From an optimization exercise on the open Yosys and OpenROAD flow, aimed at small area, a short achievable clock period and few clock cycles per item; shortcuts taken in it are not production practice. In this exercise RTL edits were held to simulation tests only and were not proved equivalent to the original. Not every run is shown, and edits may drop behaviour that the tests do not exercise. Power and IR drop assume default switching activity.

File: flow/run.sh
#!/bin/bash
# Own layout flow: the standard ORFS flow and synthesis script, with three changes:
#  - ABC maps the logic with flow/abc.script (delay-targeted map) instead of ORFS's script;
#  - the port buffers are buf_1 instead of buffer_ports' default pick;
#  - the flow's timing repair aims at the setup margin set in flow/opts.sh.
# Each tool's output goes to the ORFS logs (orfs/logs/...) and to standard.log here.
set -euo pipefail
cd "$(dirname "$0")/.."
W=$(pwd)
source flow/opts.sh
cat > my_synth.tcl <<EOT
# synth_recipe.tcl with ABC's script replaced by flow/abc.script
proc abc {args} {
  set i [lsearch -exact \$args -script]
  if {\$i >= 0} { lset args [expr {\$i + 1}] $W/flow/abc.script }
  yosys abc {*}\$args
}
source $W/synth_recipe.tcl
EOT
sed "s#SYNTH_SCRIPT=[^ ]*synth_recipe.tcl#SYNTH_SCRIPT=$W/my_synth.tcl#" standard.sh > my_standard.sh
grep -q "SYNTH_SCRIPT=$W/my_synth.tcl" my_standard.sh
bash my_standard.sh > standard.log 2>&1
File: flow/abc.script
strash
balance
rewrite
refactor
balance
rewrite
rewrite -z
balance
refactor -z
rewrite -z
balance
dch
map -D 1200
topo
stime -c
buffer -c
upsize -c
dnsize -c
File: flow/opts.sh
# Settings for flow/run.sh (environment variables the ORFS scripts read).
# Port buffers: the smallest buffer rather than buffer_ports' default pick.
export BUFFER_PORTS_ARGS="-buffer_cell sky130_fd_sc_hd__buf_1"
# Timing repair aims below the real period (14 ns - 9.6 ns); config.mk's
# TNS_END_PERCENT 0 keeps it to the worst path.
export SETUP_SLACK_MARGIN=9.6
File: standard.sh
#!/bin/bash
# synth_recipe.tcl (not shown) runs the flow's synth.tcl, then flattens the netlist and writes it again
# the make line also repeats each setting of config.mk as NAME=value (left out here)
make -C /OpenROAD-flow-scripts/flow DESIGN_CONFIG=/design/flow/config.mk WORK_HOME=/design/flow/orfs CLKGATE_MAP_FILE= SYNTH_SCRIPT=/design/flow/synth_recipe.tcl "${@:-finish}"
File: config.mk
export PLATFORM = sky130hd
export DESIGN_NAME = decision_tree_classifier
export DESIGN_NICKNAME = decision_tree_classifier
export VERILOG_FILES = /design/flow/design.v
export SDC_FILE = /design/flow/constraint.sdc
export NUM_CORES = 4
export LEC_CHECK = 0
export CAP_MARGIN = 20
export CORE_AREA = 5 5 265 265
export CTS_BUF_LIST = sky130_fd_sc_hd__clkbuf_8
export DIE_AREA = 0 0 270 270
export PLACE_DENSITY = 0.75
export SLEW_MARGIN = 20
export SYNTH_MEMORY_MAX_BITS = 65536
export TNS_END_PERCENT = 0
File: constraint.sdc
create_clock -name core_clock -period 14.0 [get_ports {clk}]
set_input_delay 2.8000 -clock core_clock [delete_from_list [all_inputs] [get_ports {clk}]]
set_output_delay 2.8000 -clock core_clock [all_outputs]
set_load 0.01 [all_outputs]
File: design.v
`timescale 1ns / 1ps
module decision_tree_classifier (
    input   wire    clk,
    input   wire    rst,
    input   wire    start,
    input   signed  [31:0]  psd_gamma,
    input   signed  [31:0]  psd_beta,
    input   signed  [31:0]  psd_alpha,
    input   signed  [31:0]  psd_theta,
    input   signed  [31:0]  psd_delta,
    input   signed  [31:0]  peak_amplitude,
    input           [ 7:0]  zero_counter,
    input   signed  [31:0]  dwt_gamma_max,
    input   signed  [31:0]  dwt_gamma_min,
    input   signed  [31:0]  dwt_gamma_mean,
    input   signed  [31:0]  dwt_gamma_sum,
    input   signed  [31:0]  dwt_beta_max,
    input   signed  [31:0]  dwt_beta_min,
    input   signed  [31:0]  dwt_beta_mean,
    input   signed  [31:0]  dwt_beta_sum,
    input   signed  [31:0]  dwt_alpha_max,
    input   signed  [31:0]  dwt_alpha_min,
    input   signed  [31:0]  dwt_alpha_mean,
    input   signed  [31:0]  dwt_alpha_sum,
    input   signed  [31:0]  dwt_theta_max,
    input   signed  [31:0]  dwt_theta_min,
    input   signed  [31:0]  dwt_theta_mean,
    input   signed  [31:0]  dwt_theta_sum,
    input   signed  [31:0]  dwt_delta_max,
    input   signed  [31:0]  dwt_delta_min,
    input   signed  [31:0]  dwt_delta_mean,
    input   signed  [31:0]  dwt_delta_sum,
    output  reg             done,
    output  wire    [3:0]   class_label
);
wire c0 = ~(~psd_gamma[31] & (psd_gamma[30] | (psd_gamma[29] | (psd_gamma[28] | (psd_gamma[27] | (psd_gamma[26] | (psd_gamma[25] | (psd_gamma[24] | (psd_gamma[23] | (psd_gamma[22] | (psd_gamma[21] | (psd_gamma[20] | (psd_gamma[19] & (psd_gamma[18] & (psd_gamma[17] | (psd_gamma[16] | (psd_gamma[15] | (psd_gamma[14] & (psd_gamma[13] & (psd_gamma[12] | (psd_gamma[11] & (psd_gamma[10] & (psd_gamma[9] & (psd_gamma[8] & (psd_gamma[7] & (psd_gamma[6] | (psd_gamma[5] & (psd_gamma[4] & (psd_gamma[3] & psd_gamma[2])))))))))))))))))))))))))))));    
wire c1 = ~(~psd_gamma[31] & (psd_gamma[30] | (psd_gamma[29] | (psd_gamma[28] | (psd_gamma[27] | (psd_gamma[26] | (psd_gamma[25] | (psd_gamma[24] | (psd_gamma[23] | (psd_gamma[22] | (psd_gamma[21] | (psd_gamma[20] | (psd_gamma[19] & (psd_gamma[18] & (psd_gamma[17] | (psd_gamma[16] & (psd_gamma[15] | (psd_gamma[14] & (psd_gamma[13] | (psd_gamma[12] & (psd_gamma[11] & (psd_gamma[10] | (psd_gamma[9] & (psd_gamma[8] & (psd_gamma[7] & (psd_gamma[6] & psd_gamma[5]))))))))))))))))))))))))));    
wire c2 = ~(~psd_gamma[31] & (psd_gamma[30] | (psd_gamma[29] | (psd_gamma[28] | (psd_gamma[27] | (psd_gamma[26] | (psd_gamma[25] | (psd_gamma[24] | (psd_gamma[23] | (psd_gamma[22] | (psd_gamma[21] | (psd_gamma[20] & (psd_gamma[19] | (psd_gamma[18] | (psd_gamma[17] & (psd_gamma[16] | (psd_gamma[15] | (psd_gamma[14] | (psd_gamma[13] | (psd_gamma[12] | (psd_gamma[11] & (psd_gamma[10] | (psd_gamma[9] & (psd_gamma[8] | (psd_gamma[7] | (psd_gamma[6] & (psd_gamma[5] | (psd_gamma[4] | (psd_gamma[3] | (psd_gamma[2] | (psd_gamma[1] & psd_gamma[0])))))))))))))))))))))))))))))));    
wire c3 = ~(~psd_gamma[31] & (psd_gamma[30] | (psd_gamma[29] | (psd_gamma[28] | (psd_gamma[27] | (psd_gamma[26] | (psd_gamma[25] | (psd_gamma[24] | (psd_gamma[23] | (psd_gamma[22] | (psd_gamma[21] | (psd_gamma[20] & (psd_gamma[19] | (psd_gamma[18] | (psd_gamma[17] & (psd_gamma[16] | (psd_gamma[15] & (psd_gamma[14] | (psd_gamma[13] | (psd_gamma[12] & (psd_gamma[11] | (psd_gamma[10] | (psd_gamma[9] & (psd_gamma[8] | (psd_gamma[7] & (psd_gamma[6] & (psd_gamma[5] & (psd_gamma[4] & (psd_gamma[3] & (psd_gamma[2] & psd_gamma[1]))))))))))))))))))))))))))))));    
wire c4 = ~(~psd_gamma[31] & (psd_gamma[30] | (psd_gamma[29] | (psd_gamma[28] | (psd_gamma[27] | (psd_gamma[26] | (psd_gamma[25] | (psd_gamma[24] | (psd_gamma[23] | (psd_gamma[22] | (psd_gamma[21] | (psd_gamma[20] & (psd_gamma[19] | (psd_gamma[18] & (psd_gamma[17] | (psd_gamma[16] | (psd_gamma[15] & (psd_gamma[14] & (psd_gamma[13] | (psd_gamma[12] & (psd_gamma[11] & (psd_gamma[10] | (psd_gamma[9] | (psd_gamma[8] | (psd_gamma[7] | (psd_gamma[6] | (psd_gamma[5] & (psd_gamma[4] & (psd_gamma[3] & (psd_gamma[2] & (psd_gamma[1] & psd_gamma[0])))))))))))))))))))))))))))))));    
wire c5 = ~(~psd_gamma[31] & (psd_gamma[30] | (psd_gamma[29] | (psd_gamma[28] | (psd_gamma[27] | (psd_gamma[26] | (psd_gamma[25] | (psd_gamma[24] | (psd_gamma[23] | (psd_gamma[22] | (psd_gamma[21] | (psd_gamma[20] & (psd_gamma[19] | (psd_gamma[18] & (psd_gamma[17] | (psd_gamma[16] | (psd_gamma[15] & (psd_gamma[14] & (psd_gamma[13] & (psd_gamma[12] | (psd_gamma[11] & (psd_gamma[10] | (psd_gamma[9] & (psd_gamma[8] & (psd_gamma[7] | (psd_gamma[6] | (psd_gamma[5] | (psd_gamma[4] & (psd_gamma[3] & (psd_gamma[2] & (psd_gamma[1] | psd_gamma[0])))))))))))))))))))))))))))))));    
wire c6 = ~(~psd_gamma[31] & (psd_gamma[30] | (psd_gamma[29] | (psd_gamma[28] | (psd_gamma[27] | (psd_gamma[26] | (psd_gamma[25] | (psd_gamma[24] | (psd_gamma[23] | (psd_gamma[22] | (psd_gamma[21] | (psd_gamma[20] & (psd_gamma[19] | (psd_gamma[18] & (psd_gamma[17] & (psd_gamma[16] | (psd_gamma[15] & (psd_gamma[14] & (psd_gamma[13] & (psd_gamma[12] | (psd_gamma[11] | (psd_gamma[10] & (psd_gamma[9] & (psd_gamma[8] & (psd_gamma[7] & (psd_gamma[6] & psd_gamma[5]))))))))))))))))))))))))));    
wire c7 = ~(~psd_gamma[31] & (psd_gamma[30] | (psd_gamma[29] | (psd_gamma[28] | (psd_gamma[27] | (psd_gamma[26] | (psd_gamma[25] | (psd_gamma[24] | (psd_gamma[23] | (psd_gamma[22] | (psd_gamma[21] | (psd_gamma[20] & (psd_gamma[19] & (psd_gamma[18] | (psd_gamma[17] | (psd_gamma[16] | (psd_gamma[15] | (psd_gamma[14] & (psd_gamma[13] & (psd_gamma[12] & (psd_gamma[11] & (psd_gamma[10] | (psd_gamma[9] & (psd_gamma[8] | (psd_gamma[7] & (psd_gamma[6] & (psd_gamma[5] | (psd_gamma[4] & (psd_gamma[3] & (psd_gamma[2] | psd_gamma[1]))))))))))))))))))))))))))))));    
wire c8 = ~(~psd_gamma[31] & (psd_gamma[30] | (psd_gamma[29] | (psd_gamma[28] | (psd_gamma[27] | (psd_gamma[26] | (psd_gamma[25] | (psd_gamma[24] | (psd_gamma[23] | (psd_gamma[22] | (psd_gamma[21] | (psd_gamma[20] & (psd_gamma[19] & (psd_gamma[18] | (psd_gamma[17] & (psd_gamma[16] & (psd_gamma[15] | (psd_gamma[14] & (psd_gamma[13] & (psd_gamma[12] & (psd_gamma[11] & (psd_gamma[10] | (psd_gamma[9] & (psd_gamma[8] | (psd_gamma[7] | (psd_gamma[6] | (psd_gamma[5] & (psd_gamma[4] | (psd_gamma[3] & psd_gamma[2])))))))))))))))))))))))))))));    
wire c9 = ~(~psd_gamma[31] & (psd_gamma[30] | (psd_gamma[29] | (psd_gamma[28] | (psd_gamma[27] | (psd_gamma[26] | (psd_gamma[25] | (psd_gamma[24] | (psd_gamma[23] | (psd_gamma[22] | (psd_gamma[21] | (psd_gamma[20] & (psd_gamma[19] & (psd_gamma[18] & (psd_gamma[17] | (psd_gamma[16] & (psd_gamma[15] | (psd_gamma[14] & (psd_gamma[13] | (psd_gamma[12] | (psd_gamma[11] & (psd_gamma[10] | (psd_gamma[9] | (psd_gamma[8] & (psd_gamma[7] & psd_gamma[6])))))))))))))))))))))))));    
wire c10 = ~(~psd_gamma[31] & (psd_gamma[30] | (psd_gamma[29] | (psd_gamma[28] | (psd_gamma[27] | (psd_gamma[26] | (psd_gamma[25] | (psd_gamma[24] | (psd_gamma[23] | (psd_gamma[22] | (psd_gamma[21] & (psd_gamma[20] | (psd_gamma[19] & (psd_gamma[18] | (psd_gamma[17] | (psd_gamma[16] & (psd_gamma[15] | (psd_gamma[14] | (psd_gamma[13] | (psd_gamma[12] | (psd_gamma[11] | (psd_gamma[10] & (psd_gamma[9] | (psd_gamma[8] | (psd_gamma[7] | (psd_gamma[6] | (psd_gamma[5] | (psd_gamma[4] & (psd_gamma[3] & psd_gamma[2])))))))))))))))))))))))))))));    
wire c11 = ~(~psd_gamma[31] & (psd_gamma[30] | (psd_gamma[29] | (psd_gamma[28] | (psd_gamma[27] | (psd_gamma[26] | (psd_gamma[25] | (psd_gamma[24] | (psd_gamma[23] | (psd_gamma[22] | (psd_gamma[21] & (psd_gamma[20] | (psd_gamma[19] & (psd_gamma[18] & (psd_gamma[17] | (psd_gamma[16] & (psd_gamma[15] & (psd_gamma[14] | (psd_gamma[13] & (psd_gamma[12] & (psd_gamma[11] | (psd_gamma[10] | (psd_gamma[9] & (psd_gamma[8] | (psd_gamma[7] | (psd_gamma[6] & (psd_gamma[5] & (psd_gamma[4] | (psd_gamma[3] & (psd_gamma[2] & psd_gamma[1]))))))))))))))))))))))))))))));    
wire c12 = ~(~psd_gamma[31] & (psd_gamma[30] | (psd_gamma[29] | (psd_gamma[28] | (psd_gamma[27] | (psd_gamma[26] | (psd_gamma[25] | (psd_gamma[24] | (psd_gamma[23] | (psd_gamma[22] | (psd_gamma[21] & (psd_gamma[20] | (psd_gamma[19] & (psd_gamma[18] & (psd_gamma[17] & (psd_gamma[16] | (psd_gamma[15] | (psd_gamma[14] & (psd_gamma[13] & (psd_gamma[12] | (psd_gamma[11] & (psd_gamma[10] | (psd_gamma[9] & (psd_gamma[8] | (psd_gamma[7] | (psd_gamma[6] & (psd_gamma[5] | (psd_gamma[4] & (psd_gamma[3] | (psd_gamma[2] | (psd_gamma[1] & psd_gamma[0])))))))))))))))))))))))))))))));    
wire c13 = ~(~psd_gamma[31] & (psd_gamma[30] | (psd_gamma[29] | (psd_gamma[28] | (psd_gamma[27] | (psd_gamma[26] | (psd_gamma[25] | (psd_gamma[24] | (psd_gamma[23] | (psd_gamma[22] | (psd_gamma[21] & (psd_gamma[20] | (psd_gamma[19] & (psd_gamma[18] & (psd_gamma[17] & (psd_gamma[16] & (psd_gamma[15] & (psd_gamma[14] & (psd_gamma[13] & (psd_gamma[12] | (psd_gamma[11] & (psd_gamma[10] & (psd_gamma[9] | (psd_gamma[8] & (psd_gamma[7] | (psd_gamma[6] & (psd_gamma[5] & (psd_gamma[4] | (psd_gamma[3] | psd_gamma[2])))))))))))))))))))))))))))));    
wire c14 = ~(~psd_beta[31] & (psd_beta[30] | (psd_beta[29] | (psd_beta[28] | (psd_beta[27] | (psd_beta[26] | (psd_beta[25] | (psd_beta[24] | (psd_beta[23] | (psd_beta[22] | (psd_beta[21] & (psd_beta[20] | (psd_beta[19] & (psd_beta[18] & (psd_beta[17] & (psd_beta[16] | (psd_beta[15] | (psd_beta[14] | (psd_beta[13] & (psd_beta[12] | (psd_beta[11] & (psd_beta[10] | (psd_beta[9] & (psd_beta[8] | (psd_beta[7] | (psd_beta[6] & (psd_beta[5] & (psd_beta[4] | (psd_beta[3] & (psd_beta[2] | (psd_beta[1] | psd_beta[0])))))))))))))))))))))))))))))));    
wire c15 = ~(~psd_beta[31] & (psd_beta[30] | (psd_beta[29] | (psd_beta[28] | (psd_beta[27] | (psd_beta[26] | (psd_beta[25] | (psd_beta[24] | (psd_beta[23] | (psd_beta[22] | (psd_beta[21] & (psd_beta[20] | (psd_beta[19] & (psd_beta[18] & (psd_beta[17] & (psd_beta[16] & (psd_beta[15] & (psd_beta[14] & (psd_beta[13] & (psd_beta[12] & (psd_beta[11] & (psd_beta[10] | (psd_beta[9] | (psd_beta[8] | (psd_beta[7] | (psd_beta[6] | (psd_beta[5] | (psd_beta[4] | (psd_beta[3] & (psd_beta[2] & (psd_beta[1] & psd_beta[0])))))))))))))))))))))))))))))));    
wire c16 = ~(~psd_beta[31] & (psd_beta[30] | (psd_beta[29] | (psd_beta[28] | (psd_beta[27] | (psd_beta[26] | (psd_beta[25] | (psd_beta[24] | (psd_beta[23] | (psd_beta[22] | (psd_beta[21] & (psd_beta[20] & (psd_beta[19] | (psd_beta[18] & (psd_beta[17] | (psd_beta[16] & (psd_beta[15] | (psd_beta[14] & (psd_beta[13] & (psd_beta[12] & (psd_beta[11] & (psd_beta[10] | (psd_beta[9] & (psd_beta[8] & (psd_beta[7] | (psd_beta[6] & (psd_beta[5] | (psd_beta[4] | psd_beta[3]))))))))))))))))))))))))))));    
wire c17 = ~(~psd_beta[31] & (psd_beta[30] | (psd_beta[29] | (psd_beta[28] | (psd_beta[27] | (psd_beta[26] | (psd_beta[25] | (psd_beta[24] | (psd_beta[23] | (psd_beta[22] & (psd_beta[21] | (psd_beta[20] | (psd_beta[19] | (psd_beta[18] | (psd_beta[17] & (psd_beta[16] | (psd_beta[15] & (psd_beta[14] & (psd_beta[13] | (psd_beta[12] | (psd_beta[11] & (psd_beta[10] & (psd_beta[9] & (psd_beta[8] & (psd_beta[7] & (psd_beta[6] | (psd_beta[5] & psd_beta[4])))))))))))))))))))))))))));    
wire c18 = ~(~psd_beta[31] & (psd_beta[30] | (psd_beta[29] | (psd_beta[28] | (psd_beta[27] | (psd_beta[26] | (psd_beta[25] | (psd_beta[24] | (psd_beta[23] | (psd_beta[22] & (psd_beta[21] | (psd_beta[20] | (psd_beta[19] & (psd_beta[18] & (psd_beta[17] | (psd_beta[16] | (psd_beta[15] | (psd_beta[14] | (psd_beta[13] & (psd_beta[12] | (psd_beta[11] & (psd_beta[10] | (psd_beta[9] & (psd_beta[8] | (psd_beta[7] & (psd_beta[6] | (psd_beta[5] | (psd_beta[4] & (psd_beta[3] | (psd_beta[2] & (psd_beta[1] & psd_beta[0])))))))))))))))))))))))))))))));    
wire c19 = ~(~psd_beta[31] & (psd_beta[30] | (psd_beta[29] | (psd_beta[28] | (psd_beta[27] | (psd_beta[26] | (psd_beta[25] | (psd_beta[24] | (psd_beta[23] | (psd_beta[22] & (psd_beta[21] | (psd_beta[20] & (psd_beta[19] & (psd_beta[18] & (psd_beta[17] & (psd_beta[16] & (psd_beta[15] | (psd_beta[14] & (psd_beta[13] & (psd_beta[12] & (psd_beta[11] & (psd_beta[10] | (psd_beta[9] & (psd_beta[8] & (psd_beta[7] & (psd_beta[6] | (psd_beta[5] & (psd_beta[4] | (psd_beta[3] | (psd_beta[2] | (psd_beta[1] & psd_beta[0])))))))))))))))))))))))))))))));    
wire c20 = ~(~psd_beta[31] & (psd_beta[30] | (psd_beta[29] | (psd_beta[28] | (psd_beta[27] | (psd_beta[26] | (psd_beta[25] | (psd_beta[24] | (psd_beta[23] | (psd_beta[22] & (psd_beta[21] & (psd_beta[20] | (psd_beta[19] & (psd_beta[18] | (psd_beta[17] | (psd_beta[16] & (psd_beta[15] & (psd_beta[14] | (psd_beta[13] | (psd_beta[12] & (psd_beta[11] & (psd_beta[10] | (psd_beta[9] | (psd_beta[8] | (psd_beta[7] | (psd_beta[6] & (psd_beta[5] | (psd_beta[4] | (psd_beta[3] | (psd_beta[2] | (psd_beta[1] | psd_beta[0])))))))))))))))))))))))))))))));    
wire c21 = ~(~psd_alpha[31] & (psd_alpha[30] | (psd_alpha[29] | (psd_alpha[28] | (psd_alpha[27] | (psd_alpha[26] | (psd_alpha[25] | (psd_alpha[24] | (psd_alpha[23] | (psd_alpha[22] | (psd_alpha[21] | (psd_alpha[20] | (psd_alpha[19] | (psd_alpha[18] | (psd_alpha[17] | (psd_alpha[16] & (psd_alpha[15] & (psd_alpha[14] & (psd_alpha[13] & (psd_alpha[12] | (psd_alpha[11] & (psd_alpha[10] & (psd_alpha[9] & (psd_alpha[8] & (psd_alpha[7] & (psd_alpha[6] | (psd_alpha[5] | (psd_alpha[4] | psd_alpha[3]))))))))))))))))))))))))))));    
wire c22 = ~(~psd_alpha[31] & (psd_alpha[30] | (psd_alpha[29] | (psd_alpha[28] | (psd_alpha[27] | (psd_alpha[26] | (psd_alpha[25] | (psd_alpha[24] | (psd_alpha[23] | (psd_alpha[22] | (psd_alpha[21] | (psd_alpha[20] | (psd_alpha[19] | (psd_alpha[18] | (psd_alpha[17] | (psd_alpha[16] & (psd_alpha[15] & (psd_alpha[14] & (psd_alpha[13] & (psd_alpha[12] & (psd_alpha[11] | (psd_alpha[10] & (psd_alpha[9] | (psd_alpha[8] & (psd_alpha[7] & (psd_alpha[6] | psd_alpha[5]))))))))))))))))))))))))));    
wire c23 = ~(~psd_alpha[31] & (psd_alpha[30] | (psd_alpha[29] | (psd_alpha[28] | (psd_alpha[27] | (psd_alpha[26] | (psd_alpha[25] | (psd_alpha[24] | (psd_alpha[23] | (psd_alpha[22] | (psd_alpha[21] | (psd_alpha[20] | (psd_alpha[19] | (psd_alpha[18] | (psd_alpha[17] & (psd_alpha[16] & (psd_alpha[15] | (psd_alpha[14] & (psd_alpha[13] | (psd_alpha[12] | (psd_alpha[11] | (psd_alpha[10] & (psd_alpha[9] & (psd_alpha[8] & (psd_alpha[7] & (psd_alpha[6] & (psd_alpha[5] | (psd_alpha[4] & (psd_alpha[3] & (psd_alpha[2] | (psd_alpha[1] & psd_alpha[0])))))))))))))))))))))))))))))));    
wire c24 = ~(~psd_alpha[31] & (psd_alpha[30] | (psd_alpha[29] | (psd_alpha[28] | (psd_alpha[27] | (psd_alpha[26] | (psd_alpha[25] | (psd_alpha[24] | (psd_alpha[23] | (psd_alpha[22] | (psd_alpha[21] | (psd_alpha[20] | (psd_alpha[19] | (psd_alpha[18] | (psd_alpha[17] & (psd_alpha[16] & (psd_alpha[15] & (psd_alpha[14] | (psd_alpha[13] & (psd_alpha[12] | (psd_alpha[11] & (psd_alpha[10] | (psd_alpha[9] | (psd_alpha[8] | (psd_alpha[7] | (psd_alpha[6] | (psd_alpha[5] | (psd_alpha[4] | (psd_alpha[3] & (psd_alpha[2] & (psd_alpha[1] & psd_alpha[0])))))))))))))))))))))))))))))));    
wire c25 = ~(~psd_alpha[31] & (psd_alpha[30] | (psd_alpha[29] | (psd_alpha[28] | (psd_alpha[27] | (psd_alpha[26] | (psd_alpha[25] | (psd_alpha[24] | (psd_alpha[23] | (psd_alpha[22] | (psd_alpha[21] | (psd_alpha[20] | (psd_alpha[19] | (psd_alpha[18] | (psd_alpha[17] & (psd_alpha[16] & (psd_alpha[15] & (psd_alpha[14] | (psd_alpha[13] & (psd_alpha[12] & (psd_alpha[11] & (psd_alpha[10] | (psd_alpha[9] & (psd_alpha[8] & (psd_alpha[7] | (psd_alpha[6] | (psd_alpha[5] | (psd_alpha[4] & (psd_alpha[3] & (psd_alpha[2] & (psd_alpha[1] | psd_alpha[0])))))))))))))))))))))))))))))));    
wire c26 = ~(~psd_alpha[31] & (psd_alpha[30] | (psd_alpha[29] | (psd_alpha[28] | (psd_alpha[27] | (psd_alpha[26] | (psd_alpha[25] | (psd_alpha[24] | (psd_alpha[23] | (psd_alpha[22] | (psd_alpha[21] | (psd_alpha[20] | (psd_alpha[19] | (psd_alpha[18] & (psd_alpha[17] & (psd_alpha[16] & (psd_alpha[15] | (psd_alpha[14] | (psd_alpha[13] | (psd_alpha[12] & (psd_alpha[11] | (psd_alpha[10] | (psd_alpha[9] & (psd_alpha[8] & (psd_alpha[7] & (psd_alpha[6] & (psd_alpha[5] & (psd_alpha[4] & (psd_alpha[3] | psd_alpha[2])))))))))))))))))))))))))))));    
wire c27 = ~(~psd_alpha[31] & (psd_alpha[30] | (psd_alpha[29] | (psd_alpha[28] | (psd_alpha[27] | (psd_alpha[26] | (psd_alpha[25] | (psd_alpha[24] | (psd_alpha[23] | (psd_alpha[22] | (psd_alpha[21] | (psd_alpha[20] | (psd_alpha[19] & (psd_alpha[18] | (psd_alpha[17] | (psd_alpha[16] | (psd_alpha[15] | (psd_alpha[14] & (psd_alpha[13] | (psd_alpha[12] | (psd_alpha[11] | (psd_alpha[10] | (psd_alpha[9] & (psd_alpha[8] & (psd_alpha[7] | (psd_alpha[6] | (psd_alpha[5] & (psd_alpha[4] & (psd_alpha[3] & psd_alpha[2])))))))))))))))))))))))))))));    
wire c28 = ~(~psd_alpha[31] & (psd_alpha[30] | (psd_alpha[29] | (psd_alpha[28] | (psd_alpha[27] | (psd_alpha[26] | (psd_alpha[25] | (psd_alpha[24] | (psd_alpha[23] | (psd_alpha[22] | (psd_alpha[21] | (psd_alpha[20] | (psd_alpha[19] & (psd_alpha[18] | (psd_alpha[17] | (psd_alpha[16] & (psd_alpha[15] | (psd_alpha[14] & (psd_alpha[13] & (psd_alpha[12] | (psd_alpha[11] | (psd_alpha[10] & (psd_alpha[9] & (psd_alpha[8] | (psd_alpha[7] | (psd_alpha[6] | (psd_alpha[5] | (psd_alpha[4] | (psd_alpha[3] | (psd_alpha[2] & psd_alpha[1]))))))))))))))))))))))))))))));    
wire c29 = ~(~psd_alpha[31] & (psd_alpha[30] | (psd_alpha[29] | (psd_alpha[28] | (psd_alpha[27] | (psd_alpha[26] | (psd_alpha[25] | (psd_alpha[24] | (psd_alpha[23] | (psd_alpha[22] | (psd_alpha[21] | (psd_alpha[20] | (psd_alpha[19] & (psd_alpha[18] | (psd_alpha[17] | (psd_alpha[16] & (psd_alpha[15] & (psd_alpha[14] & (psd_alpha[13] & (psd_alpha[12] & (psd_alpha[11] | (psd_alpha[10] & (psd_alpha[9] & (psd_alpha[8] | (psd_alpha[7] | (psd_alpha[6] | (psd_alpha[5] & (psd_alpha[4] & (psd_alpha[3] | (psd_alpha[2] & (psd_alpha[1] | psd_alpha[0])))))))))))))))))))))))))))))));    
wire c30 = ~(~psd_alpha[31] & (psd_alpha[30] | (psd_alpha[29] | (psd_alpha[28] | (psd_alpha[27] | (psd_alpha[26] | (psd_alpha[25] | (psd_alpha[24] | (psd_alpha[23] | (psd_alpha[22] | (psd_alpha[21] | (psd_alpha[20] | (psd_alpha[19] & (psd_alpha[18] | (psd_alpha[17] & (psd_alpha[16] | (psd_alpha[15] | (psd_alpha[14] | (psd_alpha[13] & (psd_alpha[12] & (psd_alpha[11] | (psd_alpha[10] & (psd_alpha[9] & (psd_alpha[8] | (psd_alpha[7] | (psd_alpha[6] | (psd_alpha[5] | (psd_alpha[4] | (psd_alpha[3] & (psd_alpha[2] | (psd_alpha[1] & psd_alpha[0])))))))))))))))))))))))))))))));    
wire c31 = ~(~psd_alpha[31] & (psd_alpha[30] | (psd_alpha[29] | (psd_alpha[28] | (psd_alpha[27] | (psd_alpha[26] | (psd_alpha[25] | (psd_alpha[24] | (psd_alpha[23] | (psd_alpha[22] | (psd_alpha[21] | (psd_alpha[20] | (psd_alpha[19] & (psd_alpha[18] | (psd_alpha[17] & (psd_alpha[16] | (psd_alpha[15] & (psd_alpha[14] | (psd_alpha[13] & (psd_alpha[12] & (psd_alpha[11] & (psd_alpha[10] | (psd_alpha[9] & (psd_alpha[8] & (psd_alpha[7] | (psd_alpha[6] & (psd_alpha[5] & (psd_alpha[4] & (psd_alpha[3] & (psd_alpha[2] & psd_alpha[1]))))))))))))))))))))))))))))));    
wire c32 = ~(~psd_theta[31] & (psd_theta[30] | (psd_theta[29] | (psd_theta[28] | (psd_theta[27] | (psd_theta[26] | (psd_theta[25] | (psd_theta[24] | (psd_theta[23] | (psd_theta[22] | (psd_theta[21] | (psd_theta[20] | (psd_theta[19] | (psd_theta[18] | (psd_theta[17] | (psd_theta[16] | (psd_theta[15] & (psd_theta[14] | (psd_theta[13] | (psd_theta[12] | (psd_theta[11] | (psd_theta[10] | (psd_theta[9] | (psd_theta[8] | (psd_theta[7] | (psd_theta[6] & (psd_theta[5] & (psd_theta[4] | (psd_theta[3] | (psd_theta[2] | (psd_theta[1] & psd_theta[0])))))))))))))))))))))))))))))));    
wire c33 = ~(~psd_theta[31] & (psd_theta[30] | (psd_theta[29] | (psd_theta[28] | (psd_theta[27] | (psd_theta[26] | (psd_theta[25] | (psd_theta[24] | (psd_theta[23] | (psd_theta[22] | (psd_theta[21] | (psd_theta[20] | (psd_theta[19] | (psd_theta[18] | (psd_theta[17] | (psd_theta[16] & (psd_theta[15] | (psd_theta[14] | (psd_theta[13] & (psd_theta[12] & (psd_theta[11] & (psd_theta[10] | (psd_theta[9] | (psd_theta[8] & (psd_theta[7] | (psd_theta[6] & (psd_theta[5] | (psd_theta[4] & (psd_theta[3] | (psd_theta[2] & psd_theta[1]))))))))))))))))))))))))))))));    
wire c34 = ~(~psd_theta[31] & (psd_theta[30] | (psd_theta[29] | (psd_theta[28] | (psd_theta[27] | (psd_theta[26] | (psd_theta[25] | (psd_theta[24] | (psd_theta[23] | (psd_theta[22] | (psd_theta[21] | (psd_theta[20] | (psd_theta[19] | (psd_theta[18] | (psd_theta[17] | (psd_theta[16] & (psd_theta[15] | (psd_theta[14] & (psd_theta[13] & (psd_theta[12] & (psd_theta[11] | (psd_theta[10] & (psd_theta[9] | (psd_theta[8] | (psd_theta[7] | (psd_theta[6] & (psd_theta[5] & (psd_theta[4] | (psd_theta[3] | (psd_theta[2] | psd_theta[1]))))))))))))))))))))))))))))));    
wire c35 = ~(~psd_theta[31] & (psd_theta[30] | (psd_theta[29] | (psd_theta[28] | (psd_theta[27] | (psd_theta[26] | (psd_theta[25] | (psd_theta[24] | (psd_theta[23] | (psd_theta[22] | (psd_theta[21] | (psd_theta[20] | (psd_theta[19] | (psd_theta[18] & (psd_theta[17] & (psd_theta[16] | (psd_theta[15] | (psd_theta[14] | (psd_theta[13] & (psd_theta[12] | (psd_theta[11] | (psd_theta[10] | (psd_theta[9] & (psd_theta[8] & (psd_theta[7] | (psd_theta[6] | (psd_theta[5] & (psd_theta[4] | psd_theta[3]))))))))))))))))))))))))))));    
wire c36 = ~(~psd_theta[31] & (psd_theta[30] | (psd_theta[29] | (psd_theta[28] | (psd_theta[27] | (psd_theta[26] | (psd_theta[25] | (psd_theta[24] | (psd_theta[23] | (psd_theta[22] | (psd_theta[21] | (psd_theta[20] | (psd_theta[19] & (psd_theta[18] | (psd_theta[17] | (psd_theta[16] | (psd_theta[15] & (psd_theta[14] | (psd_theta[13] | (psd_theta[12] | (psd_theta[11] & (psd_theta[10] | (psd_theta[9] | (psd_theta[8] | (psd_theta[7] | (psd_theta[6] | psd_theta[5]))))))))))))))))))))))))));    
wire c37 = ~(~psd_theta[31] & (psd_theta[30] | (psd_theta[29] | (psd_theta[28] | (psd_theta[27] | (psd_theta[26] | (psd_theta[25] | (psd_theta[24] | (psd_theta[23] | (psd_theta[22] | (psd_theta[21] | (psd_theta[20] | (psd_theta[19] & (psd_theta[18] | (psd_theta[17] & (psd_theta[16] & (psd_theta[15] & (psd_theta[14] | (psd_theta[13] | (psd_theta[12] | (psd_theta[11] | (psd_theta[10] | (psd_theta[9] & (psd_theta[8] | (psd_theta[7] | (psd_theta[6] | (psd_theta[5] | (psd_theta[4] & (psd_theta[3] & (psd_theta[2] | psd_theta[1]))))))))))))))))))))))))))))));    
wire c38 = ~(~psd_delta[31] & (psd_delta[30] | (psd_delta[29] | (psd_delta[28] | (psd_delta[27] | (psd_delta[26] | (psd_delta[25] | (psd_delta[24] | (psd_delta[23] | (psd_delta[22] | (psd_delta[21] | (psd_delta[20] | (psd_delta[19] | (psd_delta[18] | (psd_delta[17] & (psd_delta[16] & (psd_delta[15] & (psd_delta[14] & (psd_delta[13] | (psd_delta[12] & (psd_delta[11] & (psd_delta[10] | (psd_delta[9] | (psd_delta[8] & (psd_delta[7] | (psd_delta[6] | (psd_delta[5] & (psd_delta[4] | (psd_delta[3] | (psd_delta[2] & (psd_delta[1] & psd_delta[0])))))))))))))))))))))))))))))));    
wire c39 = ~(~psd_delta[31] & (psd_delta[30] | (psd_delta[29] | (psd_delta[28] | (psd_delta[27] | (psd_delta[26] | (psd_delta[25] | (psd_delta[24] | (psd_delta[23] | (psd_delta[22] | (psd_delta[21] | (psd_delta[20] | (psd_delta[19] & (psd_delta[18] | (psd_delta[17] | (psd_delta[16] & (psd_delta[15] & (psd_delta[14] | (psd_delta[13] & (psd_delta[12] | (psd_delta[11] & (psd_delta[10] & (psd_delta[9] | (psd_delta[8] | (psd_delta[7] | (psd_delta[6] & (psd_delta[5] | (psd_delta[4] & (psd_delta[3] | psd_delta[2])))))))))))))))))))))))))))));    
wire c40 = ~(~psd_delta[31] & (psd_delta[30] | (psd_delta[29] | (psd_delta[28] | (psd_delta[27] | (psd_delta[26] | (psd_delta[25] | (psd_delta[24] | (psd_delta[23] | (psd_delta[22] | (psd_delta[21] | (psd_delta[20] & (psd_delta[19] | (psd_delta[18] & (psd_delta[17] | (psd_delta[16] | (psd_delta[15] | (psd_delta[14] | (psd_delta[13] & (psd_delta[12] | (psd_delta[11] & (psd_delta[10] & (psd_delta[9] & (psd_delta[8] & (psd_delta[7] & (psd_delta[6] & (psd_delta[5] | (psd_delta[4] & (psd_delta[3] | (psd_delta[2] & psd_delta[1]))))))))))))))))))))))))))))));    
wire c41 = ~(~psd_delta[31] & (psd_delta[30] | (psd_delta[29] | (psd_delta[28] | (psd_delta[27] | (psd_delta[26] | (psd_delta[25] | (psd_delta[24] | (psd_delta[23] | (psd_delta[22] | (psd_delta[21] | (psd_delta[20] & (psd_delta[19] | (psd_delta[18] & (psd_delta[17] | (psd_delta[16] | (psd_delta[15] | (psd_delta[14] & (psd_delta[13] & (psd_delta[12] & (psd_delta[11] & (psd_delta[10] & (psd_delta[9] & psd_delta[8])))))))))))))))))))))));    
wire c42 = ~(~psd_delta[31] & (psd_delta[30] | (psd_delta[29] | (psd_delta[28] | (psd_delta[27] | (psd_delta[26] | (psd_delta[25] | (psd_delta[24] | (psd_delta[23] | (psd_delta[22] | (psd_delta[21] | (psd_delta[20] & (psd_delta[19] & (psd_delta[18] | (psd_delta[17] | (psd_delta[16] & (psd_delta[15] & (psd_delta[14] | (psd_delta[13] & (psd_delta[12] & (psd_delta[11] & (psd_delta[10] | (psd_delta[9] & (psd_delta[8] & (psd_delta[7] & (psd_delta[6] & (psd_delta[5] | (psd_delta[4] & (psd_delta[3] | (psd_delta[2] & (psd_delta[1] & psd_delta[0])))))))))))))))))))))))))))))));    
wire c43 = ~(~psd_delta[31] & (psd_delta[30] | (psd_delta[29] | (psd_delta[28] | (psd_delta[27] | (psd_delta[26] | (psd_delta[25] | (psd_delta[24] | (psd_delta[23] | (psd_delta[22] | (psd_delta[21] & (psd_delta[20] | (psd_delta[19] | (psd_delta[18] | (psd_delta[17] & (psd_delta[16] & (psd_delta[15] | (psd_delta[14] & (psd_delta[13] | (psd_delta[12] | (psd_delta[11] & (psd_delta[10] | (psd_delta[9] | (psd_delta[8] & (psd_delta[7] | (psd_delta[6] & (psd_delta[5] & (psd_delta[4] | (psd_delta[3] & (psd_delta[2] | psd_delta[1]))))))))))))))))))))))))))))));    
wire c44 = ~(~peak_amplitude[31] & (peak_amplitude[30] | (peak_amplitude[29] | (peak_amplitude[28] | (peak_amplitude[27] | (peak_amplitude[26] & (peak_amplitude[25] | (peak_amplitude[24] | (peak_amplitude[23] & (peak_amplitude[22] | (peak_amplitude[21] | (peak_amplitude[20] | (peak_amplitude[19] | (peak_amplitude[18] | (peak_amplitude[17] | (peak_amplitude[16] & (peak_amplitude[15] & (peak_amplitude[14] | (peak_amplitude[13] & (peak_amplitude[12] | (peak_amplitude[11] | (peak_amplitude[10] | (peak_amplitude[9] | (peak_amplitude[8] & (peak_amplitude[7] & (peak_amplitude[6] & (peak_amplitude[5] & (peak_amplitude[4] | (peak_amplitude[3] | (peak_amplitude[2] & peak_amplitude[1]))))))))))))))))))))))))))))));    
wire c45 = ~(~peak_amplitude[31] & (peak_amplitude[30] | (peak_amplitude[29] | (peak_amplitude[28] | (peak_amplitude[27] | (peak_amplitude[26] & (peak_amplitude[25] | (peak_amplitude[24] & (peak_amplitude[23] | (peak_amplitude[22] | (peak_amplitude[21] | (peak_amplitude[20] | (peak_amplitude[19] & (peak_amplitude[18] & (peak_amplitude[17] & (peak_amplitude[16] | (peak_amplitude[15] & (peak_amplitude[14] & (peak_amplitude[13] & (peak_amplitude[12] & (peak_amplitude[11] & (peak_amplitude[10] | (peak_amplitude[9] | (peak_amplitude[8] | (peak_amplitude[7] & (peak_amplitude[6] & (peak_amplitude[5] & (peak_amplitude[4] & (peak_amplitude[3] & (peak_amplitude[2] & peak_amplitude[1]))))))))))))))))))))))))))))));    
wire c46 = ~(~peak_amplitude[31] & (peak_amplitude[30] | (peak_amplitude[29] | (peak_amplitude[28] | (peak_amplitude[27] | (peak_amplitude[26] & (peak_amplitude[25] | (peak_amplitude[24] & (peak_amplitude[23] & (peak_amplitude[22] | (peak_amplitude[21] | (peak_amplitude[20] & (peak_amplitude[19] & (peak_amplitude[18] | (peak_amplitude[17] & (peak_amplitude[16] & (peak_amplitude[15] & (peak_amplitude[14] & (peak_amplitude[13] | (peak_amplitude[12] & (peak_amplitude[11] | (peak_amplitude[10] | (peak_amplitude[9] & (peak_amplitude[8] | (peak_amplitude[7] & (peak_amplitude[6] & (peak_amplitude[5] | (peak_amplitude[4] | (peak_amplitude[3] | (peak_amplitude[2] & peak_amplitude[1]))))))))))))))))))))))))))))));    
wire c47 = ~(~peak_amplitude[31] & (peak_amplitude[30] | (peak_amplitude[29] | (peak_amplitude[28] | (peak_amplitude[27] | (peak_amplitude[26] & (peak_amplitude[25] & (peak_amplitude[24] | (peak_amplitude[23] | (peak_amplitude[22] & (peak_amplitude[21] | (peak_amplitude[20] | (peak_amplitude[19] & (peak_amplitude[18] | (peak_amplitude[17] | (peak_amplitude[16] & (peak_amplitude[15] | (peak_amplitude[14] | (peak_amplitude[13] | (peak_amplitude[12] & (peak_amplitude[11] | (peak_amplitude[10] & (peak_amplitude[9] | (peak_amplitude[8] & (peak_amplitude[7] & (peak_amplitude[6] & (peak_amplitude[5] & (peak_amplitude[4] & (peak_amplitude[3] | peak_amplitude[2])))))))))))))))))))))))))))));    
wire c48 = ~(~peak_amplitude[31] & (peak_amplitude[30] | (peak_amplitude[29] | (peak_amplitude[28] | (peak_amplitude[27] | (peak_amplitude[26] & (peak_amplitude[25] & (peak_amplitude[24] | (peak_amplitude[23] & (peak_amplitude[22] | (peak_amplitude[21] | (peak_amplitude[20] | (peak_amplitude[19] & (peak_amplitude[18] & (peak_amplitude[17] & (peak_amplitude[16] & (peak_amplitude[15] | (peak_amplitude[14] | (peak_amplitude[13] & (peak_amplitude[12] & (peak_amplitude[11] & (peak_amplitude[10] | (peak_amplitude[9] | (peak_amplitude[8] & (peak_amplitude[7] | (peak_amplitude[6] & (peak_amplitude[5] | (peak_amplitude[4] | (peak_amplitude[3] | peak_amplitude[2])))))))))))))))))))))))))))));    
wire c49 = ~(~peak_amplitude[31] & (peak_amplitude[30] | (peak_amplitude[29] | (peak_amplitude[28] | (peak_amplitude[27] | (peak_amplitude[26] & (peak_amplitude[25] & (peak_amplitude[24] | (peak_amplitude[23] & (peak_amplitude[22] | (peak_amplitude[21] & (peak_amplitude[20] & (peak_amplitude[19] | (peak_amplitude[18] | (peak_amplitude[17] & (peak_amplitude[16] & (peak_amplitude[15] & (peak_amplitude[14] & (peak_amplitude[13] | (peak_amplitude[12] & (peak_amplitude[11] | (peak_amplitude[10] | (peak_amplitude[9] | (peak_amplitude[8] & (peak_amplitude[7] & (peak_amplitude[6] | (peak_amplitude[5] | (peak_amplitude[4] & (peak_amplitude[3] & (peak_amplitude[2] & peak_amplitude[1]))))))))))))))))))))))))))))));    
wire c50 = ~(~peak_amplitude[31] & (peak_amplitude[30] | (peak_amplitude[29] | (peak_amplitude[28] | (peak_amplitude[27] | (peak_amplitude[26] & (peak_amplitude[25] & (peak_amplitude[24] & (peak_amplitude[23] & (peak_amplitude[22] | (peak_amplitude[21] & (peak_amplitude[20] & (peak_amplitude[19] | (peak_amplitude[18] & (peak_amplitude[17] | (peak_amplitude[16] & (peak_amplitude[15] & (peak_amplitude[14] & (peak_amplitude[13] | (peak_amplitude[12] | (peak_amplitude[11] | (peak_amplitude[10] | (peak_amplitude[9] & (peak_amplitude[8] | (peak_amplitude[7] | (peak_amplitude[6] & (peak_amplitude[5] | (peak_amplitude[4] & (peak_amplitude[3] & (peak_amplitude[2] | (peak_amplitude[1] | peak_amplitude[0])))))))))))))))))))))))))))))));    
wire c51 = ~(~peak_amplitude[31] & (peak_amplitude[30] | (peak_amplitude[29] | (peak_amplitude[28] | (peak_amplitude[27] & (peak_amplitude[26] | (peak_amplitude[25] | (peak_amplitude[24] | (peak_amplitude[23] & (peak_amplitude[22] | (peak_amplitude[21] & (peak_amplitude[20] & (peak_amplitude[19] | (peak_amplitude[18] | (peak_amplitude[17] & (peak_amplitude[16] & (peak_amplitude[15] & (peak_amplitude[14] | (peak_amplitude[13] | (peak_amplitude[12] | (peak_amplitude[11] & (peak_amplitude[10] | (peak_amplitude[9] & (peak_amplitude[8] & (peak_amplitude[7] & (peak_amplitude[6] & (peak_amplitude[5] | (peak_amplitude[4] & (peak_amplitude[3] | (peak_amplitude[2] | peak_amplitude[1]))))))))))))))))))))))))))))));    
wire c52 = ~(~peak_amplitude[31] & (peak_amplitude[30] | (peak_amplitude[29] | (peak_amplitude[28] | (peak_amplitude[27] & (peak_amplitude[26] | (peak_amplitude[25] | (peak_amplitude[24] | (peak_amplitude[23] & (peak_amplitude[22] & (peak_amplitude[21] & (peak_amplitude[20] | (peak_amplitude[19] & (peak_amplitude[18] | (peak_amplitude[17] | (peak_amplitude[16] | (peak_amplitude[15] & (peak_amplitude[14] & (peak_amplitude[13] & (peak_amplitude[12] & (peak_amplitude[11] | (peak_amplitude[10] & (peak_amplitude[9] | (peak_amplitude[8] & (peak_amplitude[7] & (peak_amplitude[6] & (peak_amplitude[5] | (peak_amplitude[4] & (peak_amplitude[3] | (peak_amplitude[2] & (peak_amplitude[1] & peak_amplitude[0])))))))))))))))))))))))))))))));    
wire c53 = ~(~peak_amplitude[31] & (peak_amplitude[30] | (peak_amplitude[29] | (peak_amplitude[28] | (peak_amplitude[27] & (peak_amplitude[26] | (peak_amplitude[25] & (peak_amplitude[24] & (peak_amplitude[23] & (peak_amplitude[22] | (peak_amplitude[21] | (peak_amplitude[20] | (peak_amplitude[19] | (peak_amplitude[18] | (peak_amplitude[17] | (peak_amplitude[16] | (peak_amplitude[15] | (peak_amplitude[14] & (peak_amplitude[13] | (peak_amplitude[12] & (peak_amplitude[11] | (peak_amplitude[10] | (peak_amplitude[9] & (peak_amplitude[8] | (peak_amplitude[7] | (peak_amplitude[6] | (peak_amplitude[5] & (peak_amplitude[4] | peak_amplitude[3]))))))))))))))))))))))))))));    
wire c54 = ~(zero_counter[7] | (zero_counter[6] | (zero_counter[5] | (zero_counter[4] & (zero_counter[3] | (zero_counter[2] | zero_counter[1]))))));    
wire c55 = ~(zero_counter[7] | (zero_counter[6] | (zero_counter[5] | (zero_counter[4] & (zero_counter[3] & (zero_counter[2] & (zero_counter[1] | zero_counter[0])))))));    
wire c56 = ~(zero_counter[7] | (zero_counter[6] | (zero_counter[5] & (zero_counter[4] | (zero_counter[3] | (zero_counter[2] | zero_counter[1]))))));    
wire c57 = ~(zero_counter[7] | (zero_counter[6] | (zero_counter[5] & (zero_counter[4] | (zero_counter[3] | (zero_counter[2] | (zero_counter[1] & zero_counter[0])))))));    
wire c58 = ~(zero_counter[7] | (zero_counter[6] | (zero_counter[5] & (zero_counter[4] | (zero_counter[3] | (zero_counter[2] & (zero_counter[1] & zero_counter[0])))))));    
wire c59 = ~(zero_counter[7] | (zero_counter[6] | (zero_counter[5] & (zero_counter[4] | (zero_counter[3] & (zero_counter[2] | (zero_counter[1] | zero_counter[0])))))));    
wire c60 = ~(zero_counter[7] | (zero_counter[6] | (zero_counter[5] & zero_counter[4])));    
wire c61 = ~(zero_counter[7] | (zero_counter[6] | (zero_counter[5] & (zero_counter[4] & (zero_counter[3] | (zero_counter[2] | zero_counter[1]))))));    
wire c62 = ~(zero_counter[7] | (zero_counter[6] | (zero_counter[5] & (zero_counter[4] & (zero_counter[3] | (zero_counter[2] | (zero_counter[1] & zero_counter[0])))))));    
wire c63 = ~(~dwt_gamma_max[31] & (dwt_gamma_max[30] | (dwt_gamma_max[29] | (dwt_gamma_max[28] | (dwt_gamma_max[27] | (dwt_gamma_max[26] | (dwt_gamma_max[25] & (dwt_gamma_max[24] & (dwt_gamma_max[23] & (dwt_gamma_max[22] | (dwt_gamma_max[21] & (dwt_gamma_max[20] | (dwt_gamma_max[19] & (dwt_gamma_max[18] & (dwt_gamma_max[17] & (dwt_gamma_max[16] & (dwt_gamma_max[15] | (dwt_gamma_max[14] & (dwt_gamma_max[13] & (dwt_gamma_max[12] | (dwt_gamma_max[11] | (dwt_gamma_max[10] | (dwt_gamma_max[9] & (dwt_gamma_max[8] | (dwt_gamma_max[7] & (dwt_gamma_max[6] | (dwt_gamma_max[5] | (dwt_gamma_max[4] & (dwt_gamma_max[3] | dwt_gamma_max[2])))))))))))))))))))))))))))));    
wire c64 = ~(~dwt_gamma_max[31] & (dwt_gamma_max[30] | (dwt_gamma_max[29] | (dwt_gamma_max[28] | (dwt_gamma_max[27] | (dwt_gamma_max[26] | (dwt_gamma_max[25] & (dwt_gamma_max[24] & (dwt_gamma_max[23] & (dwt_gamma_max[22] & (dwt_gamma_max[21] & (dwt_gamma_max[20] | (dwt_gamma_max[19] | (dwt_gamma_max[18] & (dwt_gamma_max[17] & (dwt_gamma_max[16] | (dwt_gamma_max[15] & (dwt_gamma_max[14] | (dwt_gamma_max[13] | (dwt_gamma_max[12] | (dwt_gamma_max[11] | (dwt_gamma_max[10] | (dwt_gamma_max[9] | (dwt_gamma_max[8] & (dwt_gamma_max[7] | (dwt_gamma_max[6] | (dwt_gamma_max[5] & (dwt_gamma_max[4] & (dwt_gamma_max[3] & (dwt_gamma_max[2] & (dwt_gamma_max[1] & dwt_gamma_max[0])))))))))))))))))))))))))))))));    
wire c65 = ~(~dwt_gamma_max[31] & (dwt_gamma_max[30] | (dwt_gamma_max[29] | (dwt_gamma_max[28] | (dwt_gamma_max[27] | (dwt_gamma_max[26] & (dwt_gamma_max[25] & (dwt_gamma_max[24] | (dwt_gamma_max[23] & (dwt_gamma_max[22] & (dwt_gamma_max[21] | (dwt_gamma_max[20] & (dwt_gamma_max[19] | (dwt_gamma_max[18] | (dwt_gamma_max[17] | (dwt_gamma_max[16] & (dwt_gamma_max[15] & (dwt_gamma_max[14] | (dwt_gamma_max[13] | (dwt_gamma_max[12] | (dwt_gamma_max[11] | (dwt_gamma_max[10] & (dwt_gamma_max[9] | (dwt_gamma_max[8] | (dwt_gamma_max[7] & (dwt_gamma_max[6] | (dwt_gamma_max[5] & (dwt_gamma_max[4] & (dwt_gamma_max[3] & (dwt_gamma_max[2] & (dwt_gamma_max[1] | dwt_gamma_max[0])))))))))))))))))))))))))))))));    
wire c66 = ~(~dwt_gamma_max[31] & (dwt_gamma_max[30] | (dwt_gamma_max[29] | (dwt_gamma_max[28] | (dwt_gamma_max[27] | (dwt_gamma_max[26] & (dwt_gamma_max[25] & (dwt_gamma_max[24] & (dwt_gamma_max[23] & (dwt_gamma_max[22] & (dwt_gamma_max[21] | (dwt_gamma_max[20] & (dwt_gamma_max[19] | (dwt_gamma_max[18] & (dwt_gamma_max[17] & (dwt_gamma_max[16] & (dwt_gamma_max[15] & (dwt_gamma_max[14] | (dwt_gamma_max[13] & (dwt_gamma_max[12] & (dwt_gamma_max[11] | (dwt_gamma_max[10] & (dwt_gamma_max[9] | (dwt_gamma_max[8] | (dwt_gamma_max[7] & (dwt_gamma_max[6] | (dwt_gamma_max[5] & (dwt_gamma_max[4] & (dwt_gamma_max[3] | (dwt_gamma_max[2] & dwt_gamma_max[1]))))))))))))))))))))))))))))));    
wire c67 = ~(~dwt_gamma_max[31] & (dwt_gamma_max[30] | (dwt_gamma_max[29] | (dwt_gamma_max[28] | (dwt_gamma_max[27] & (dwt_gamma_max[26] | (dwt_gamma_max[25] | (dwt_gamma_max[24] | (dwt_gamma_max[23] | (dwt_gamma_max[22] | (dwt_gamma_max[21] | (dwt_gamma_max[20] | (dwt_gamma_max[19] | (dwt_gamma_max[18] | (dwt_gamma_max[17] | (dwt_gamma_max[16] | (dwt_gamma_max[15] | (dwt_gamma_max[14] | (dwt_gamma_max[13] & (dwt_gamma_max[12] | (dwt_gamma_max[11] | (dwt_gamma_max[10] & (dwt_gamma_max[9] | (dwt_gamma_max[8] | (dwt_gamma_max[7] | (dwt_gamma_max[6] | (dwt_gamma_max[5] & (dwt_gamma_max[4] | (dwt_gamma_max[3] | (dwt_gamma_max[2] | dwt_gamma_max[1]))))))))))))))))))))))))))))));    
wire c68 = ~(~dwt_gamma_min[31] | (dwt_gamma_min[30] & (dwt_gamma_min[29] & (dwt_gamma_min[28] & (dwt_gamma_min[27] & (dwt_gamma_min[26] | (dwt_gamma_min[25] | (dwt_gamma_min[24] & (dwt_gamma_min[23] & (dwt_gamma_min[22] & (dwt_gamma_min[21] & (dwt_gamma_min[20] | (dwt_gamma_min[19] & (dwt_gamma_min[18] | (dwt_gamma_min[17] | (dwt_gamma_min[16] & (dwt_gamma_min[15] & (dwt_gamma_min[14] & (dwt_gamma_min[13] & (dwt_gamma_min[12] & (dwt_gamma_min[11] | (dwt_gamma_min[10] | (dwt_gamma_min[9] | (dwt_gamma_min[8] | (dwt_gamma_min[7] | (dwt_gamma_min[6] & (dwt_gamma_min[5] | (dwt_gamma_min[4] | (dwt_gamma_min[3] | (dwt_gamma_min[2] | dwt_gamma_min[1]))))))))))))))))))))))))))))));    
wire c69 = ~(~dwt_gamma_mean[31] & (dwt_gamma_mean[30] | (dwt_gamma_mean[29] | (dwt_gamma_mean[28] | (dwt_gamma_mean[27] | (dwt_gamma_mean[26] | (dwt_gamma_mean[25] | (dwt_gamma_mean[24] | (dwt_gamma_mean[23] | (dwt_gamma_mean[22] | (dwt_gamma_mean[21] | (dwt_gamma_mean[20] & (dwt_gamma_mean[19] | (dwt_gamma_mean[18] & (dwt_gamma_mean[17] & (dwt_gamma_mean[16] & (dwt_gamma_mean[15] & (dwt_gamma_mean[14] & (dwt_gamma_mean[13] | (dwt_gamma_mean[12] & (dwt_gamma_mean[11] | (dwt_gamma_mean[10] | (dwt_gamma_mean[9] | (dwt_gamma_mean[8] | (dwt_gamma_mean[7] | (dwt_gamma_mean[6] | (dwt_gamma_mean[5] & (dwt_gamma_mean[4] | dwt_gamma_mean[3]))))))))))))))))))))))))))));    
wire c70 = ~(~dwt_gamma_sum[31] & (dwt_gamma_sum[30] | (dwt_gamma_sum[29] | (dwt_gamma_sum[28] | (dwt_gamma_sum[27] | (dwt_gamma_sum[26] | (dwt_gamma_sum[25] | (dwt_gamma_sum[24] & (dwt_gamma_sum[23] & (dwt_gamma_sum[22] | (dwt_gamma_sum[21] | (dwt_gamma_sum[20] | (dwt_gamma_sum[19] & (dwt_gamma_sum[18] & (dwt_gamma_sum[17] & (dwt_gamma_sum[16] & (dwt_gamma_sum[15] | (dwt_gamma_sum[14] | (dwt_gamma_sum[13] | (dwt_gamma_sum[12] | (dwt_gamma_sum[11] & (dwt_gamma_sum[10] & (dwt_gamma_sum[9] | (dwt_gamma_sum[8] & (dwt_gamma_sum[7] | (dwt_gamma_sum[6] | (dwt_gamma_sum[5] & (dwt_gamma_sum[4] | dwt_gamma_sum[3]))))))))))))))))))))))))))));    
wire c71 = ~(~dwt_gamma_sum[31] & (dwt_gamma_sum[30] | (dwt_gamma_sum[29] | (dwt_gamma_sum[28] | (dwt_gamma_sum[27] | (dwt_gamma_sum[26] | (dwt_gamma_sum[25] | (dwt_gamma_sum[24] & (dwt_gamma_sum[23] & (dwt_gamma_sum[22] | (dwt_gamma_sum[21] & (dwt_gamma_sum[20] | (dwt_gamma_sum[19] | (dwt_gamma_sum[18] | (dwt_gamma_sum[17] & (dwt_gamma_sum[16] | (dwt_gamma_sum[15] & (dwt_gamma_sum[14] & (dwt_gamma_sum[13] | (dwt_gamma_sum[12] & (dwt_gamma_sum[11] | (dwt_gamma_sum[10] & (dwt_gamma_sum[9] & (dwt_gamma_sum[8] & (dwt_gamma_sum[7] & (dwt_gamma_sum[6] & (dwt_gamma_sum[5] | (dwt_gamma_sum[4] & (dwt_gamma_sum[3] | (dwt_gamma_sum[2] | dwt_gamma_sum[1]))))))))))))))))))))))))))))));    
wire c72 = ~(~dwt_gamma_sum[31] & (dwt_gamma_sum[30] | (dwt_gamma_sum[29] | (dwt_gamma_sum[28] | (dwt_gamma_sum[27] | (dwt_gamma_sum[26] | (dwt_gamma_sum[25] | (dwt_gamma_sum[24] & (dwt_gamma_sum[23] & (dwt_gamma_sum[22] | (dwt_gamma_sum[21] & (dwt_gamma_sum[20] | (dwt_gamma_sum[19] & (dwt_gamma_sum[18] & (dwt_gamma_sum[17] | (dwt_gamma_sum[16] & (dwt_gamma_sum[15] & (dwt_gamma_sum[14] | (dwt_gamma_sum[13] & (dwt_gamma_sum[12] | (dwt_gamma_sum[11] & (dwt_gamma_sum[10] & (dwt_gamma_sum[9] | (dwt_gamma_sum[8] | (dwt_gamma_sum[7] | (dwt_gamma_sum[6] & (dwt_gamma_sum[5] & (dwt_gamma_sum[4] | (dwt_gamma_sum[3] & (dwt_gamma_sum[2] | dwt_gamma_sum[1]))))))))))))))))))))))))))))));    
wire c73 = ~(~dwt_beta_max[31] & (dwt_beta_max[30] | (dwt_beta_max[29] | (dwt_beta_max[28] | (dwt_beta_max[27] | (dwt_beta_max[26] & (dwt_beta_max[25] | (dwt_beta_max[24] | (dwt_beta_max[23] & (dwt_beta_max[22] & (dwt_beta_max[21] & (dwt_beta_max[20] | (dwt_beta_max[19] | (dwt_beta_max[18] | (dwt_beta_max[17] & (dwt_beta_max[16] & (dwt_beta_max[15] & (dwt_beta_max[14] | (dwt_beta_max[13] & (dwt_beta_max[12] & (dwt_beta_max[11] & (dwt_beta_max[10] | (dwt_beta_max[9] & (dwt_beta_max[8] & (dwt_beta_max[7] & (dwt_beta_max[6] | dwt_beta_max[5]))))))))))))))))))))))))));    
wire c74 = ~(~dwt_beta_max[31] & (dwt_beta_max[30] | (dwt_beta_max[29] | (dwt_beta_max[28] | (dwt_beta_max[27] | (dwt_beta_max[26] & (dwt_beta_max[25] & (dwt_beta_max[24] & (dwt_beta_max[23] & (dwt_beta_max[22] | (dwt_beta_max[21] | (dwt_beta_max[20] & (dwt_beta_max[19] & (dwt_beta_max[18] | (dwt_beta_max[17] & (dwt_beta_max[16] | (dwt_beta_max[15] | (dwt_beta_max[14] & (dwt_beta_max[13] & (dwt_beta_max[12] & (dwt_beta_max[11] | (dwt_beta_max[10] | (dwt_beta_max[9] & (dwt_beta_max[8] | (dwt_beta_max[7] & (dwt_beta_max[6] | (dwt_beta_max[5] & (dwt_beta_max[4] & (dwt_beta_max[3] & (dwt_beta_max[2] | dwt_beta_max[1]))))))))))))))))))))))))))))));    
wire c75 = ~(~dwt_beta_max[31] & (dwt_beta_max[30] | (dwt_beta_max[29] | (dwt_beta_max[28] | (dwt_beta_max[27] & (dwt_beta_max[26] | (dwt_beta_max[25] & (dwt_beta_max[24] | (dwt_beta_max[23] | (dwt_beta_max[22] | (dwt_beta_max[21] | (dwt_beta_max[20] | (dwt_beta_max[19] | (dwt_beta_max[18] | (dwt_beta_max[17] | (dwt_beta_max[16] & (dwt_beta_max[15] & (dwt_beta_max[14] | (dwt_beta_max[13] | (dwt_beta_max[12] | (dwt_beta_max[11] | (dwt_beta_max[10] & (dwt_beta_max[9] | (dwt_beta_max[8] & (dwt_beta_max[7] & (dwt_beta_max[6] | (dwt_beta_max[5] & (dwt_beta_max[4] & (dwt_beta_max[3] & (dwt_beta_max[2] | dwt_beta_max[1]))))))))))))))))))))))))))))));    
wire c76 = ~(~dwt_beta_min[31] | (dwt_beta_min[30] & (dwt_beta_min[29] & (dwt_beta_min[28] & (dwt_beta_min[27] | (dwt_beta_min[26] & (dwt_beta_min[25] & (dwt_beta_min[24] & (dwt_beta_min[23] | (dwt_beta_min[22] | (dwt_beta_min[21] & (dwt_beta_min[20] & (dwt_beta_min[19] | (dwt_beta_min[18] | (dwt_beta_min[17] & (dwt_beta_min[16] & (dwt_beta_min[15] & (dwt_beta_min[14] & (dwt_beta_min[13] | (dwt_beta_min[12] & (dwt_beta_min[11] | (dwt_beta_min[10] | (dwt_beta_min[9] | (dwt_beta_min[8] & (dwt_beta_min[7] & (dwt_beta_min[6] | (dwt_beta_min[5] | (dwt_beta_min[4] | (dwt_beta_min[3] | (dwt_beta_min[2] & (dwt_beta_min[1] & dwt_beta_min[0])))))))))))))))))))))))))))))));    
wire c77 = ~(~dwt_beta_min[31] | (dwt_beta_min[30] & (dwt_beta_min[29] & (dwt_beta_min[28] & (dwt_beta_min[27] & (dwt_beta_min[26] | (dwt_beta_min[25] & (dwt_beta_min[24] | (dwt_beta_min[23] | (dwt_beta_min[22] | (dwt_beta_min[21] & (dwt_beta_min[20] & (dwt_beta_min[19] & (dwt_beta_min[18] & (dwt_beta_min[17] & (dwt_beta_min[16] & (dwt_beta_min[15] | (dwt_beta_min[14] & (dwt_beta_min[13] | (dwt_beta_min[12] & (dwt_beta_min[11] & (dwt_beta_min[10] & (dwt_beta_min[9] | (dwt_beta_min[8] & (dwt_beta_min[7] & (dwt_beta_min[6] & (dwt_beta_min[5] | (dwt_beta_min[4] | (dwt_beta_min[3] | (dwt_beta_min[2] & dwt_beta_min[1]))))))))))))))))))))))))))))));    
wire c78 = ~(~dwt_beta_min[31] | (dwt_beta_min[30] & (dwt_beta_min[29] & (dwt_beta_min[28] & (dwt_beta_min[27] & (dwt_beta_min[26] & (dwt_beta_min[25] | (dwt_beta_min[24] | (dwt_beta_min[23] | (dwt_beta_min[22] & (dwt_beta_min[21] & (dwt_beta_min[20] & (dwt_beta_min[19] | (dwt_beta_min[18] & (dwt_beta_min[17] | (dwt_beta_min[16] & (dwt_beta_min[15] & (dwt_beta_min[14] & (dwt_beta_min[13] & (dwt_beta_min[12] & (dwt_beta_min[11] | (dwt_beta_min[10] | (dwt_beta_min[9] | (dwt_beta_min[8] | (dwt_beta_min[7] & (dwt_beta_min[6] | (dwt_beta_min[5] | (dwt_beta_min[4] & (dwt_beta_min[3] | (dwt_beta_min[2] | dwt_beta_min[1]))))))))))))))))))))))))))))));    
wire c79 = ~(~dwt_beta_sum[31] & (dwt_beta_sum[30] | (dwt_beta_sum[29] | (dwt_beta_sum[28] | (dwt_beta_sum[27] | (dwt_beta_sum[26] | (dwt_beta_sum[25] | (dwt_beta_sum[24] & (dwt_beta_sum[23] | (dwt_beta_sum[22] & (dwt_beta_sum[21] | (dwt_beta_sum[20] | (dwt_beta_sum[19] & (dwt_beta_sum[18] & (dwt_beta_sum[17] | (dwt_beta_sum[16] & (dwt_beta_sum[15] & (dwt_beta_sum[14] | (dwt_beta_sum[13] | (dwt_beta_sum[12] | (dwt_beta_sum[11] & (dwt_beta_sum[10] | (dwt_beta_sum[9] | (dwt_beta_sum[8] | (dwt_beta_sum[7] | (dwt_beta_sum[6] | (dwt_beta_sum[5] & (dwt_beta_sum[4] & (dwt_beta_sum[3] | (dwt_beta_sum[2] & (dwt_beta_sum[1] | dwt_beta_sum[0])))))))))))))))))))))))))))))));    
wire c80 = ~(~dwt_beta_sum[31] & (dwt_beta_sum[30] | (dwt_beta_sum[29] | (dwt_beta_sum[28] | (dwt_beta_sum[27] | (dwt_beta_sum[26] | (dwt_beta_sum[25] | (dwt_beta_sum[24] & (dwt_beta_sum[23] & (dwt_beta_sum[22] | (dwt_beta_sum[21] | (dwt_beta_sum[20] | (dwt_beta_sum[19] | (dwt_beta_sum[18] | (dwt_beta_sum[17] | (dwt_beta_sum[16] & (dwt_beta_sum[15] & (dwt_beta_sum[14] | (dwt_beta_sum[13] & (dwt_beta_sum[12] | (dwt_beta_sum[11] | (dwt_beta_sum[10] & (dwt_beta_sum[9] | (dwt_beta_sum[8] | (dwt_beta_sum[7] | (dwt_beta_sum[6] | (dwt_beta_sum[5] | (dwt_beta_sum[4] | (dwt_beta_sum[3] | (dwt_beta_sum[2] & dwt_beta_sum[1]))))))))))))))))))))))))))))));    
wire c81 = ~(~dwt_alpha_max[31] & (dwt_alpha_max[30] | (dwt_alpha_max[29] | (dwt_alpha_max[28] | (dwt_alpha_max[27] & (dwt_alpha_max[26] | (dwt_alpha_max[25] | (dwt_alpha_max[24] & (dwt_alpha_max[23] & (dwt_alpha_max[22] & (dwt_alpha_max[21] | (dwt_alpha_max[20] & (dwt_alpha_max[19] & (dwt_alpha_max[18] & (dwt_alpha_max[17] | (dwt_alpha_max[16] & (dwt_alpha_max[15] | (dwt_alpha_max[14] | (dwt_alpha_max[13] & (dwt_alpha_max[12] | (dwt_alpha_max[11] | (dwt_alpha_max[10] | (dwt_alpha_max[9] & (dwt_alpha_max[8] | (dwt_alpha_max[7] | (dwt_alpha_max[6] & (dwt_alpha_max[5] & (dwt_alpha_max[4] | (dwt_alpha_max[3] & dwt_alpha_max[2])))))))))))))))))))))))))))));    
wire c82 = ~(~dwt_alpha_min[31] | (dwt_alpha_min[30] & (dwt_alpha_min[29] & (dwt_alpha_min[28] & (dwt_alpha_min[27] | (dwt_alpha_min[26] | (dwt_alpha_min[25] | (dwt_alpha_min[24] | (dwt_alpha_min[23] | (dwt_alpha_min[22] & (dwt_alpha_min[21] | (dwt_alpha_min[20] | (dwt_alpha_min[19] & (dwt_alpha_min[18] | (dwt_alpha_min[17] | (dwt_alpha_min[16] | (dwt_alpha_min[15] & (dwt_alpha_min[14] | (dwt_alpha_min[13] & (dwt_alpha_min[12] & (dwt_alpha_min[11] & (dwt_alpha_min[10] & (dwt_alpha_min[9] | (dwt_alpha_min[8] & (dwt_alpha_min[7] | (dwt_alpha_min[6] & (dwt_alpha_min[5] & (dwt_alpha_min[4] | (dwt_alpha_min[3] & (dwt_alpha_min[2] & (dwt_alpha_min[1] | dwt_alpha_min[0])))))))))))))))))))))))))))))));    
wire c83 = ~(~dwt_alpha_min[31] | (dwt_alpha_min[30] & (dwt_alpha_min[29] & (dwt_alpha_min[28] & (dwt_alpha_min[27] & (dwt_alpha_min[26] | (dwt_alpha_min[25] & (dwt_alpha_min[24] | (dwt_alpha_min[23] | (dwt_alpha_min[22] & (dwt_alpha_min[21] & (dwt_alpha_min[20] & (dwt_alpha_min[19] & (dwt_alpha_min[18] | (dwt_alpha_min[17] | (dwt_alpha_min[16] & (dwt_alpha_min[15] | (dwt_alpha_min[14] & (dwt_alpha_min[13] | (dwt_alpha_min[12] | (dwt_alpha_min[11] & (dwt_alpha_min[10] & (dwt_alpha_min[9] | (dwt_alpha_min[8] | (dwt_alpha_min[7] & (dwt_alpha_min[6] | (dwt_alpha_min[5] | (dwt_alpha_min[4] | (dwt_alpha_min[3] | (dwt_alpha_min[2] & dwt_alpha_min[1]))))))))))))))))))))))))))))));    
wire c84 = ~(~dwt_alpha_min[31] | (dwt_alpha_min[30] & (dwt_alpha_min[29] & (dwt_alpha_min[28] & (dwt_alpha_min[27] & (dwt_alpha_min[26] | (dwt_alpha_min[25] & (dwt_alpha_min[24] & (dwt_alpha_min[23] | (dwt_alpha_min[22] & (dwt_alpha_min[21] & (dwt_alpha_min[20] & (dwt_alpha_min[19] | (dwt_alpha_min[18] | (dwt_alpha_min[17] | (dwt_alpha_min[16] | (dwt_alpha_min[15] | (dwt_alpha_min[14] | (dwt_alpha_min[13] | (dwt_alpha_min[12] | (dwt_alpha_min[11] | (dwt_alpha_min[10] & (dwt_alpha_min[9] | (dwt_alpha_min[8] & (dwt_alpha_min[7] | (dwt_alpha_min[6] | (dwt_alpha_min[5] & (dwt_alpha_min[4] | (dwt_alpha_min[3] | (dwt_alpha_min[2] & (dwt_alpha_min[1] & dwt_alpha_min[0])))))))))))))))))))))))))))))));    
wire c85 = ~(~dwt_alpha_min[31] | (dwt_alpha_min[30] & (dwt_alpha_min[29] & (dwt_alpha_min[28] & (dwt_alpha_min[27] & (dwt_alpha_min[26] & (dwt_alpha_min[25] | (dwt_alpha_min[24] | (dwt_alpha_min[23] | (dwt_alpha_min[22] & (dwt_alpha_min[21] & (dwt_alpha_min[20] & (dwt_alpha_min[19] & (dwt_alpha_min[18] | (dwt_alpha_min[17] & (dwt_alpha_min[16] | (dwt_alpha_min[15] | (dwt_alpha_min[14] & (dwt_alpha_min[13] & (dwt_alpha_min[12] | (dwt_alpha_min[11] | (dwt_alpha_min[10] | (dwt_alpha_min[9] & (dwt_alpha_min[8] | (dwt_alpha_min[7] & (dwt_alpha_min[6] | (dwt_alpha_min[5] & dwt_alpha_min[4])))))))))))))))))))))))))));    
wire c86 = ~(~dwt_alpha_mean[31] | (dwt_alpha_mean[30] & (dwt_alpha_mean[29] & (dwt_alpha_mean[28] & (dwt_alpha_mean[27] & (dwt_alpha_mean[26] & (dwt_alpha_mean[25] & (dwt_alpha_mean[24] & (dwt_alpha_mean[23] & (dwt_alpha_mean[22] & (dwt_alpha_mean[21] & (dwt_alpha_mean[20] | (dwt_alpha_mean[19] & (dwt_alpha_mean[18] & (dwt_alpha_mean[17] | (dwt_alpha_mean[16] | (dwt_alpha_mean[15] | (dwt_alpha_mean[14] | (dwt_alpha_mean[13] | (dwt_alpha_mean[12] | (dwt_alpha_mean[11] | (dwt_alpha_mean[10] | (dwt_alpha_mean[9] | (dwt_alpha_mean[8] & (dwt_alpha_mean[7] & (dwt_alpha_mean[6] & dwt_alpha_mean[5]))))))))))))))))))))))))));    
wire c87 = ~(~dwt_alpha_sum[31] & (dwt_alpha_sum[30] | (dwt_alpha_sum[29] | (dwt_alpha_sum[28] | (dwt_alpha_sum[27] | (dwt_alpha_sum[26] | (dwt_alpha_sum[25] & (dwt_alpha_sum[24] | (dwt_alpha_sum[23] & (dwt_alpha_sum[22] | (dwt_alpha_sum[21] & (dwt_alpha_sum[20] | (dwt_alpha_sum[19] | (dwt_alpha_sum[18] | (dwt_alpha_sum[17] | (dwt_alpha_sum[16] | (dwt_alpha_sum[15] & (dwt_alpha_sum[14] & (dwt_alpha_sum[13] | (dwt_alpha_sum[12] & (dwt_alpha_sum[11] & (dwt_alpha_sum[10] & (dwt_alpha_sum[9] & (dwt_alpha_sum[8] & (dwt_alpha_sum[7] | (dwt_alpha_sum[6] & (dwt_alpha_sum[5] & (dwt_alpha_sum[4] & (dwt_alpha_sum[3] & (dwt_alpha_sum[2] | (dwt_alpha_sum[1] & dwt_alpha_sum[0])))))))))))))))))))))))))))))));    
wire c88 = ~(~dwt_theta_max[31] & (dwt_theta_max[30] | (dwt_theta_max[29] | (dwt_theta_max[28] | (dwt_theta_max[27] | (dwt_theta_max[26] & (dwt_theta_max[25] | (dwt_theta_max[24] & (dwt_theta_max[23] | (dwt_theta_max[22] & (dwt_theta_max[21] | (dwt_theta_max[20] & (dwt_theta_max[19] & (dwt_theta_max[18] & (dwt_theta_max[17] | (dwt_theta_max[16] | (dwt_theta_max[15] | (dwt_theta_max[14] | (dwt_theta_max[13] & (dwt_theta_max[12] | (dwt_theta_max[11] | (dwt_theta_max[10] & (dwt_theta_max[9] | (dwt_theta_max[8] | (dwt_theta_max[7] | (dwt_theta_max[6] & (dwt_theta_max[5] | (dwt_theta_max[4] | (dwt_theta_max[3] & (dwt_theta_max[2] & (dwt_theta_max[1] & dwt_theta_max[0])))))))))))))))))))))))))))))));    
wire c89 = ~(~dwt_theta_mean[31] | (dwt_theta_mean[30] & (dwt_theta_mean[29] & (dwt_theta_mean[28] & (dwt_theta_mean[27] & (dwt_theta_mean[26] & (dwt_theta_mean[25] & (dwt_theta_mean[24] | (dwt_theta_mean[23] & (dwt_theta_mean[22] | (dwt_theta_mean[21] & (dwt_theta_mean[20] & (dwt_theta_mean[19] & (dwt_theta_mean[18] & (dwt_theta_mean[17] & (dwt_theta_mean[16] | (dwt_theta_mean[15] & (dwt_theta_mean[14] & (dwt_theta_mean[13] & (dwt_theta_mean[12] | (dwt_theta_mean[11] & (dwt_theta_mean[10] | (dwt_theta_mean[9] & (dwt_theta_mean[8] | (dwt_theta_mean[7] & (dwt_theta_mean[6] & (dwt_theta_mean[5] | (dwt_theta_mean[4] & (dwt_theta_mean[3] & (dwt_theta_mean[2] | dwt_theta_mean[1]))))))))))))))))))))))))))))));    
wire c90 = ~(~dwt_delta_max[31] & (dwt_delta_max[30] | (dwt_delta_max[29] | (dwt_delta_max[28] | (dwt_delta_max[27] & (dwt_delta_max[26] | (dwt_delta_max[25] | (dwt_delta_max[24] | (dwt_delta_max[23] & (dwt_delta_max[22] | (dwt_delta_max[21] & (dwt_delta_max[20] | (dwt_delta_max[19] | (dwt_delta_max[18] | (dwt_delta_max[17] | (dwt_delta_max[16] | (dwt_delta_max[15] & (dwt_delta_max[14] | (dwt_delta_max[13] | (dwt_delta_max[12] & (dwt_delta_max[11] & (dwt_delta_max[10] & (dwt_delta_max[9] & (dwt_delta_max[8] & (dwt_delta_max[7] | (dwt_delta_max[6] | (dwt_delta_max[5] | (dwt_delta_max[4] & (dwt_delta_max[3] & dwt_delta_max[2])))))))))))))))))))))))))))));    
wire c91 = ~(~dwt_delta_sum[31] & (dwt_delta_sum[30] | (dwt_delta_sum[29] | (dwt_delta_sum[28] | (dwt_delta_sum[27] | (dwt_delta_sum[26] & (dwt_delta_sum[25] | (dwt_delta_sum[24] | (dwt_delta_sum[23] & (dwt_delta_sum[22] | (dwt_delta_sum[21] | (dwt_delta_sum[20] | (dwt_delta_sum[19] & (dwt_delta_sum[18] | (dwt_delta_sum[17] | (dwt_delta_sum[16] & (dwt_delta_sum[15] & (dwt_delta_sum[14] | (dwt_delta_sum[13] | (dwt_delta_sum[12] & (dwt_delta_sum[11] | (dwt_delta_sum[10] & (dwt_delta_sum[9] | (dwt_delta_sum[8] & (dwt_delta_sum[7] & (dwt_delta_sum[6] | (dwt_delta_sum[5] | (dwt_delta_sum[4] & (dwt_delta_sum[3] | (dwt_delta_sum[2] | (dwt_delta_sum[1] | dwt_delta_sum[0])))))))))))))))))))))))))))))));    
reg cmp_q0;
reg cmp_q1;
reg cmp_q2;
reg cmp_q3;
reg sub_q4;
reg sub_q5;
reg sub_q6;
reg cmp_q7;
reg sub_q8;
reg sub_q9;
reg cmp_q10;
reg sub_q11;
reg sub_q12;
always_ff @(posedge clk or posedge rst) begin
    if (rst) done <= 1'b0;
    else     done <= start;
end
always_ff @(posedge clk) begin
    cmp_q0 <= c51;
    cmp_q1 <= c59;
    cmp_q2 <= c31;
    cmp_q3 <= c73;
    sub_q4 <= (c64 ? (c14 ? (c10 ? (c42 ? (c79 ? 1'b0 : 1'b1) : 1'b0) : 1'b0) : (c87 ? (c27 ? (c1 ? 1'b0 : (c35 ? 1'b1 : 1'b0)) : (c34 ? 1'b1 : 1'b0)) : (c47 ? (c80 ? 1'b1 : (c45 ? 1'b1 : 1'b0)) : (c25 ? (c50 ? 1'b0 : 1'b1) : 1'b1)))) : (c22 ? (c91 ? (c84 ? 1'b0 : 1'b1) : 1'b1) : (c41 ? (c69 ? 1'b1 : 1'b0) : 1'b0)));
    sub_q5 <= (c11 ? (c82 ? 1'b0 : (c44 ? 1'b0 : (c43 ? (c76 ? (c57 ? 1'b1 : 1'b0) : 1'b1) : 1'b0))) : (c83 ? (c26 ? (c21 ? 1'b0 : (c16 ? 1'b0 : 1'b1)) : (c72 ? (c12 ? 1'b1 : 1'b0) : 1'b1)) : (c46 ? 1'b1 : (c71 ? (c78 ? 1'b0 : 1'b1) : 1'b1))));
    sub_q6 <= (c55 ? (c54 ? 1'b0 : 1'b1) : 1'b0);
    cmp_q7 <= c5;
    sub_q8 <= (c49 ? (c61 ? (c39 ? (c60 ? 1'b1 : (c0 ? 1'b0 : 1'b1)) : (c15 ? 1'b1 : 1'b0)) : (c23 ? 1'b0 : (c4 ? 1'b1 : 1'b0))) : (c85 ? 1'b0 : 1'b1));
    sub_q9 <= (c70 ? (c47 ? (c65 ? (c90 ? (c6 ? (c86 ? 1'b1 : 1'b0) : (c40 ? 1'b0 : 1'b1)) : (c28 ? 1'b1 : 1'b0)) : 1'b1) : (c77 ? (c19 ? 1'b0 : 1'b1) : (c7 ? 1'b0 : 1'b1))) : (c48 ? (c62 ? (c63 ? 1'b0 : (c29 ? 1'b1 : 1'b0)) : 1'b0) : 1'b0));
    cmp_q10 <= c37;
    sub_q11 <= (c81 ? (c68 ? (c53 ? (c56 ? 1'b1 : 1'b0) : (c74 ? 1'b0 : (c8 ? 1'b1 : 1'b0))) : (c18 ? (c17 ? (c30 ? 1'b0 : 1'b1) : (c33 ? 1'b0 : (c38 ? 1'b0 : 1'b1))) : (c58 ? (c36 ? (c89 ? 1'b1 : 1'b0) : 1'b1) : (c13 ? 1'b1 : 1'b0)))) : (c75 ? (c52 ? (c3 ? 1'b0 : 1'b1) : (c32 ? (c24 ? (c2 ? 1'b0 : 1'b1) : 1'b0) : (c66 ? 1'b0 : (c67 ? 1'b1 : 1'b0)))) : (c88 ? 1'b0 : 1'b1)));
    sub_q12 <= (c9 ? (c20 ? 1'b1 : 1'b0) : 1'b1);
end
assign class_label = {3'd0, (cmp_q0 ? (cmp_q1 ? (cmp_q2 ? (cmp_q3 ? sub_q4 : sub_q5) : sub_q6) : (cmp_q7 ? sub_q8 : sub_q9)) : (cmp_q10 ? sub_q11 : sub_q12))};
endmodule
==> results_dict.tcl, run 1 <==
set metrics [dict create \
    syn-cell-area_um2 6260 \
    worstSetupPathType "primary input to flop" \
    yosysWarnings 1 \
    die_x_um 270 \
    status "timing/DRC/antenna clean" \
    area.sequential_um2 285 \
    crit_chain "buf_1 > or2_1 > nor2_1 > o311ai_1 > nand3_1 > a21oi_1 > or2_1 > a31oi_1 > a21oi_2 > nand3_1 > o22ai_1" \
    fin_crit_ps 4700 \
    synth_area_per_cell_um2 5.33 \
    dp_hpwl_mm 50.3 \
    cp.depth 11 \
    clock_cell_area_share_pct 0.533 \
    vdd.ir_drop.worst_uv 18.8 \
    power_frac_comb_pct 72.6 \
    firstDrtPassIters 7 \
    fin_crit_sh_pct 33.6 \
    fillers 7878 \
    fin_cells 2739 \
    drive_above_1_share_pct 5.62 \
    grt_pass1_vias 11300 \
    io_pins 848 \
    ant_nets 0 \
    slew_viol_final 0 \
    area_delta_synth_final_pct 65.1 \
    antenna_found_initial 25 \
    n_antenna_cell 15 \
    intPower_w 0.000158 \
    preCtsSetupSlack_ps 8510 \
    dominant_cells "multi-input combinational cells" \
    path_max_fanout 4 \
    multi_input_gates 961 \
    nets 2695 \
    worstMarginPinSlew_ps 925 \
    buf_share_pct 25.4 \
    cts_root_buffer "clkbuf_8" \
    max_slew_margin_pct 37.7 \
    drc 0 \
    fmax_ghz 0.213 \
    dieArea_um2 72900 \
    drtIter0Drc 721 \
    synth_cell_type_count 70 \
    finalSetupViolCount 0 \
    crit_path_top_delay_cell "o311ai_1" \
    hold_buffers 0 \
    hold_viol 0 \
    cp-start-kind "primary input" \
    seq_cells 14 \
    worstPathRequired_ps 14190 \
    worstSetupEndpoint "sub_q5" \
    cap_violations 0 \
    cts_tree "built" \
    endpoint_kind "flop" \
    grt_max_degree 9 \
    ys_ff_latch 14 \
    p_leak_nw 3.52 \
    numClockSinks 14 \
    max_stage_delay_ps 280 \
    inverters 195 \
    clkbuf_count 4 \
    ctsLongestPathBuffers 2 \
    synth-main-ff-cell "dfxtp_1" \
    p_switching_w 0.000168 \
    signal_buffers 677 \
    ys_seq_area_share_pct 4.56 \
    layout_setup_ws_ps 9300 \
    nWellTaps 873 \
    cpLargestDelayFamily "compound AO/OA/AOI/OAI gates" \
    min_path_type "primary input to asynchronous set/reset pin" \
    synth_edf_count 0 \
    sh_seq_area_pct 2.76 \
    final_common_cell "buf_1" \
    crit_path_start "peak_amplitude[3]" \
    swShare_pct 51.6 \
    crit_arrival_ps 4890 \
    pwr-share-seq_pct 13.7 \
    clk_pin_slew_worst_paths_ps 80 \
    dp_cells 2715 \
    synthArstFlopShare_pct 7.14 \
    setup-tns-final_ps 0 \
    gp_congestion 1.03 \
    row_count 95 \
    grt-ovfl-total 0 \
    die_h_um 270 \
    htree_levels 1 \
    powerDensity_nw_per_um2 31.6 \
    syn_inst 1173 \
    clockPowerShare_pct 13.7 \
    grt_pass1_wl_mm 74.2 \
    numCtsBuffers 3 \
    via_per_inst 4.28 \
    io_buffer_count 668 \
    rsz0062_at_grt "true" \
    path_buf_inv 1 \
    multi_input_area_share_pct 53.3 \
    multi_input_area_um2 5500 \
    mostFrequentLayoutCells "buf_1 (657), inv_1 (184), nor2_1 (152), nand2_1 (147), a21oi_1 (103)" \
]
Testbench counts for the RTL of run 1, summed over its fixed seeds: cycles 3,200, items 3,200.
==> run 1: power by group through the flow <==
stage	combinational, W	clock [W]	sequential, W
final	0.000237	0.0000448	0.0000445
after global routing	0.000263	0.0000490	0.0000448
after CTS	0.000231	0.0000467	0.0000445
after detailed placement	0.000225	0	0.0000454
after global placement	0.000223	0	0.0000454
after floorplan	0.0000900	0	0.0000447
==> run 1: cell families after synthesis <==
family                 count (synthesis)  synth area share, %
buffers and inverters                200                 12.2
other                                  1               0.0599
muxes                                  2                0.320
and+or+nand+nor                      572                 43.1
DFF                                   14                 4.56
AOI/OAI and AO/OA                    384                 39.7
==> run 1: synthesized netlist by cell type, types with 5 or more instances <==
cell	number	area share, %
o22ai_1	7	0.70
nor2_1	156	9.4
nand2_1	148	8.9
o2111ai_1	10	1.4
nand3_1	81	6.5
o41ai_1	11	1.5
inv_2	7	0.42
or2_1	5	0.50
a2111oi_0	6	0.84
o311ai_1	7	0.98
a311oi_1	8	1.1
o311ai_0	5	0.70
o21ai_1	13	1.0
nand3b_1	5	0.60
o31ai_1	18	2.2
or3_1	5	0.50
a21boi_0	6	0.72
o21ai_0	70	5.6
o21bai_1	13	1.6
a21oi_1	111	8.9
o211ai_1	21	2.5
a31oi_1	30	3.0
dfxtp_1	13	4.2
inv_1	185	11
a211oi_1	11	1.3
nor4_1	32	3.2
nand4_1	30	3.0
nor3_1	75	6.0
and3_1	5	0.50
o21a_1	9	1.1
==> run 1: state kept, by name, summed over array words and instances (netlist names) <==
name,flops
cmp_q0,1
cmp_q1,1
cmp_q10,1
cmp_q2,1
cmp_q3,1
cmp_q7,1
done,1
sub_q11,1
sub_q12,1
sub_q4,1
sub_q5,1
sub_q6,1
sub_q8,1
sub_q9,1
==> run 1: layer usage <==
layer | global-route usage [%] | share of wire [%]
met5 | 0 | 0.21
met4 | 3.48 | 3.4
met3 | 3.94 | 9.2
met2 | 25.4 | 49
met1 | 15.5 | 38
==> run 1: what timing repair did <==
item / in CTS / in global routing
setup endpoints to repair: 6 / 6
buffers inserted: 3 / 2
hold endpoints to repair: 0 / 0
pin swaps: 10 / 26
resized for setup: 39 / 49
==> run 1: metrics by stage <==
step	area [um^2]	power (W)	hold slack (ps)
after global placement	9860	0.000269	2670
after CTS	10100	0.000322	2390
after floorplan	6260	0.000135	2530
after global routing	10300	0.000357	2400
after detailed placement	9860	0.000270	2680
final	10300	0.000326	2390
**Run 1: M3 wires**

Bar = 100 um. Cells faint in the background.
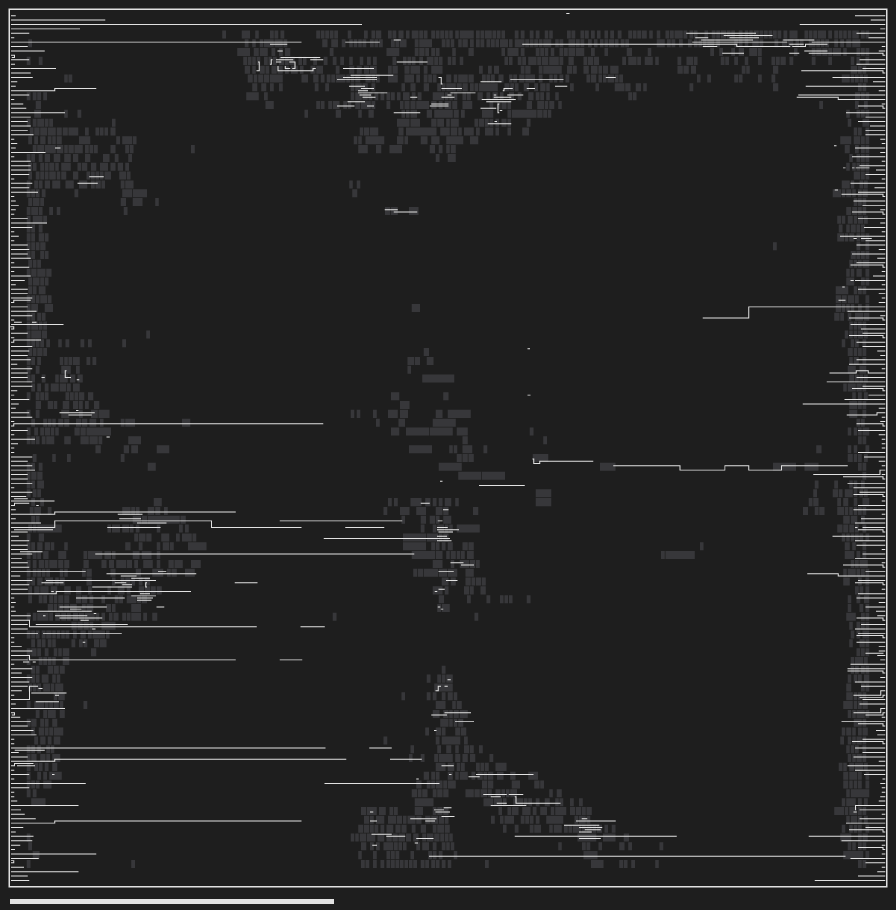
- longest straight run: 128 um
- share of all routed wire: 9.2%
- wire length on this layer: 5,100 um
wirelength, routed: 55.3 mm
Vias: 11,700
routing usage on met3: 3.94%

**Run 1: routing congestion**

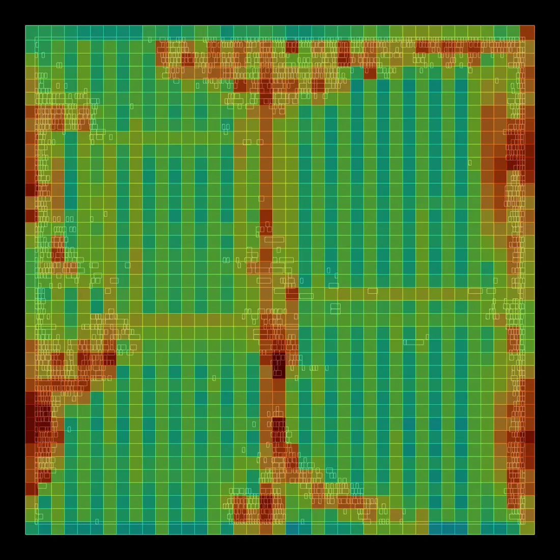
Util after Layout: 15.4%
Global Route met2 Usage: 25.4%
WL/cell: 20.2 um
GRT busiest layer: met2
GRT Overall Usage: 13.7%

**Run 1: cell area per tile**

Bar = 100 um. The die is cut into 27 by 27 equal tiles; white is low, dark blue is high, 0 to 100% covered.
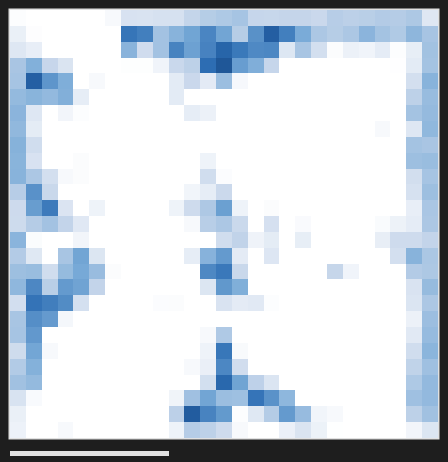
- fullest tile: 84%
- mean over tiles: 13%
- densest ninth of the die: top middle
- nearly empty tiles: 60%
- tiles over 75% full: 1.0%
core area: 67,200 um^2
Initial Util: 9.32%

==> inputs of run 2 (changes only) <==
--- a/config.mk
+++ b/config.mk
@@ -10,5 +10,6 @@
 export CTS_BUF_LIST = sky130_fd_sc_hd__clkbuf_8
 export DIE_AREA = 0 0 270 270
-export PLACE_DENSITY = 0.75
+export GPL_ROUTABILITY_DRIVEN = 0
+export PLACE_DENSITY = 0.6
 export SLEW_MARGIN = 20
 export SYNTH_MEMORY_MAX_BITS = 65536
**Run 2: metal layers overlaid**

Only two layers are drawn.
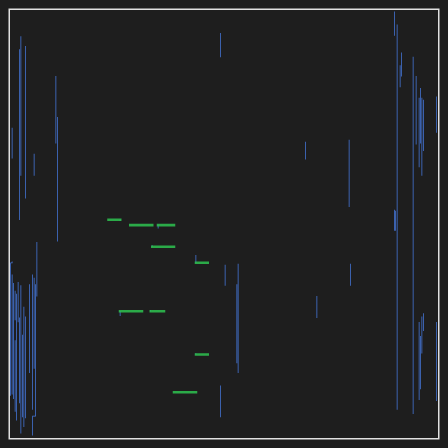
- met5: green (wire length 95.7 um)
- met4: blue (wire length 2,700 um)
wirelength, routed: 54.6 mm
WL/cell: 19.8 um
Vias: 11,700
GRT Overall Usage: 13.6%

**Run 2: a small window of the routed layout**

Window x 110 to 160, y 164 to 214 um. Cells in gray, sequential cells in the stronger gray; small squares are vias.
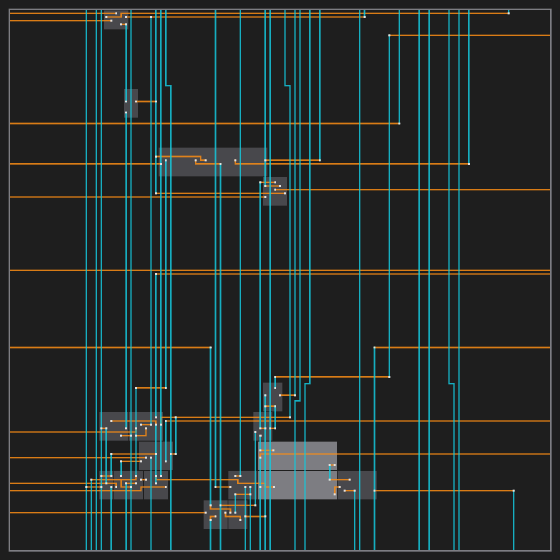
- met2: cyan
- met1: orange
- sequential cells in the window: 2
- cells with their middle in the window: 18
- netlist names of flops here include: sub_q4 (1), sub_q5 (1)

==> results_dict.tcl, run 2 <==
set metrics [dict create \
    status "timing/DRC/antenna clean" \
    cp.depth 10 \
    mostFrequentLayoutCells "buf_1 (652), inv_1 (183), nor2_1 (149), nand2_1 (146), a21oi_1 (101)" \
    slew_viol_final 0 \
    fillers 7860 \
    die_x_um 270 \
    crit_path_top_delay_cell "o211ai_1" \
    synthArstFlopShare_pct 7.14 \
    powerDensity_nw_per_um2 31.8 \
    ctsLongestPathBuffers 2 \
    dp_cells 2716 \
    finalSetupViolCount 0 \
    cts_root_buffer "clkbuf_8" \
    fmax_ghz 0.215 \
    grt_pass1_wl_mm 73.9 \
    die_h_um 270 \
    min_path_type "primary input to asynchronous set/reset pin" \
    crit_chain "buf_8 > or2_4 > a2111oi_4 > o22ai_2 > o21ai_2 > a211oi_4 > o211ai_1 > a21oi_1 > o21ai_1 > o22ai_2" \
    ys_seq_area_share_pct 4.56 \
    worstSetupPathType "primary input to flop" \
    io_buffer_count 668 \
    cp-start-kind "primary input" \
    synth_mux_area_share_pct 0.320 \
    synth_cell_type_count 70 \
    grt_max_degree 9 \
    fin_crit_sh_pct 33.2 \
    htree_levels 1 \
    synth_top_area_share_pct 11.1 \
    synth_area_leaders "inv_1 (11%), nor2_1 (9.4%), a21oi_1 (8.9%)" \
    numClockSinks 14 \
    syn_inst 1173 \
    synthMostInstantiatedCell "inv_1" \
    grt_pass1_vias 11300 \
    start_util_pct 9.32 \
    synth_top_family_by_area "simple AND/OR/NAND/NOR gates" \
    clk_pin_slew_worst_paths_ps 100 \
    timing.critical_path.mode_cell "o22ai_2" \
    max_stage_delay_ps 420 \
    hold_viol 0 \
    max_slew_margin_pct 57.8 \
    cap_violations 0 \
    worstMarginPinSlew_ps 629 \
    ys_ff_latch 14 \
    drtIter0Drc 671 \
    dpl_cell_area_um2 9880 \
    synth_edf_count 0 \
    ant_nets 0 \
    crit_arrival_ps 4820 \
    dieArea_um2 72900 \
    p_leak_nw 3.56 \
    cts_tree "built" \
    drc 0 \
    fin_crit_ps 4650 \
    grt-ovfl-total 0 \
    holdWs_ps 2320 \
    path_max_fanout 5 \
    syn-cell-area_um2 6260 \
    setup-tns-final_ps 0 \
    firstDrtPassIters 5 \
    endpoint_kind "flop" \
    antenna_found_initial 39 \
    synth_area_per_cell_um2 5.33 \
    fin_cells 2749 \
    synth_xor_xnor_area_share_pct 0 \
    p_total_w 0.000334 \
    final_common_cell "buf_1" \
    synth_top_area_cell "inv_1" \
    vdd.ir_drop.worst_uv 35.9 \
    yosysWarnings 1 \
    cpLargestDelayFamily "compound AO/OA/AOI/OAI gates" \
    row_count 95 \
    yosys.area_share.simple_pct 43.1 \
    numCtsBuffers 3 \
    path_buf_inv 1 \
    via_per_inst 4.27 \
    nets 2699 \
    worstPathRequired_ps 14170 \
    area_delta_synth_final_pct 67.8 \
    rsz0062_at_grt "true" \
    synth-main-ff-cell "dfxtp_1" \
    synth_compound_area_share_pct 39.7 \
    dp_hpwl_mm 49.7 \
    core_area_um2 67200 \
    drive_above_1_share_pct 6.90 \
    synthTopCellsByCount "inv_1 (185), nor2_1 (156), nand2_1 (148), a21oi_1 (111), nand3_1 (81)" \
    synthAdderAreaFrac_pct 0 \
    io_pins 848 \
    final_area_um2 10500 \
]
==> run 2: area by class of cell <==
class	count	area [um^2]	share of cell area [%]
multi-input cells	961	5630	53.7
repair buffers	681	2650	25.2
well taps	873	1090	10.4
inverters	195	734	7.00
flip-flops and latches	14	285	2.72
clock buffers	4	55.1	0.524
diodes	21	52.6	0.501
==> run 2: timing repair <==
action                                  CTS  global route
hold buffers                              0             0
resized for setup                        80            32
endpoints found under the setup margin    5             6
setup buffers                             5             3
pin swaps                                20            16
==> run 2: metal layers <==
metal	wire length, um	track usage, %	vias to the layer above	part of all wire, %
li1	-	-	5665	-
met1	20100	14.9	5231	37
met2	26900	24.9	707	49
met3	4800	3.84	121	8.8
met4	2700	5.30	18	4.9
met5	95	0	-	0.17
==> run 2: cell families (layout without fill, tap and decap cells) <==
family	after synthesis	in the layout
AND/OR/NAND/NOR	572	572
buffers and inverters	200	880
AO/OA/AOI/OAI	384	384
other	1	24
flip-flops	14	14
multiplexers	2	2
==> run 2: through the flow <==
step                worst slack, ps  util [%]
CTS                            9370      15.3
global route                   9210      15.6
finish                         9350      15.6
detailed placement             8310      14.7
global placement               7970      14.7
floorplan                      9740         -
==> run 2: worst max path at each step <==
stage	start	to
2_1_floorplan	psd_gamma[28]	sub_q9
3_3_place_gp	psd_gamma[28]	sub_q8
3_5_place_dp	dwt_gamma_min[9]	sub_q11
4_1_cts	psd_delta[2]	sub_q11
5_1_grt	peak_amplitude[4]	sub_q11
6_report	peak_amplitude[4]	sub_q11
==> run 2: power breakdown <==
part	total [W]	switching, W	internal (W)
Combinational	0.000243	0.000151	0.0000915
Sequential	0.0000445	0.00000152	0.0000430
Clock	0.0000466	0.0000215	0.0000251
==> inputs of run 3 (changes only) <==
--- a/config.mk
+++ b/config.mk
@@ -10,5 +10,4 @@
 export CTS_BUF_LIST = sky130_fd_sc_hd__clkbuf_8
 export DIE_AREA = 0 0 270 270
-export GPL_ROUTABILITY_DRIVEN = 0
 export PLACE_DENSITY = 0.6
 export SLEW_MARGIN = 20
**Run 3: cell area per tile**

Bar = 100 um. The die is cut into 27 by 27 equal tiles; white is low, dark blue is high, 0 to 100% covered.
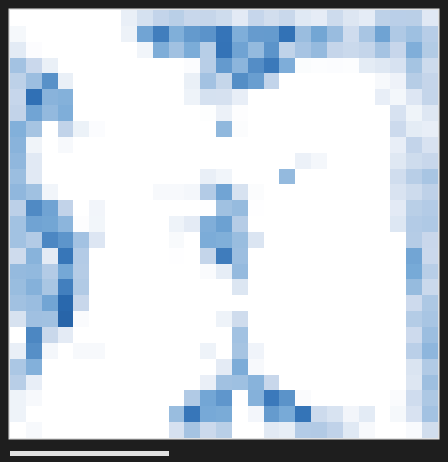
- tiles over 75% full: 0.30%
- mean over tiles: 13%
- densest ninth of the die: top middle
- nearly empty tiles: 58%
Util after Layout: 15.5%

**Run 3: M3 wires**

Bar = 100 um. Cells faint in the background.
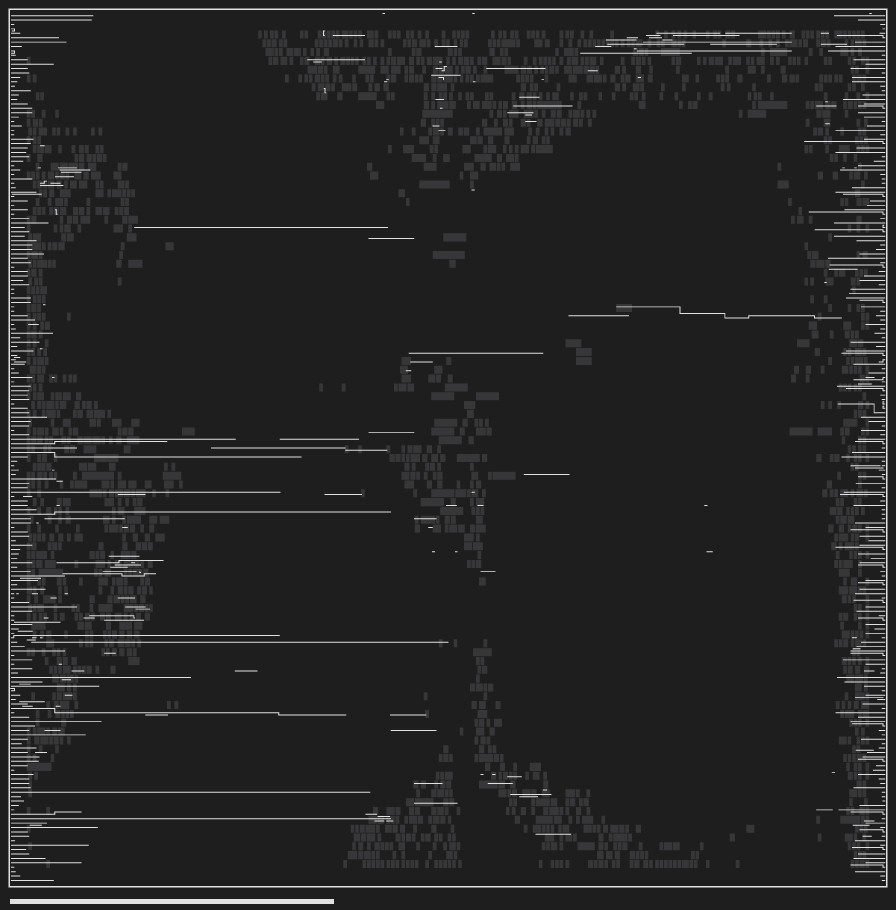
- main direction: horizontal
- nets with wire on the layer: 495
- wire length on this layer: 4,610 um
- longest straight run: 128 um
wirelength, routed: 54.8 mm
Vias: 11,600
routing usage on met3: 3.60%

==> results_dict.tcl, run 3 <==
set metrics [dict create \
    status "timing/DRC/antenna clean" \
    synth_mux_area_share_pct 0.320 \
    syn_inst 1173 \
    htree_levels 1 \
    synthArstFlopShare_pct 7.14 \
    worstMarginPinSlew_ps 729 \
    dp_cells 2715 \
    numClockSinks 14 \
    pwr-share-seq_pct 13.5 \
    yosysWarnings 1 \
    synth_top_area_cell "inv_1" \
    finalSetupViolCount 0 \
    fin_crit_ps 4600 \
    grt_use_total_pct 13.8 \
    synthMostInstantiatedCell "inv_1" \
    p_switching_w 0.000174 \
    drive_above_1_share_pct 6.15 \
    ant_nets 0 \
    synth_xor_xnor_area_share_pct 0 \
    synth_area_leaders "inv_1 (11%), nor2_1 (9.4%), a21oi_1 (8.9%)" \
    dpl_cell_area_um2 9870 \
    synth_top_family_by_area "simple AND/OR/NAND/NOR gates" \
    syn-cell-area_um2 6260 \
    dp_hpwl_mm 50.6 \
    io_buffer_count 668 \
    worstSetupPathType "primary input to flop" \
    synth_cell_type_count 70 \
    drc 0 \
    nets 2699 \
    die_x_um 270 \
    fin_crit_sh_pct 32.9 \
    max_slew_margin_pct 51.1 \
    swShare_pct 52.4 \
    drtIter0Drc 620 \
    power_frac_comb_pct 72.0 \
    ctsLongestPathBuffers 2 \
    synth-main-ff-cell "dfxtp_1" \
    ys_ff_latch 14 \
    yosys.area_share.simple_pct 43.1 \
    clockPowerShare_pct 14.6 \
    io_pins 848 \
    layout_setup_ws_ps 9400 \
    final_common_cell "buf_1" \
    synth_area_per_cell_um2 5.33 \
    ys_seq_area_share_pct 4.56 \
    wl_per_cell_um 19.9 \
    synth_top_area_share_pct 11.1 \
    fin_cells 2748 \
    grt-ovfl-total 0 \
    synth_compound_area_share_pct 39.7 \
    crit_path_start "peak_amplitude[5]" \
    row_count 95 \
    rsz0062_at_grt "true" \
    grt_max_degree 9 \
    grt_pass1_wl_mm 74.8 \
    numCtsBuffers 3 \
    min_path_type "primary input to asynchronous set/reset pin" \
    cap_violations 0 \
    setup-tns-final_ps 0 \
    preCtsSetupSlack_ps 8340 \
    p_leak_nw 3.54 \
    final_area_um2 10400 \
    worstPathRequired_ps 14170 \
    crit_arrival_ps 4770 \
    firstDrtPassIters 8 \
    mostFrequentLayoutCells "buf_1 (658), inv_1 (185), nor2_1 (151), nand2_1 (147), a21oi_1 (104)" \
    synthAdderAreaFrac_pct 0 \
    area_delta_synth_final_pct 66.5 \
    powerDensity_nw_per_um2 31.8 \
    synth_edf_count 0 \
    via_per_inst 4.21 \
    cp-start-kind "primary input" \
    die_h_um 270 \
    synthTopCellsByCount "inv_1 (185), nor2_1 (156), nand2_1 (148), a21oi_1 (111), nand3_1 (81)" \
    core_area_um2 67200 \
    cts_root_buffer "clkbuf_8" \
    hold_viol 0 \
    start_util_pct 9.32 \
    intPower_w 0.000158 \
]
[run 3: routing by layer]
metal / routed length [um] / GRT usage, %
met5: 125 / 0
met4: 2840 / 5.66
met3: 4610 / 3.60
met2: 27000 / 25.3
met1: 20200 / 15.0
[run 3: final cells by class]
cell class              count  area [um^2]
diodes                     20         50.0
well taps                 873         1090
flip-flops and latches     14          285
fillers                  7987        56700
repair buffers            681         2620
inverters                 195          734
multi-input cells         961         5580
clock buffers               4         55.1
[run 3: timing repair]
action	in CTS	in global routing
gates resized for setup	74	15
setup endpoints to repair	7	6
hold buffers	0	0
cloned	0	0
setup buffers	5	4
pin swaps	15	9
[run 3: worst max-delay path, stage by stage]
cell	delay [ps]
buf_2	140
a21oi_1	240
nor3b_1	90
o31ai_1	290
a31oi_1	170
o41ai_2	460
nand4_1	140
nand2_1	120
nand3_1	100
a31oi_1	160
a21oi_1	50
[run 3: worst paths after layout]
| check | slack, ps | depth (start not counted) | end |
|---|---|---|---|
| max | 9400 | 11 | sub_q4 |
| min | 2310 | 2 | done |
| max in group asynchronous | 11600 | 2 | done |
| min in group core_clock | 2700 | 1 | done |
[run 3: power groups by stage]
stage | Sequential, W | Combinational (W) | Clock, W
2_1_floorplan | 0.0000447 | 0.0000900 | 0
3_3_place_gp | 0.0000456 | 0.000226 | 0
3_5_place_dp | 0.0000456 | 0.000228 | 0
4_1_cts | 0.0000447 | 0.000238 | 0.0000533
5_1_grt | 0.0000449 | 0.000267 | 0.0000533
6_report | 0.0000446 | 0.000238 | 0.0000482
[run 3: stage by stage]
step,hold slack [ps],power [W]
floorplan,2530,0.000135
global placement,2610,0.000272
detailed placement,2610,0.000273
CTS,2280,0.000336
global route,2310,0.000365
finish,2310,0.000331
[run 3: logic make-up after synthesis]
| logic type | Yosys count |
|---|---|
| DFF | 14 |
| and+or+nand+nor | 572 |
| other | 1 |
| AOI/OAI and AO/OA | 384 |
| muxes | 2 |
| buffers and inverters | 200 |
==> inputs of run 4 (changes only) <==
--- a/flow/opts.sh
+++ b/flow/opts.sh
@@ -5,2 +5,3 @@
 # TNS_END_PERCENT 0 keeps it to the worst path.
 export SETUP_SLACK_MARGIN=9.6
+export SETUP_MOVE_SEQUENCE="unbuffer,sizeup,swap,buffer"
==> results_dict.tcl, run 4 <==
set metrics [dict create \
    antenna_found_initial 37 \
    synth-main-ff-cell "dfxtp_1" \
    crit_arrival_ps 4770 \
    synthArstFlopShare_pct 7.14 \
    dieArea_um2 72900 \
    ys_ff_latch 14 \
    hold_viol 0 \
    max_stage_delay_ps 460 \
    wl_mm 54.8 \
    dpl_cell_area_um2 9870 \
    fillers 7987 \
    synth_xor_xnor_area_share_pct 0 \
    hold_buffers 0 \
    yosysWarnings 1 \
    ant_nets 0 \
    cp-start-kind "primary input" \
    layout_setup_ws_ps 9400 \
    grt-ovfl-total 0 \
    die_h_um 270 \
    start_util_pct 9.32 \
    num_vias 11600 \
    drive_above_1_share_pct 6.15 \
    status "timing/DRC/antenna clean" \
    drc 0 \
    path_buf_inv 1 \
    holdWs_ps 2310 \
    row_count 95 \
    synth_cell_type_count 70 \
    powerDensity_nw_per_um2 31.8 \
    gp_congestion 0.959 \
    worstMarginPinSlew_ps 729 \
    ctsLongestPathBuffers 2 \
    cap_violations 0 \
    grt_pass1_wl_mm 74.8 \
    crit_path_top_delay_cell "o41ai_2" \
    p_total_w 0.000331 \
    core_area_um2 67200 \
    p_leak_nw 3.54 \
    syn_inst 1173 \
    cts_tree "built" \
    htree_levels 1 \
    synthTopCellsByCount "inv_1 (185), nor2_1 (156), nand2_1 (148), a21oi_1 (111), nand3_1 (81)" \
    fin_crit_sh_pct 32.9 \
    area_delta_synth_final_pct 66.5 \
    clk_pin_slew_worst_paths_ps 100 \
    worstPathRequired_ps 14170 \
    dp_hpwl_mm 50.6 \
    synth_top_area_share_pct 11.1 \
    endpoint_kind "flop" \
    drtIter0Drc 620 \
    via_per_inst 4.21 \
    yosys.area_share.simple_pct 43.1 \
    synth_edf_count 0 \
    preCtsSetupSlack_ps 8340 \
    multi_input_area_um2 5580 \
    io_pins 848 \
    cpLargestDelayFamily "compound AO/OA/AOI/OAI gates" \
    mostFrequentLayoutCells "buf_1 (658), inv_1 (185), nor2_1 (151), nand2_1 (147), a21oi_1 (104)" \
    synth_compound_area_share_pct 39.7 \
    min_path_type "primary input to asynchronous set/reset pin" \
    fmax_ghz 0.217 \
    final_area_um2 10400 \
    fin_crit_ps 4600 \
    synth_mux_area_share_pct 0.320 \
    ys_seq_area_share_pct 4.56 \
    grt_max_degree 9 \
    synth_area_per_cell_um2 5.33 \
    numCtsBuffers 3 \
    synthMostInstantiatedCell "inv_1" \
    nets 2699 \
    max_slew_margin_pct 51.1 \
    final_common_cell "buf_1" \
    firstDrtPassIters 8 \
    worstSetupPathType "primary input to flop" \
    vdd.ir_drop.worst_uv 25.3 \
    grt_pass1_vias 11600 \
    io_buffer_count 668 \
    synthAdderAreaFrac_pct 0 \
    slew_viol_final 0 \
    synth_top_area_cell "inv_1" \
    synth_area_leaders "inv_1 (11%), nor2_1 (9.4%), a21oi_1 (8.9%)" \
    syn-cell-area_um2 6260 \
    synth_top_family_by_area "simple AND/OR/NAND/NOR gates" \
    cts_root_buffer "clkbuf_8" \
    crit_chain "buf_2 > a21oi_1 > nor3b_1 > o31ai_1 > a31oi_1 > o41ai_2 > nand4_1 > nand2_1 > nand3_1 > a31oi_1 > a21oi_1" \
    numClockSinks 14 \
    path_max_fanout 6 \
    finalSetupViolCount 0 \
    die_x_um 270 \
    rsz0062_at_grt "true" \
    area.sequential_um2 285 \
    setup-tns-final_ps 0 \
]
run 4: cell counts after synthesis:
Identical to the previous run, type by type.
run 4: layer usage:
| layer | global-route usage [%] | vias to the layer above | part of all wire [%] |
|---|---|---|---|
| met4 | 5.66 | 20 | 5.2 |
| li1 | - | 5668 | - |
| met3 | 3.60 | 121 | 8.4 |
| met2 | 25.3 | 622 | 49 |
| met1 | 15.0 | 5145 | 37 |
| met5 | 0 | - | 0.23 |
run 4: cell families after synthesis:
| logic type | Yosys count |
|---|---|
| and+or+nand+nor | 572 |
| AOI/OAI and AO/OA | 384 |
| buffers and inverters | 200 |
| DFF | 14 |
| muxes | 2 |
| other | 1 |
run 4: layout make-up:
type / instances / area share, %
inverters: 195 / 7.05
repair buffers: 681 / 25.2
multi-input cells: 961 / 53.5
flip-flops and latches: 14 / 2.74
diodes: 20 / 0.480
well taps: 873 / 10.5
clock buffers: 4 / 0.529
run 4: final timing paths:
path / from / slack (ps) / depth (start not counted) / to
worst max-delay path: peak_amplitude[5] / 9400 / 11 / sub_q4
worst min-delay path: rst / 2310 / 2 / done
max in group asynchronous: rst / 11600 / 2 / done
min in group core_clock: start / 2700 / 1 / done
run 4: through the flow:
step	util, %	instances
3_5_place_dp	14.7	2715
6_report	15.5	2748
4_1_cts	15.3	2724
3_3_place_gp	14.7	2715
2_1_floorplan	-	1175
5_1_grt	15.5	2745
run 4: timing repair:
action | 4_1_cts | 5_1_grt
pin swaps | 15 | 9
endpoints found under the setup margin | 7 | 6
setup buffers | 5 | 4
resized for setup | 74 | 15
run 4: report_power, final:
group	internal, W	switching (W)	leakage (nW)	total [W]
Combinational	0.0000895	0.000149	3.40	0.000238
Sequential	0.0000430	0.00000167	0.121	0.0000446
Clock	0.0000251	0.0000231	0.0289	0.0000482
**Run 4: metal layers overlaid**

Only two layers are drawn.
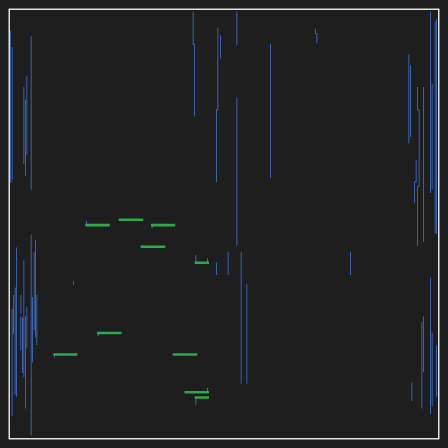
- met4: blue (wire length 2,840 um)
- met5: green (wire length 125 um)
GRT Overall Usage: 13.8%
WL/cell: 19.9 um

**Run 4: a small window of the routed layout**

Window x 110 to 160, y 164 to 214 um. Cells in gray, sequential cells in the stronger gray; small squares are vias.
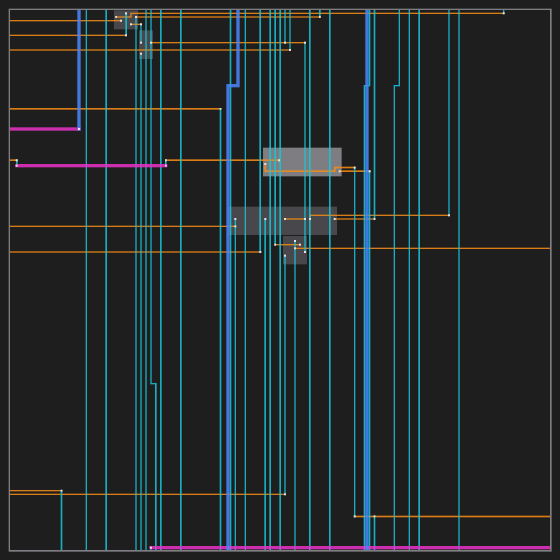
- met3: magenta
- met1: orange
- met4: blue
- met2: cyan
- netlist names of flops here include: sub_q12 (1)
- cells with their middle in the window: 5
- sequential cells in the window: 1

==> inputs of run 5 (changes only) <==
--- a/flow/opts.sh
+++ b/flow/opts.sh
@@ -5,3 +5,2 @@
 # TNS_END_PERCENT 0 keeps it to the worst path.
 export SETUP_SLACK_MARGIN=9.6
-export SETUP_MOVE_SEQUENCE="unbuffer,sizeup,swap,buffer"
--- a/config.mk
+++ b/config.mk
@@ -7,7 +7,7 @@
 export LEC_CHECK = 0
 export CAP_MARGIN = 20
-export CORE_AREA = 5 5 265 265
+export CORE_AREA = 5 5 250 250
 export CTS_BUF_LIST = sky130_fd_sc_hd__clkbuf_8
-export DIE_AREA = 0 0 270 270
+export DIE_AREA = 0 0 255 255
 export PLACE_DENSITY = 0.6
 export SLEW_MARGIN = 20
**Run 5: metal layers overlaid**

Only two layers are drawn.
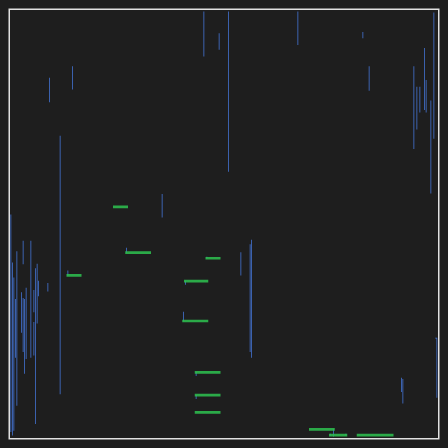
- met4: blue (wire length 1,720 um)
- met5: green (wire length 147 um)
wirelength, routed: 53.9 mm
WL/cell: 20.4 um

**Run 5: a small window of the routed layout**

Window x 102 to 152, y 154 to 204 um. Cells in gray, sequential cells in the stronger gray; small squares are vias.
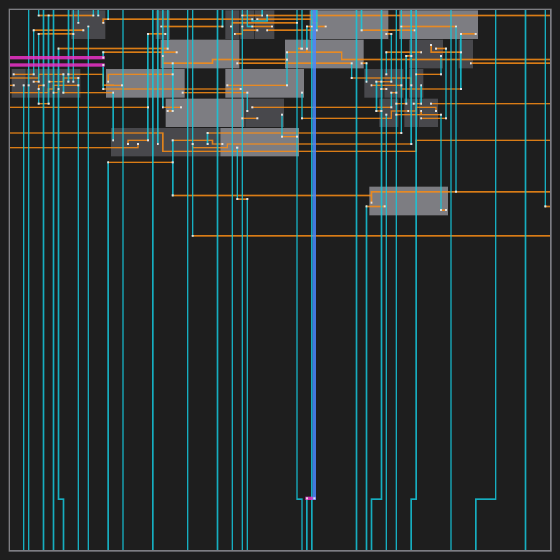
- met2: cyan
- met1: orange
- met4: blue
- met3: magenta
- sequential cells in the window: 9
- cells with their middle in the window: 27
- most frequent: dfxtp_1 (9), inv_1 (3), a21oi_1 (3)

==> results_dict.tcl, run 5 <==
set metrics [dict create \
    status "timing/DRC/antenna clean" \
    synth_mux_area_share_pct 0.320 \
    area_delta_synth_final_pct 62.5 \
    nets 2695 \
    ant_nets 0 \
    fin_util_pct 17.2 \
    synthAdderAreaFrac_pct 0 \
    fin_cells 2639 \
    p_leak_nw 3.51 \
    finalSetupViolCount 0 \
    ys_ff_latch 14 \
    synth_top_area_share_pct 11.1 \
    cts_root_buffer "clkbuf_8" \
    grt_pass1_vias 11000 \
    grt_pass1_wl_mm 69.1 \
    io_pins 848 \
    row_count 89 \
    worstPathRequired_ps 14140 \
    worstSetupPathType "primary input to flop" \
    vdd.ir_drop.worst_uv 20.6 \
    synthArstFlopShare_pct 7.14 \
    rsz0062_at_grt "true" \
    hold_buffers 0 \
    synthMostInstantiatedCell "inv_1" \
    ctsLongestPathBuffers 2 \
    synth_area_per_cell_um2 5.33 \
    grt-ovfl-total 0 \
    preCtsSetupSlack_ps 7950 \
    firstDrtPassIters 5 \
    synth_edf_count 0 \
    fillers 6999 \
    multi_input_area_um2 5490 \
    path_max_fanout 3 \
    mostFrequentLayoutCells "buf_1 (663), inv_1 (185), nor2_1 (156), nand2_1 (147), a21oi_1 (105)" \
    cap_violations 0 \
    core_area_um2 59200 \
    cts_tree "built" \
    ys_seq_area_share_pct 4.56 \
    clk_pin_slew_worst_paths_ps 80 \
    hold_viol 0 \
    slew_viol_final 0 \
    gp_congestion 0.969 \
    num_vias 11600 \
    crit_arrival_ps 4860 \
    area.sequential_um2 285 \
    min_path_type "primary input to asynchronous set/reset pin" \
    synth-main-ff-cell "dfxtp_1" \
    die_x_um 255 \
    fmax_ghz 0.212 \
    dp_hpwl_mm 49.9 \
    max_slew_margin_pct 37.7 \
    worstMarginPinSlew_ps 922 \
    yosys.area_share.simple_pct 43.1 \
    die_h_um 255 \
    layout_setup_ws_ps 9290 \
    drive_above_1_share_pct 4.70 \
    synth_top_area_cell "inv_1" \
    endpoint_kind "flop" \
    setup-tns-final_ps 0 \
    fin_crit_sh_pct 33.7 \
    drtIter0Drc 818 \
    htree_levels 1 \
    io_buffer_count 668 \
    powerDensity_nw_per_um2 32.1 \
    via_per_inst 4.40 \
    syn_inst 1173 \
]
-- run 5: cell counts after synthesis --
Identical to the previous run, type by type.
-- run 5: cell families after synthesis --
family,Yosys count
simple gates,572
mux,2
buf+inv,200
other cells,1
flops,14
compound gates,384
-- run 5: per-layer routing --
layer	GRT usage [%]	vias to the layer above	wire length, um
met2	27.8	623	27500
met5	0	-	147
met1	16.0	5207	19600
met3	3.83	104	4920
li1	-	5654	-
met4	4.07	24	1720
-- run 5: layout make-up --
class	instances	share of cell area (%)
inverter	195	7.22
tap	773	9.51
multi-input combinational	961	54.0
antenna	15	0.369
clock buffer	4	0.541
timing repair buffer	677	25.6
sequential	14	2.81
-- run 5: final timing paths --
path,depth (start not counted),slack [ps],from,to
setup / recovery,9,9290,dwt_beta_min[1],sub_q5
hold / removal,2,2320,rst,done
max in group asynchronous,2,11590,rst,done
min in group core_clock,1,2630,start,done
-- run 5: through the flow --
step / instance area (um^2) / power (W) / hold WS [ps]
after global placement: 9730 / 0.000271 / 2610
after global routing: 10200 / 0.000356 / 2320
final: 10200 / 0.000326 / 2320
after detailed placement: 9730 / 0.000272 / 2610
after floorplan: 6260 / 0.000135 / 2530
after CTS: 9980 / 0.000328 / 2310
-- run 5: what timing repair did --
item | 4_1_cts | 5_1_grt
setup buffers | 3 | 4
pin swaps | 6 | 13
endpoints found under the setup margin | 6 | 8
gates resized for setup | 35 | 27
cloned | 0 | 0
-- run 5: report_power, final --
part | internal [W] | leakage [nW] | switching, W
clock | 0.0000251 | 0.0289 | 0.0000209
sequential | 0.0000430 | 0.121 | 0.00000152
combinational | 0.0000885 | 3.36 | 0.000147
total | 0.000157 | 3.51 | 0.000170
-- run 5: worst max-delay path, stage by stage --
cell and delay (ps):
buf_1 100, o31ai_1 490, a31oi_1 180, o311ai_1 280, a31oi_1 120, o41ai_1 400, o2111ai_1 190, o211ai_1 190
o22ai_1 100

==> port drivers added, routing unchanged <==
How much do the figures lean on ideal ports? The routed layouts below were timed once more, with nothing changed but the port constraints. Step 1 (the two cells are an assumption about what drives the block):
set clk [get_ports {clk}]
set_driving_cell -lib_cell sky130_fd_sc_hd__clkbuf_16 $clk
set_driving_cell -lib_cell sky130_fd_sc_hd__buf_2 [delete_from_list [all_inputs] $clk]
Step 2 times the ports against the registers' clock, not the clock port: input delays grow and output delays shrink by t, the midpoint of the rising clock arrivals with the driver on. Slacks: ideal ports / drivers / drivers and shift; pairs: ideal ports / drivers.
run	t (ns)	slack for setup (ns)	worst register clock-pin slew, ns	pins driven straight from the clock port
run 1	0.295	9.301 / 9.302 / 9.007	0.08 / 0.08	1
run 2	0.296	9.347 / 9.340 / 9.043	0.10 / 0.10	1
run 3	0.301	9.397 / 9.386 / 9.084	0.10 / 0.10	1
run 4	0.301	9.397 / 9.386 / 9.084	0.10 / 0.10	1
run 5	0.306	9.287 / 9.239 / 8.933	0.08 / 0.08	1
After both steps setup and hold are still met in every run listed. For run 5, which loses most, drivers alone change the setup slack by -0.048 ns; drivers and shift together by -0.354 ns.
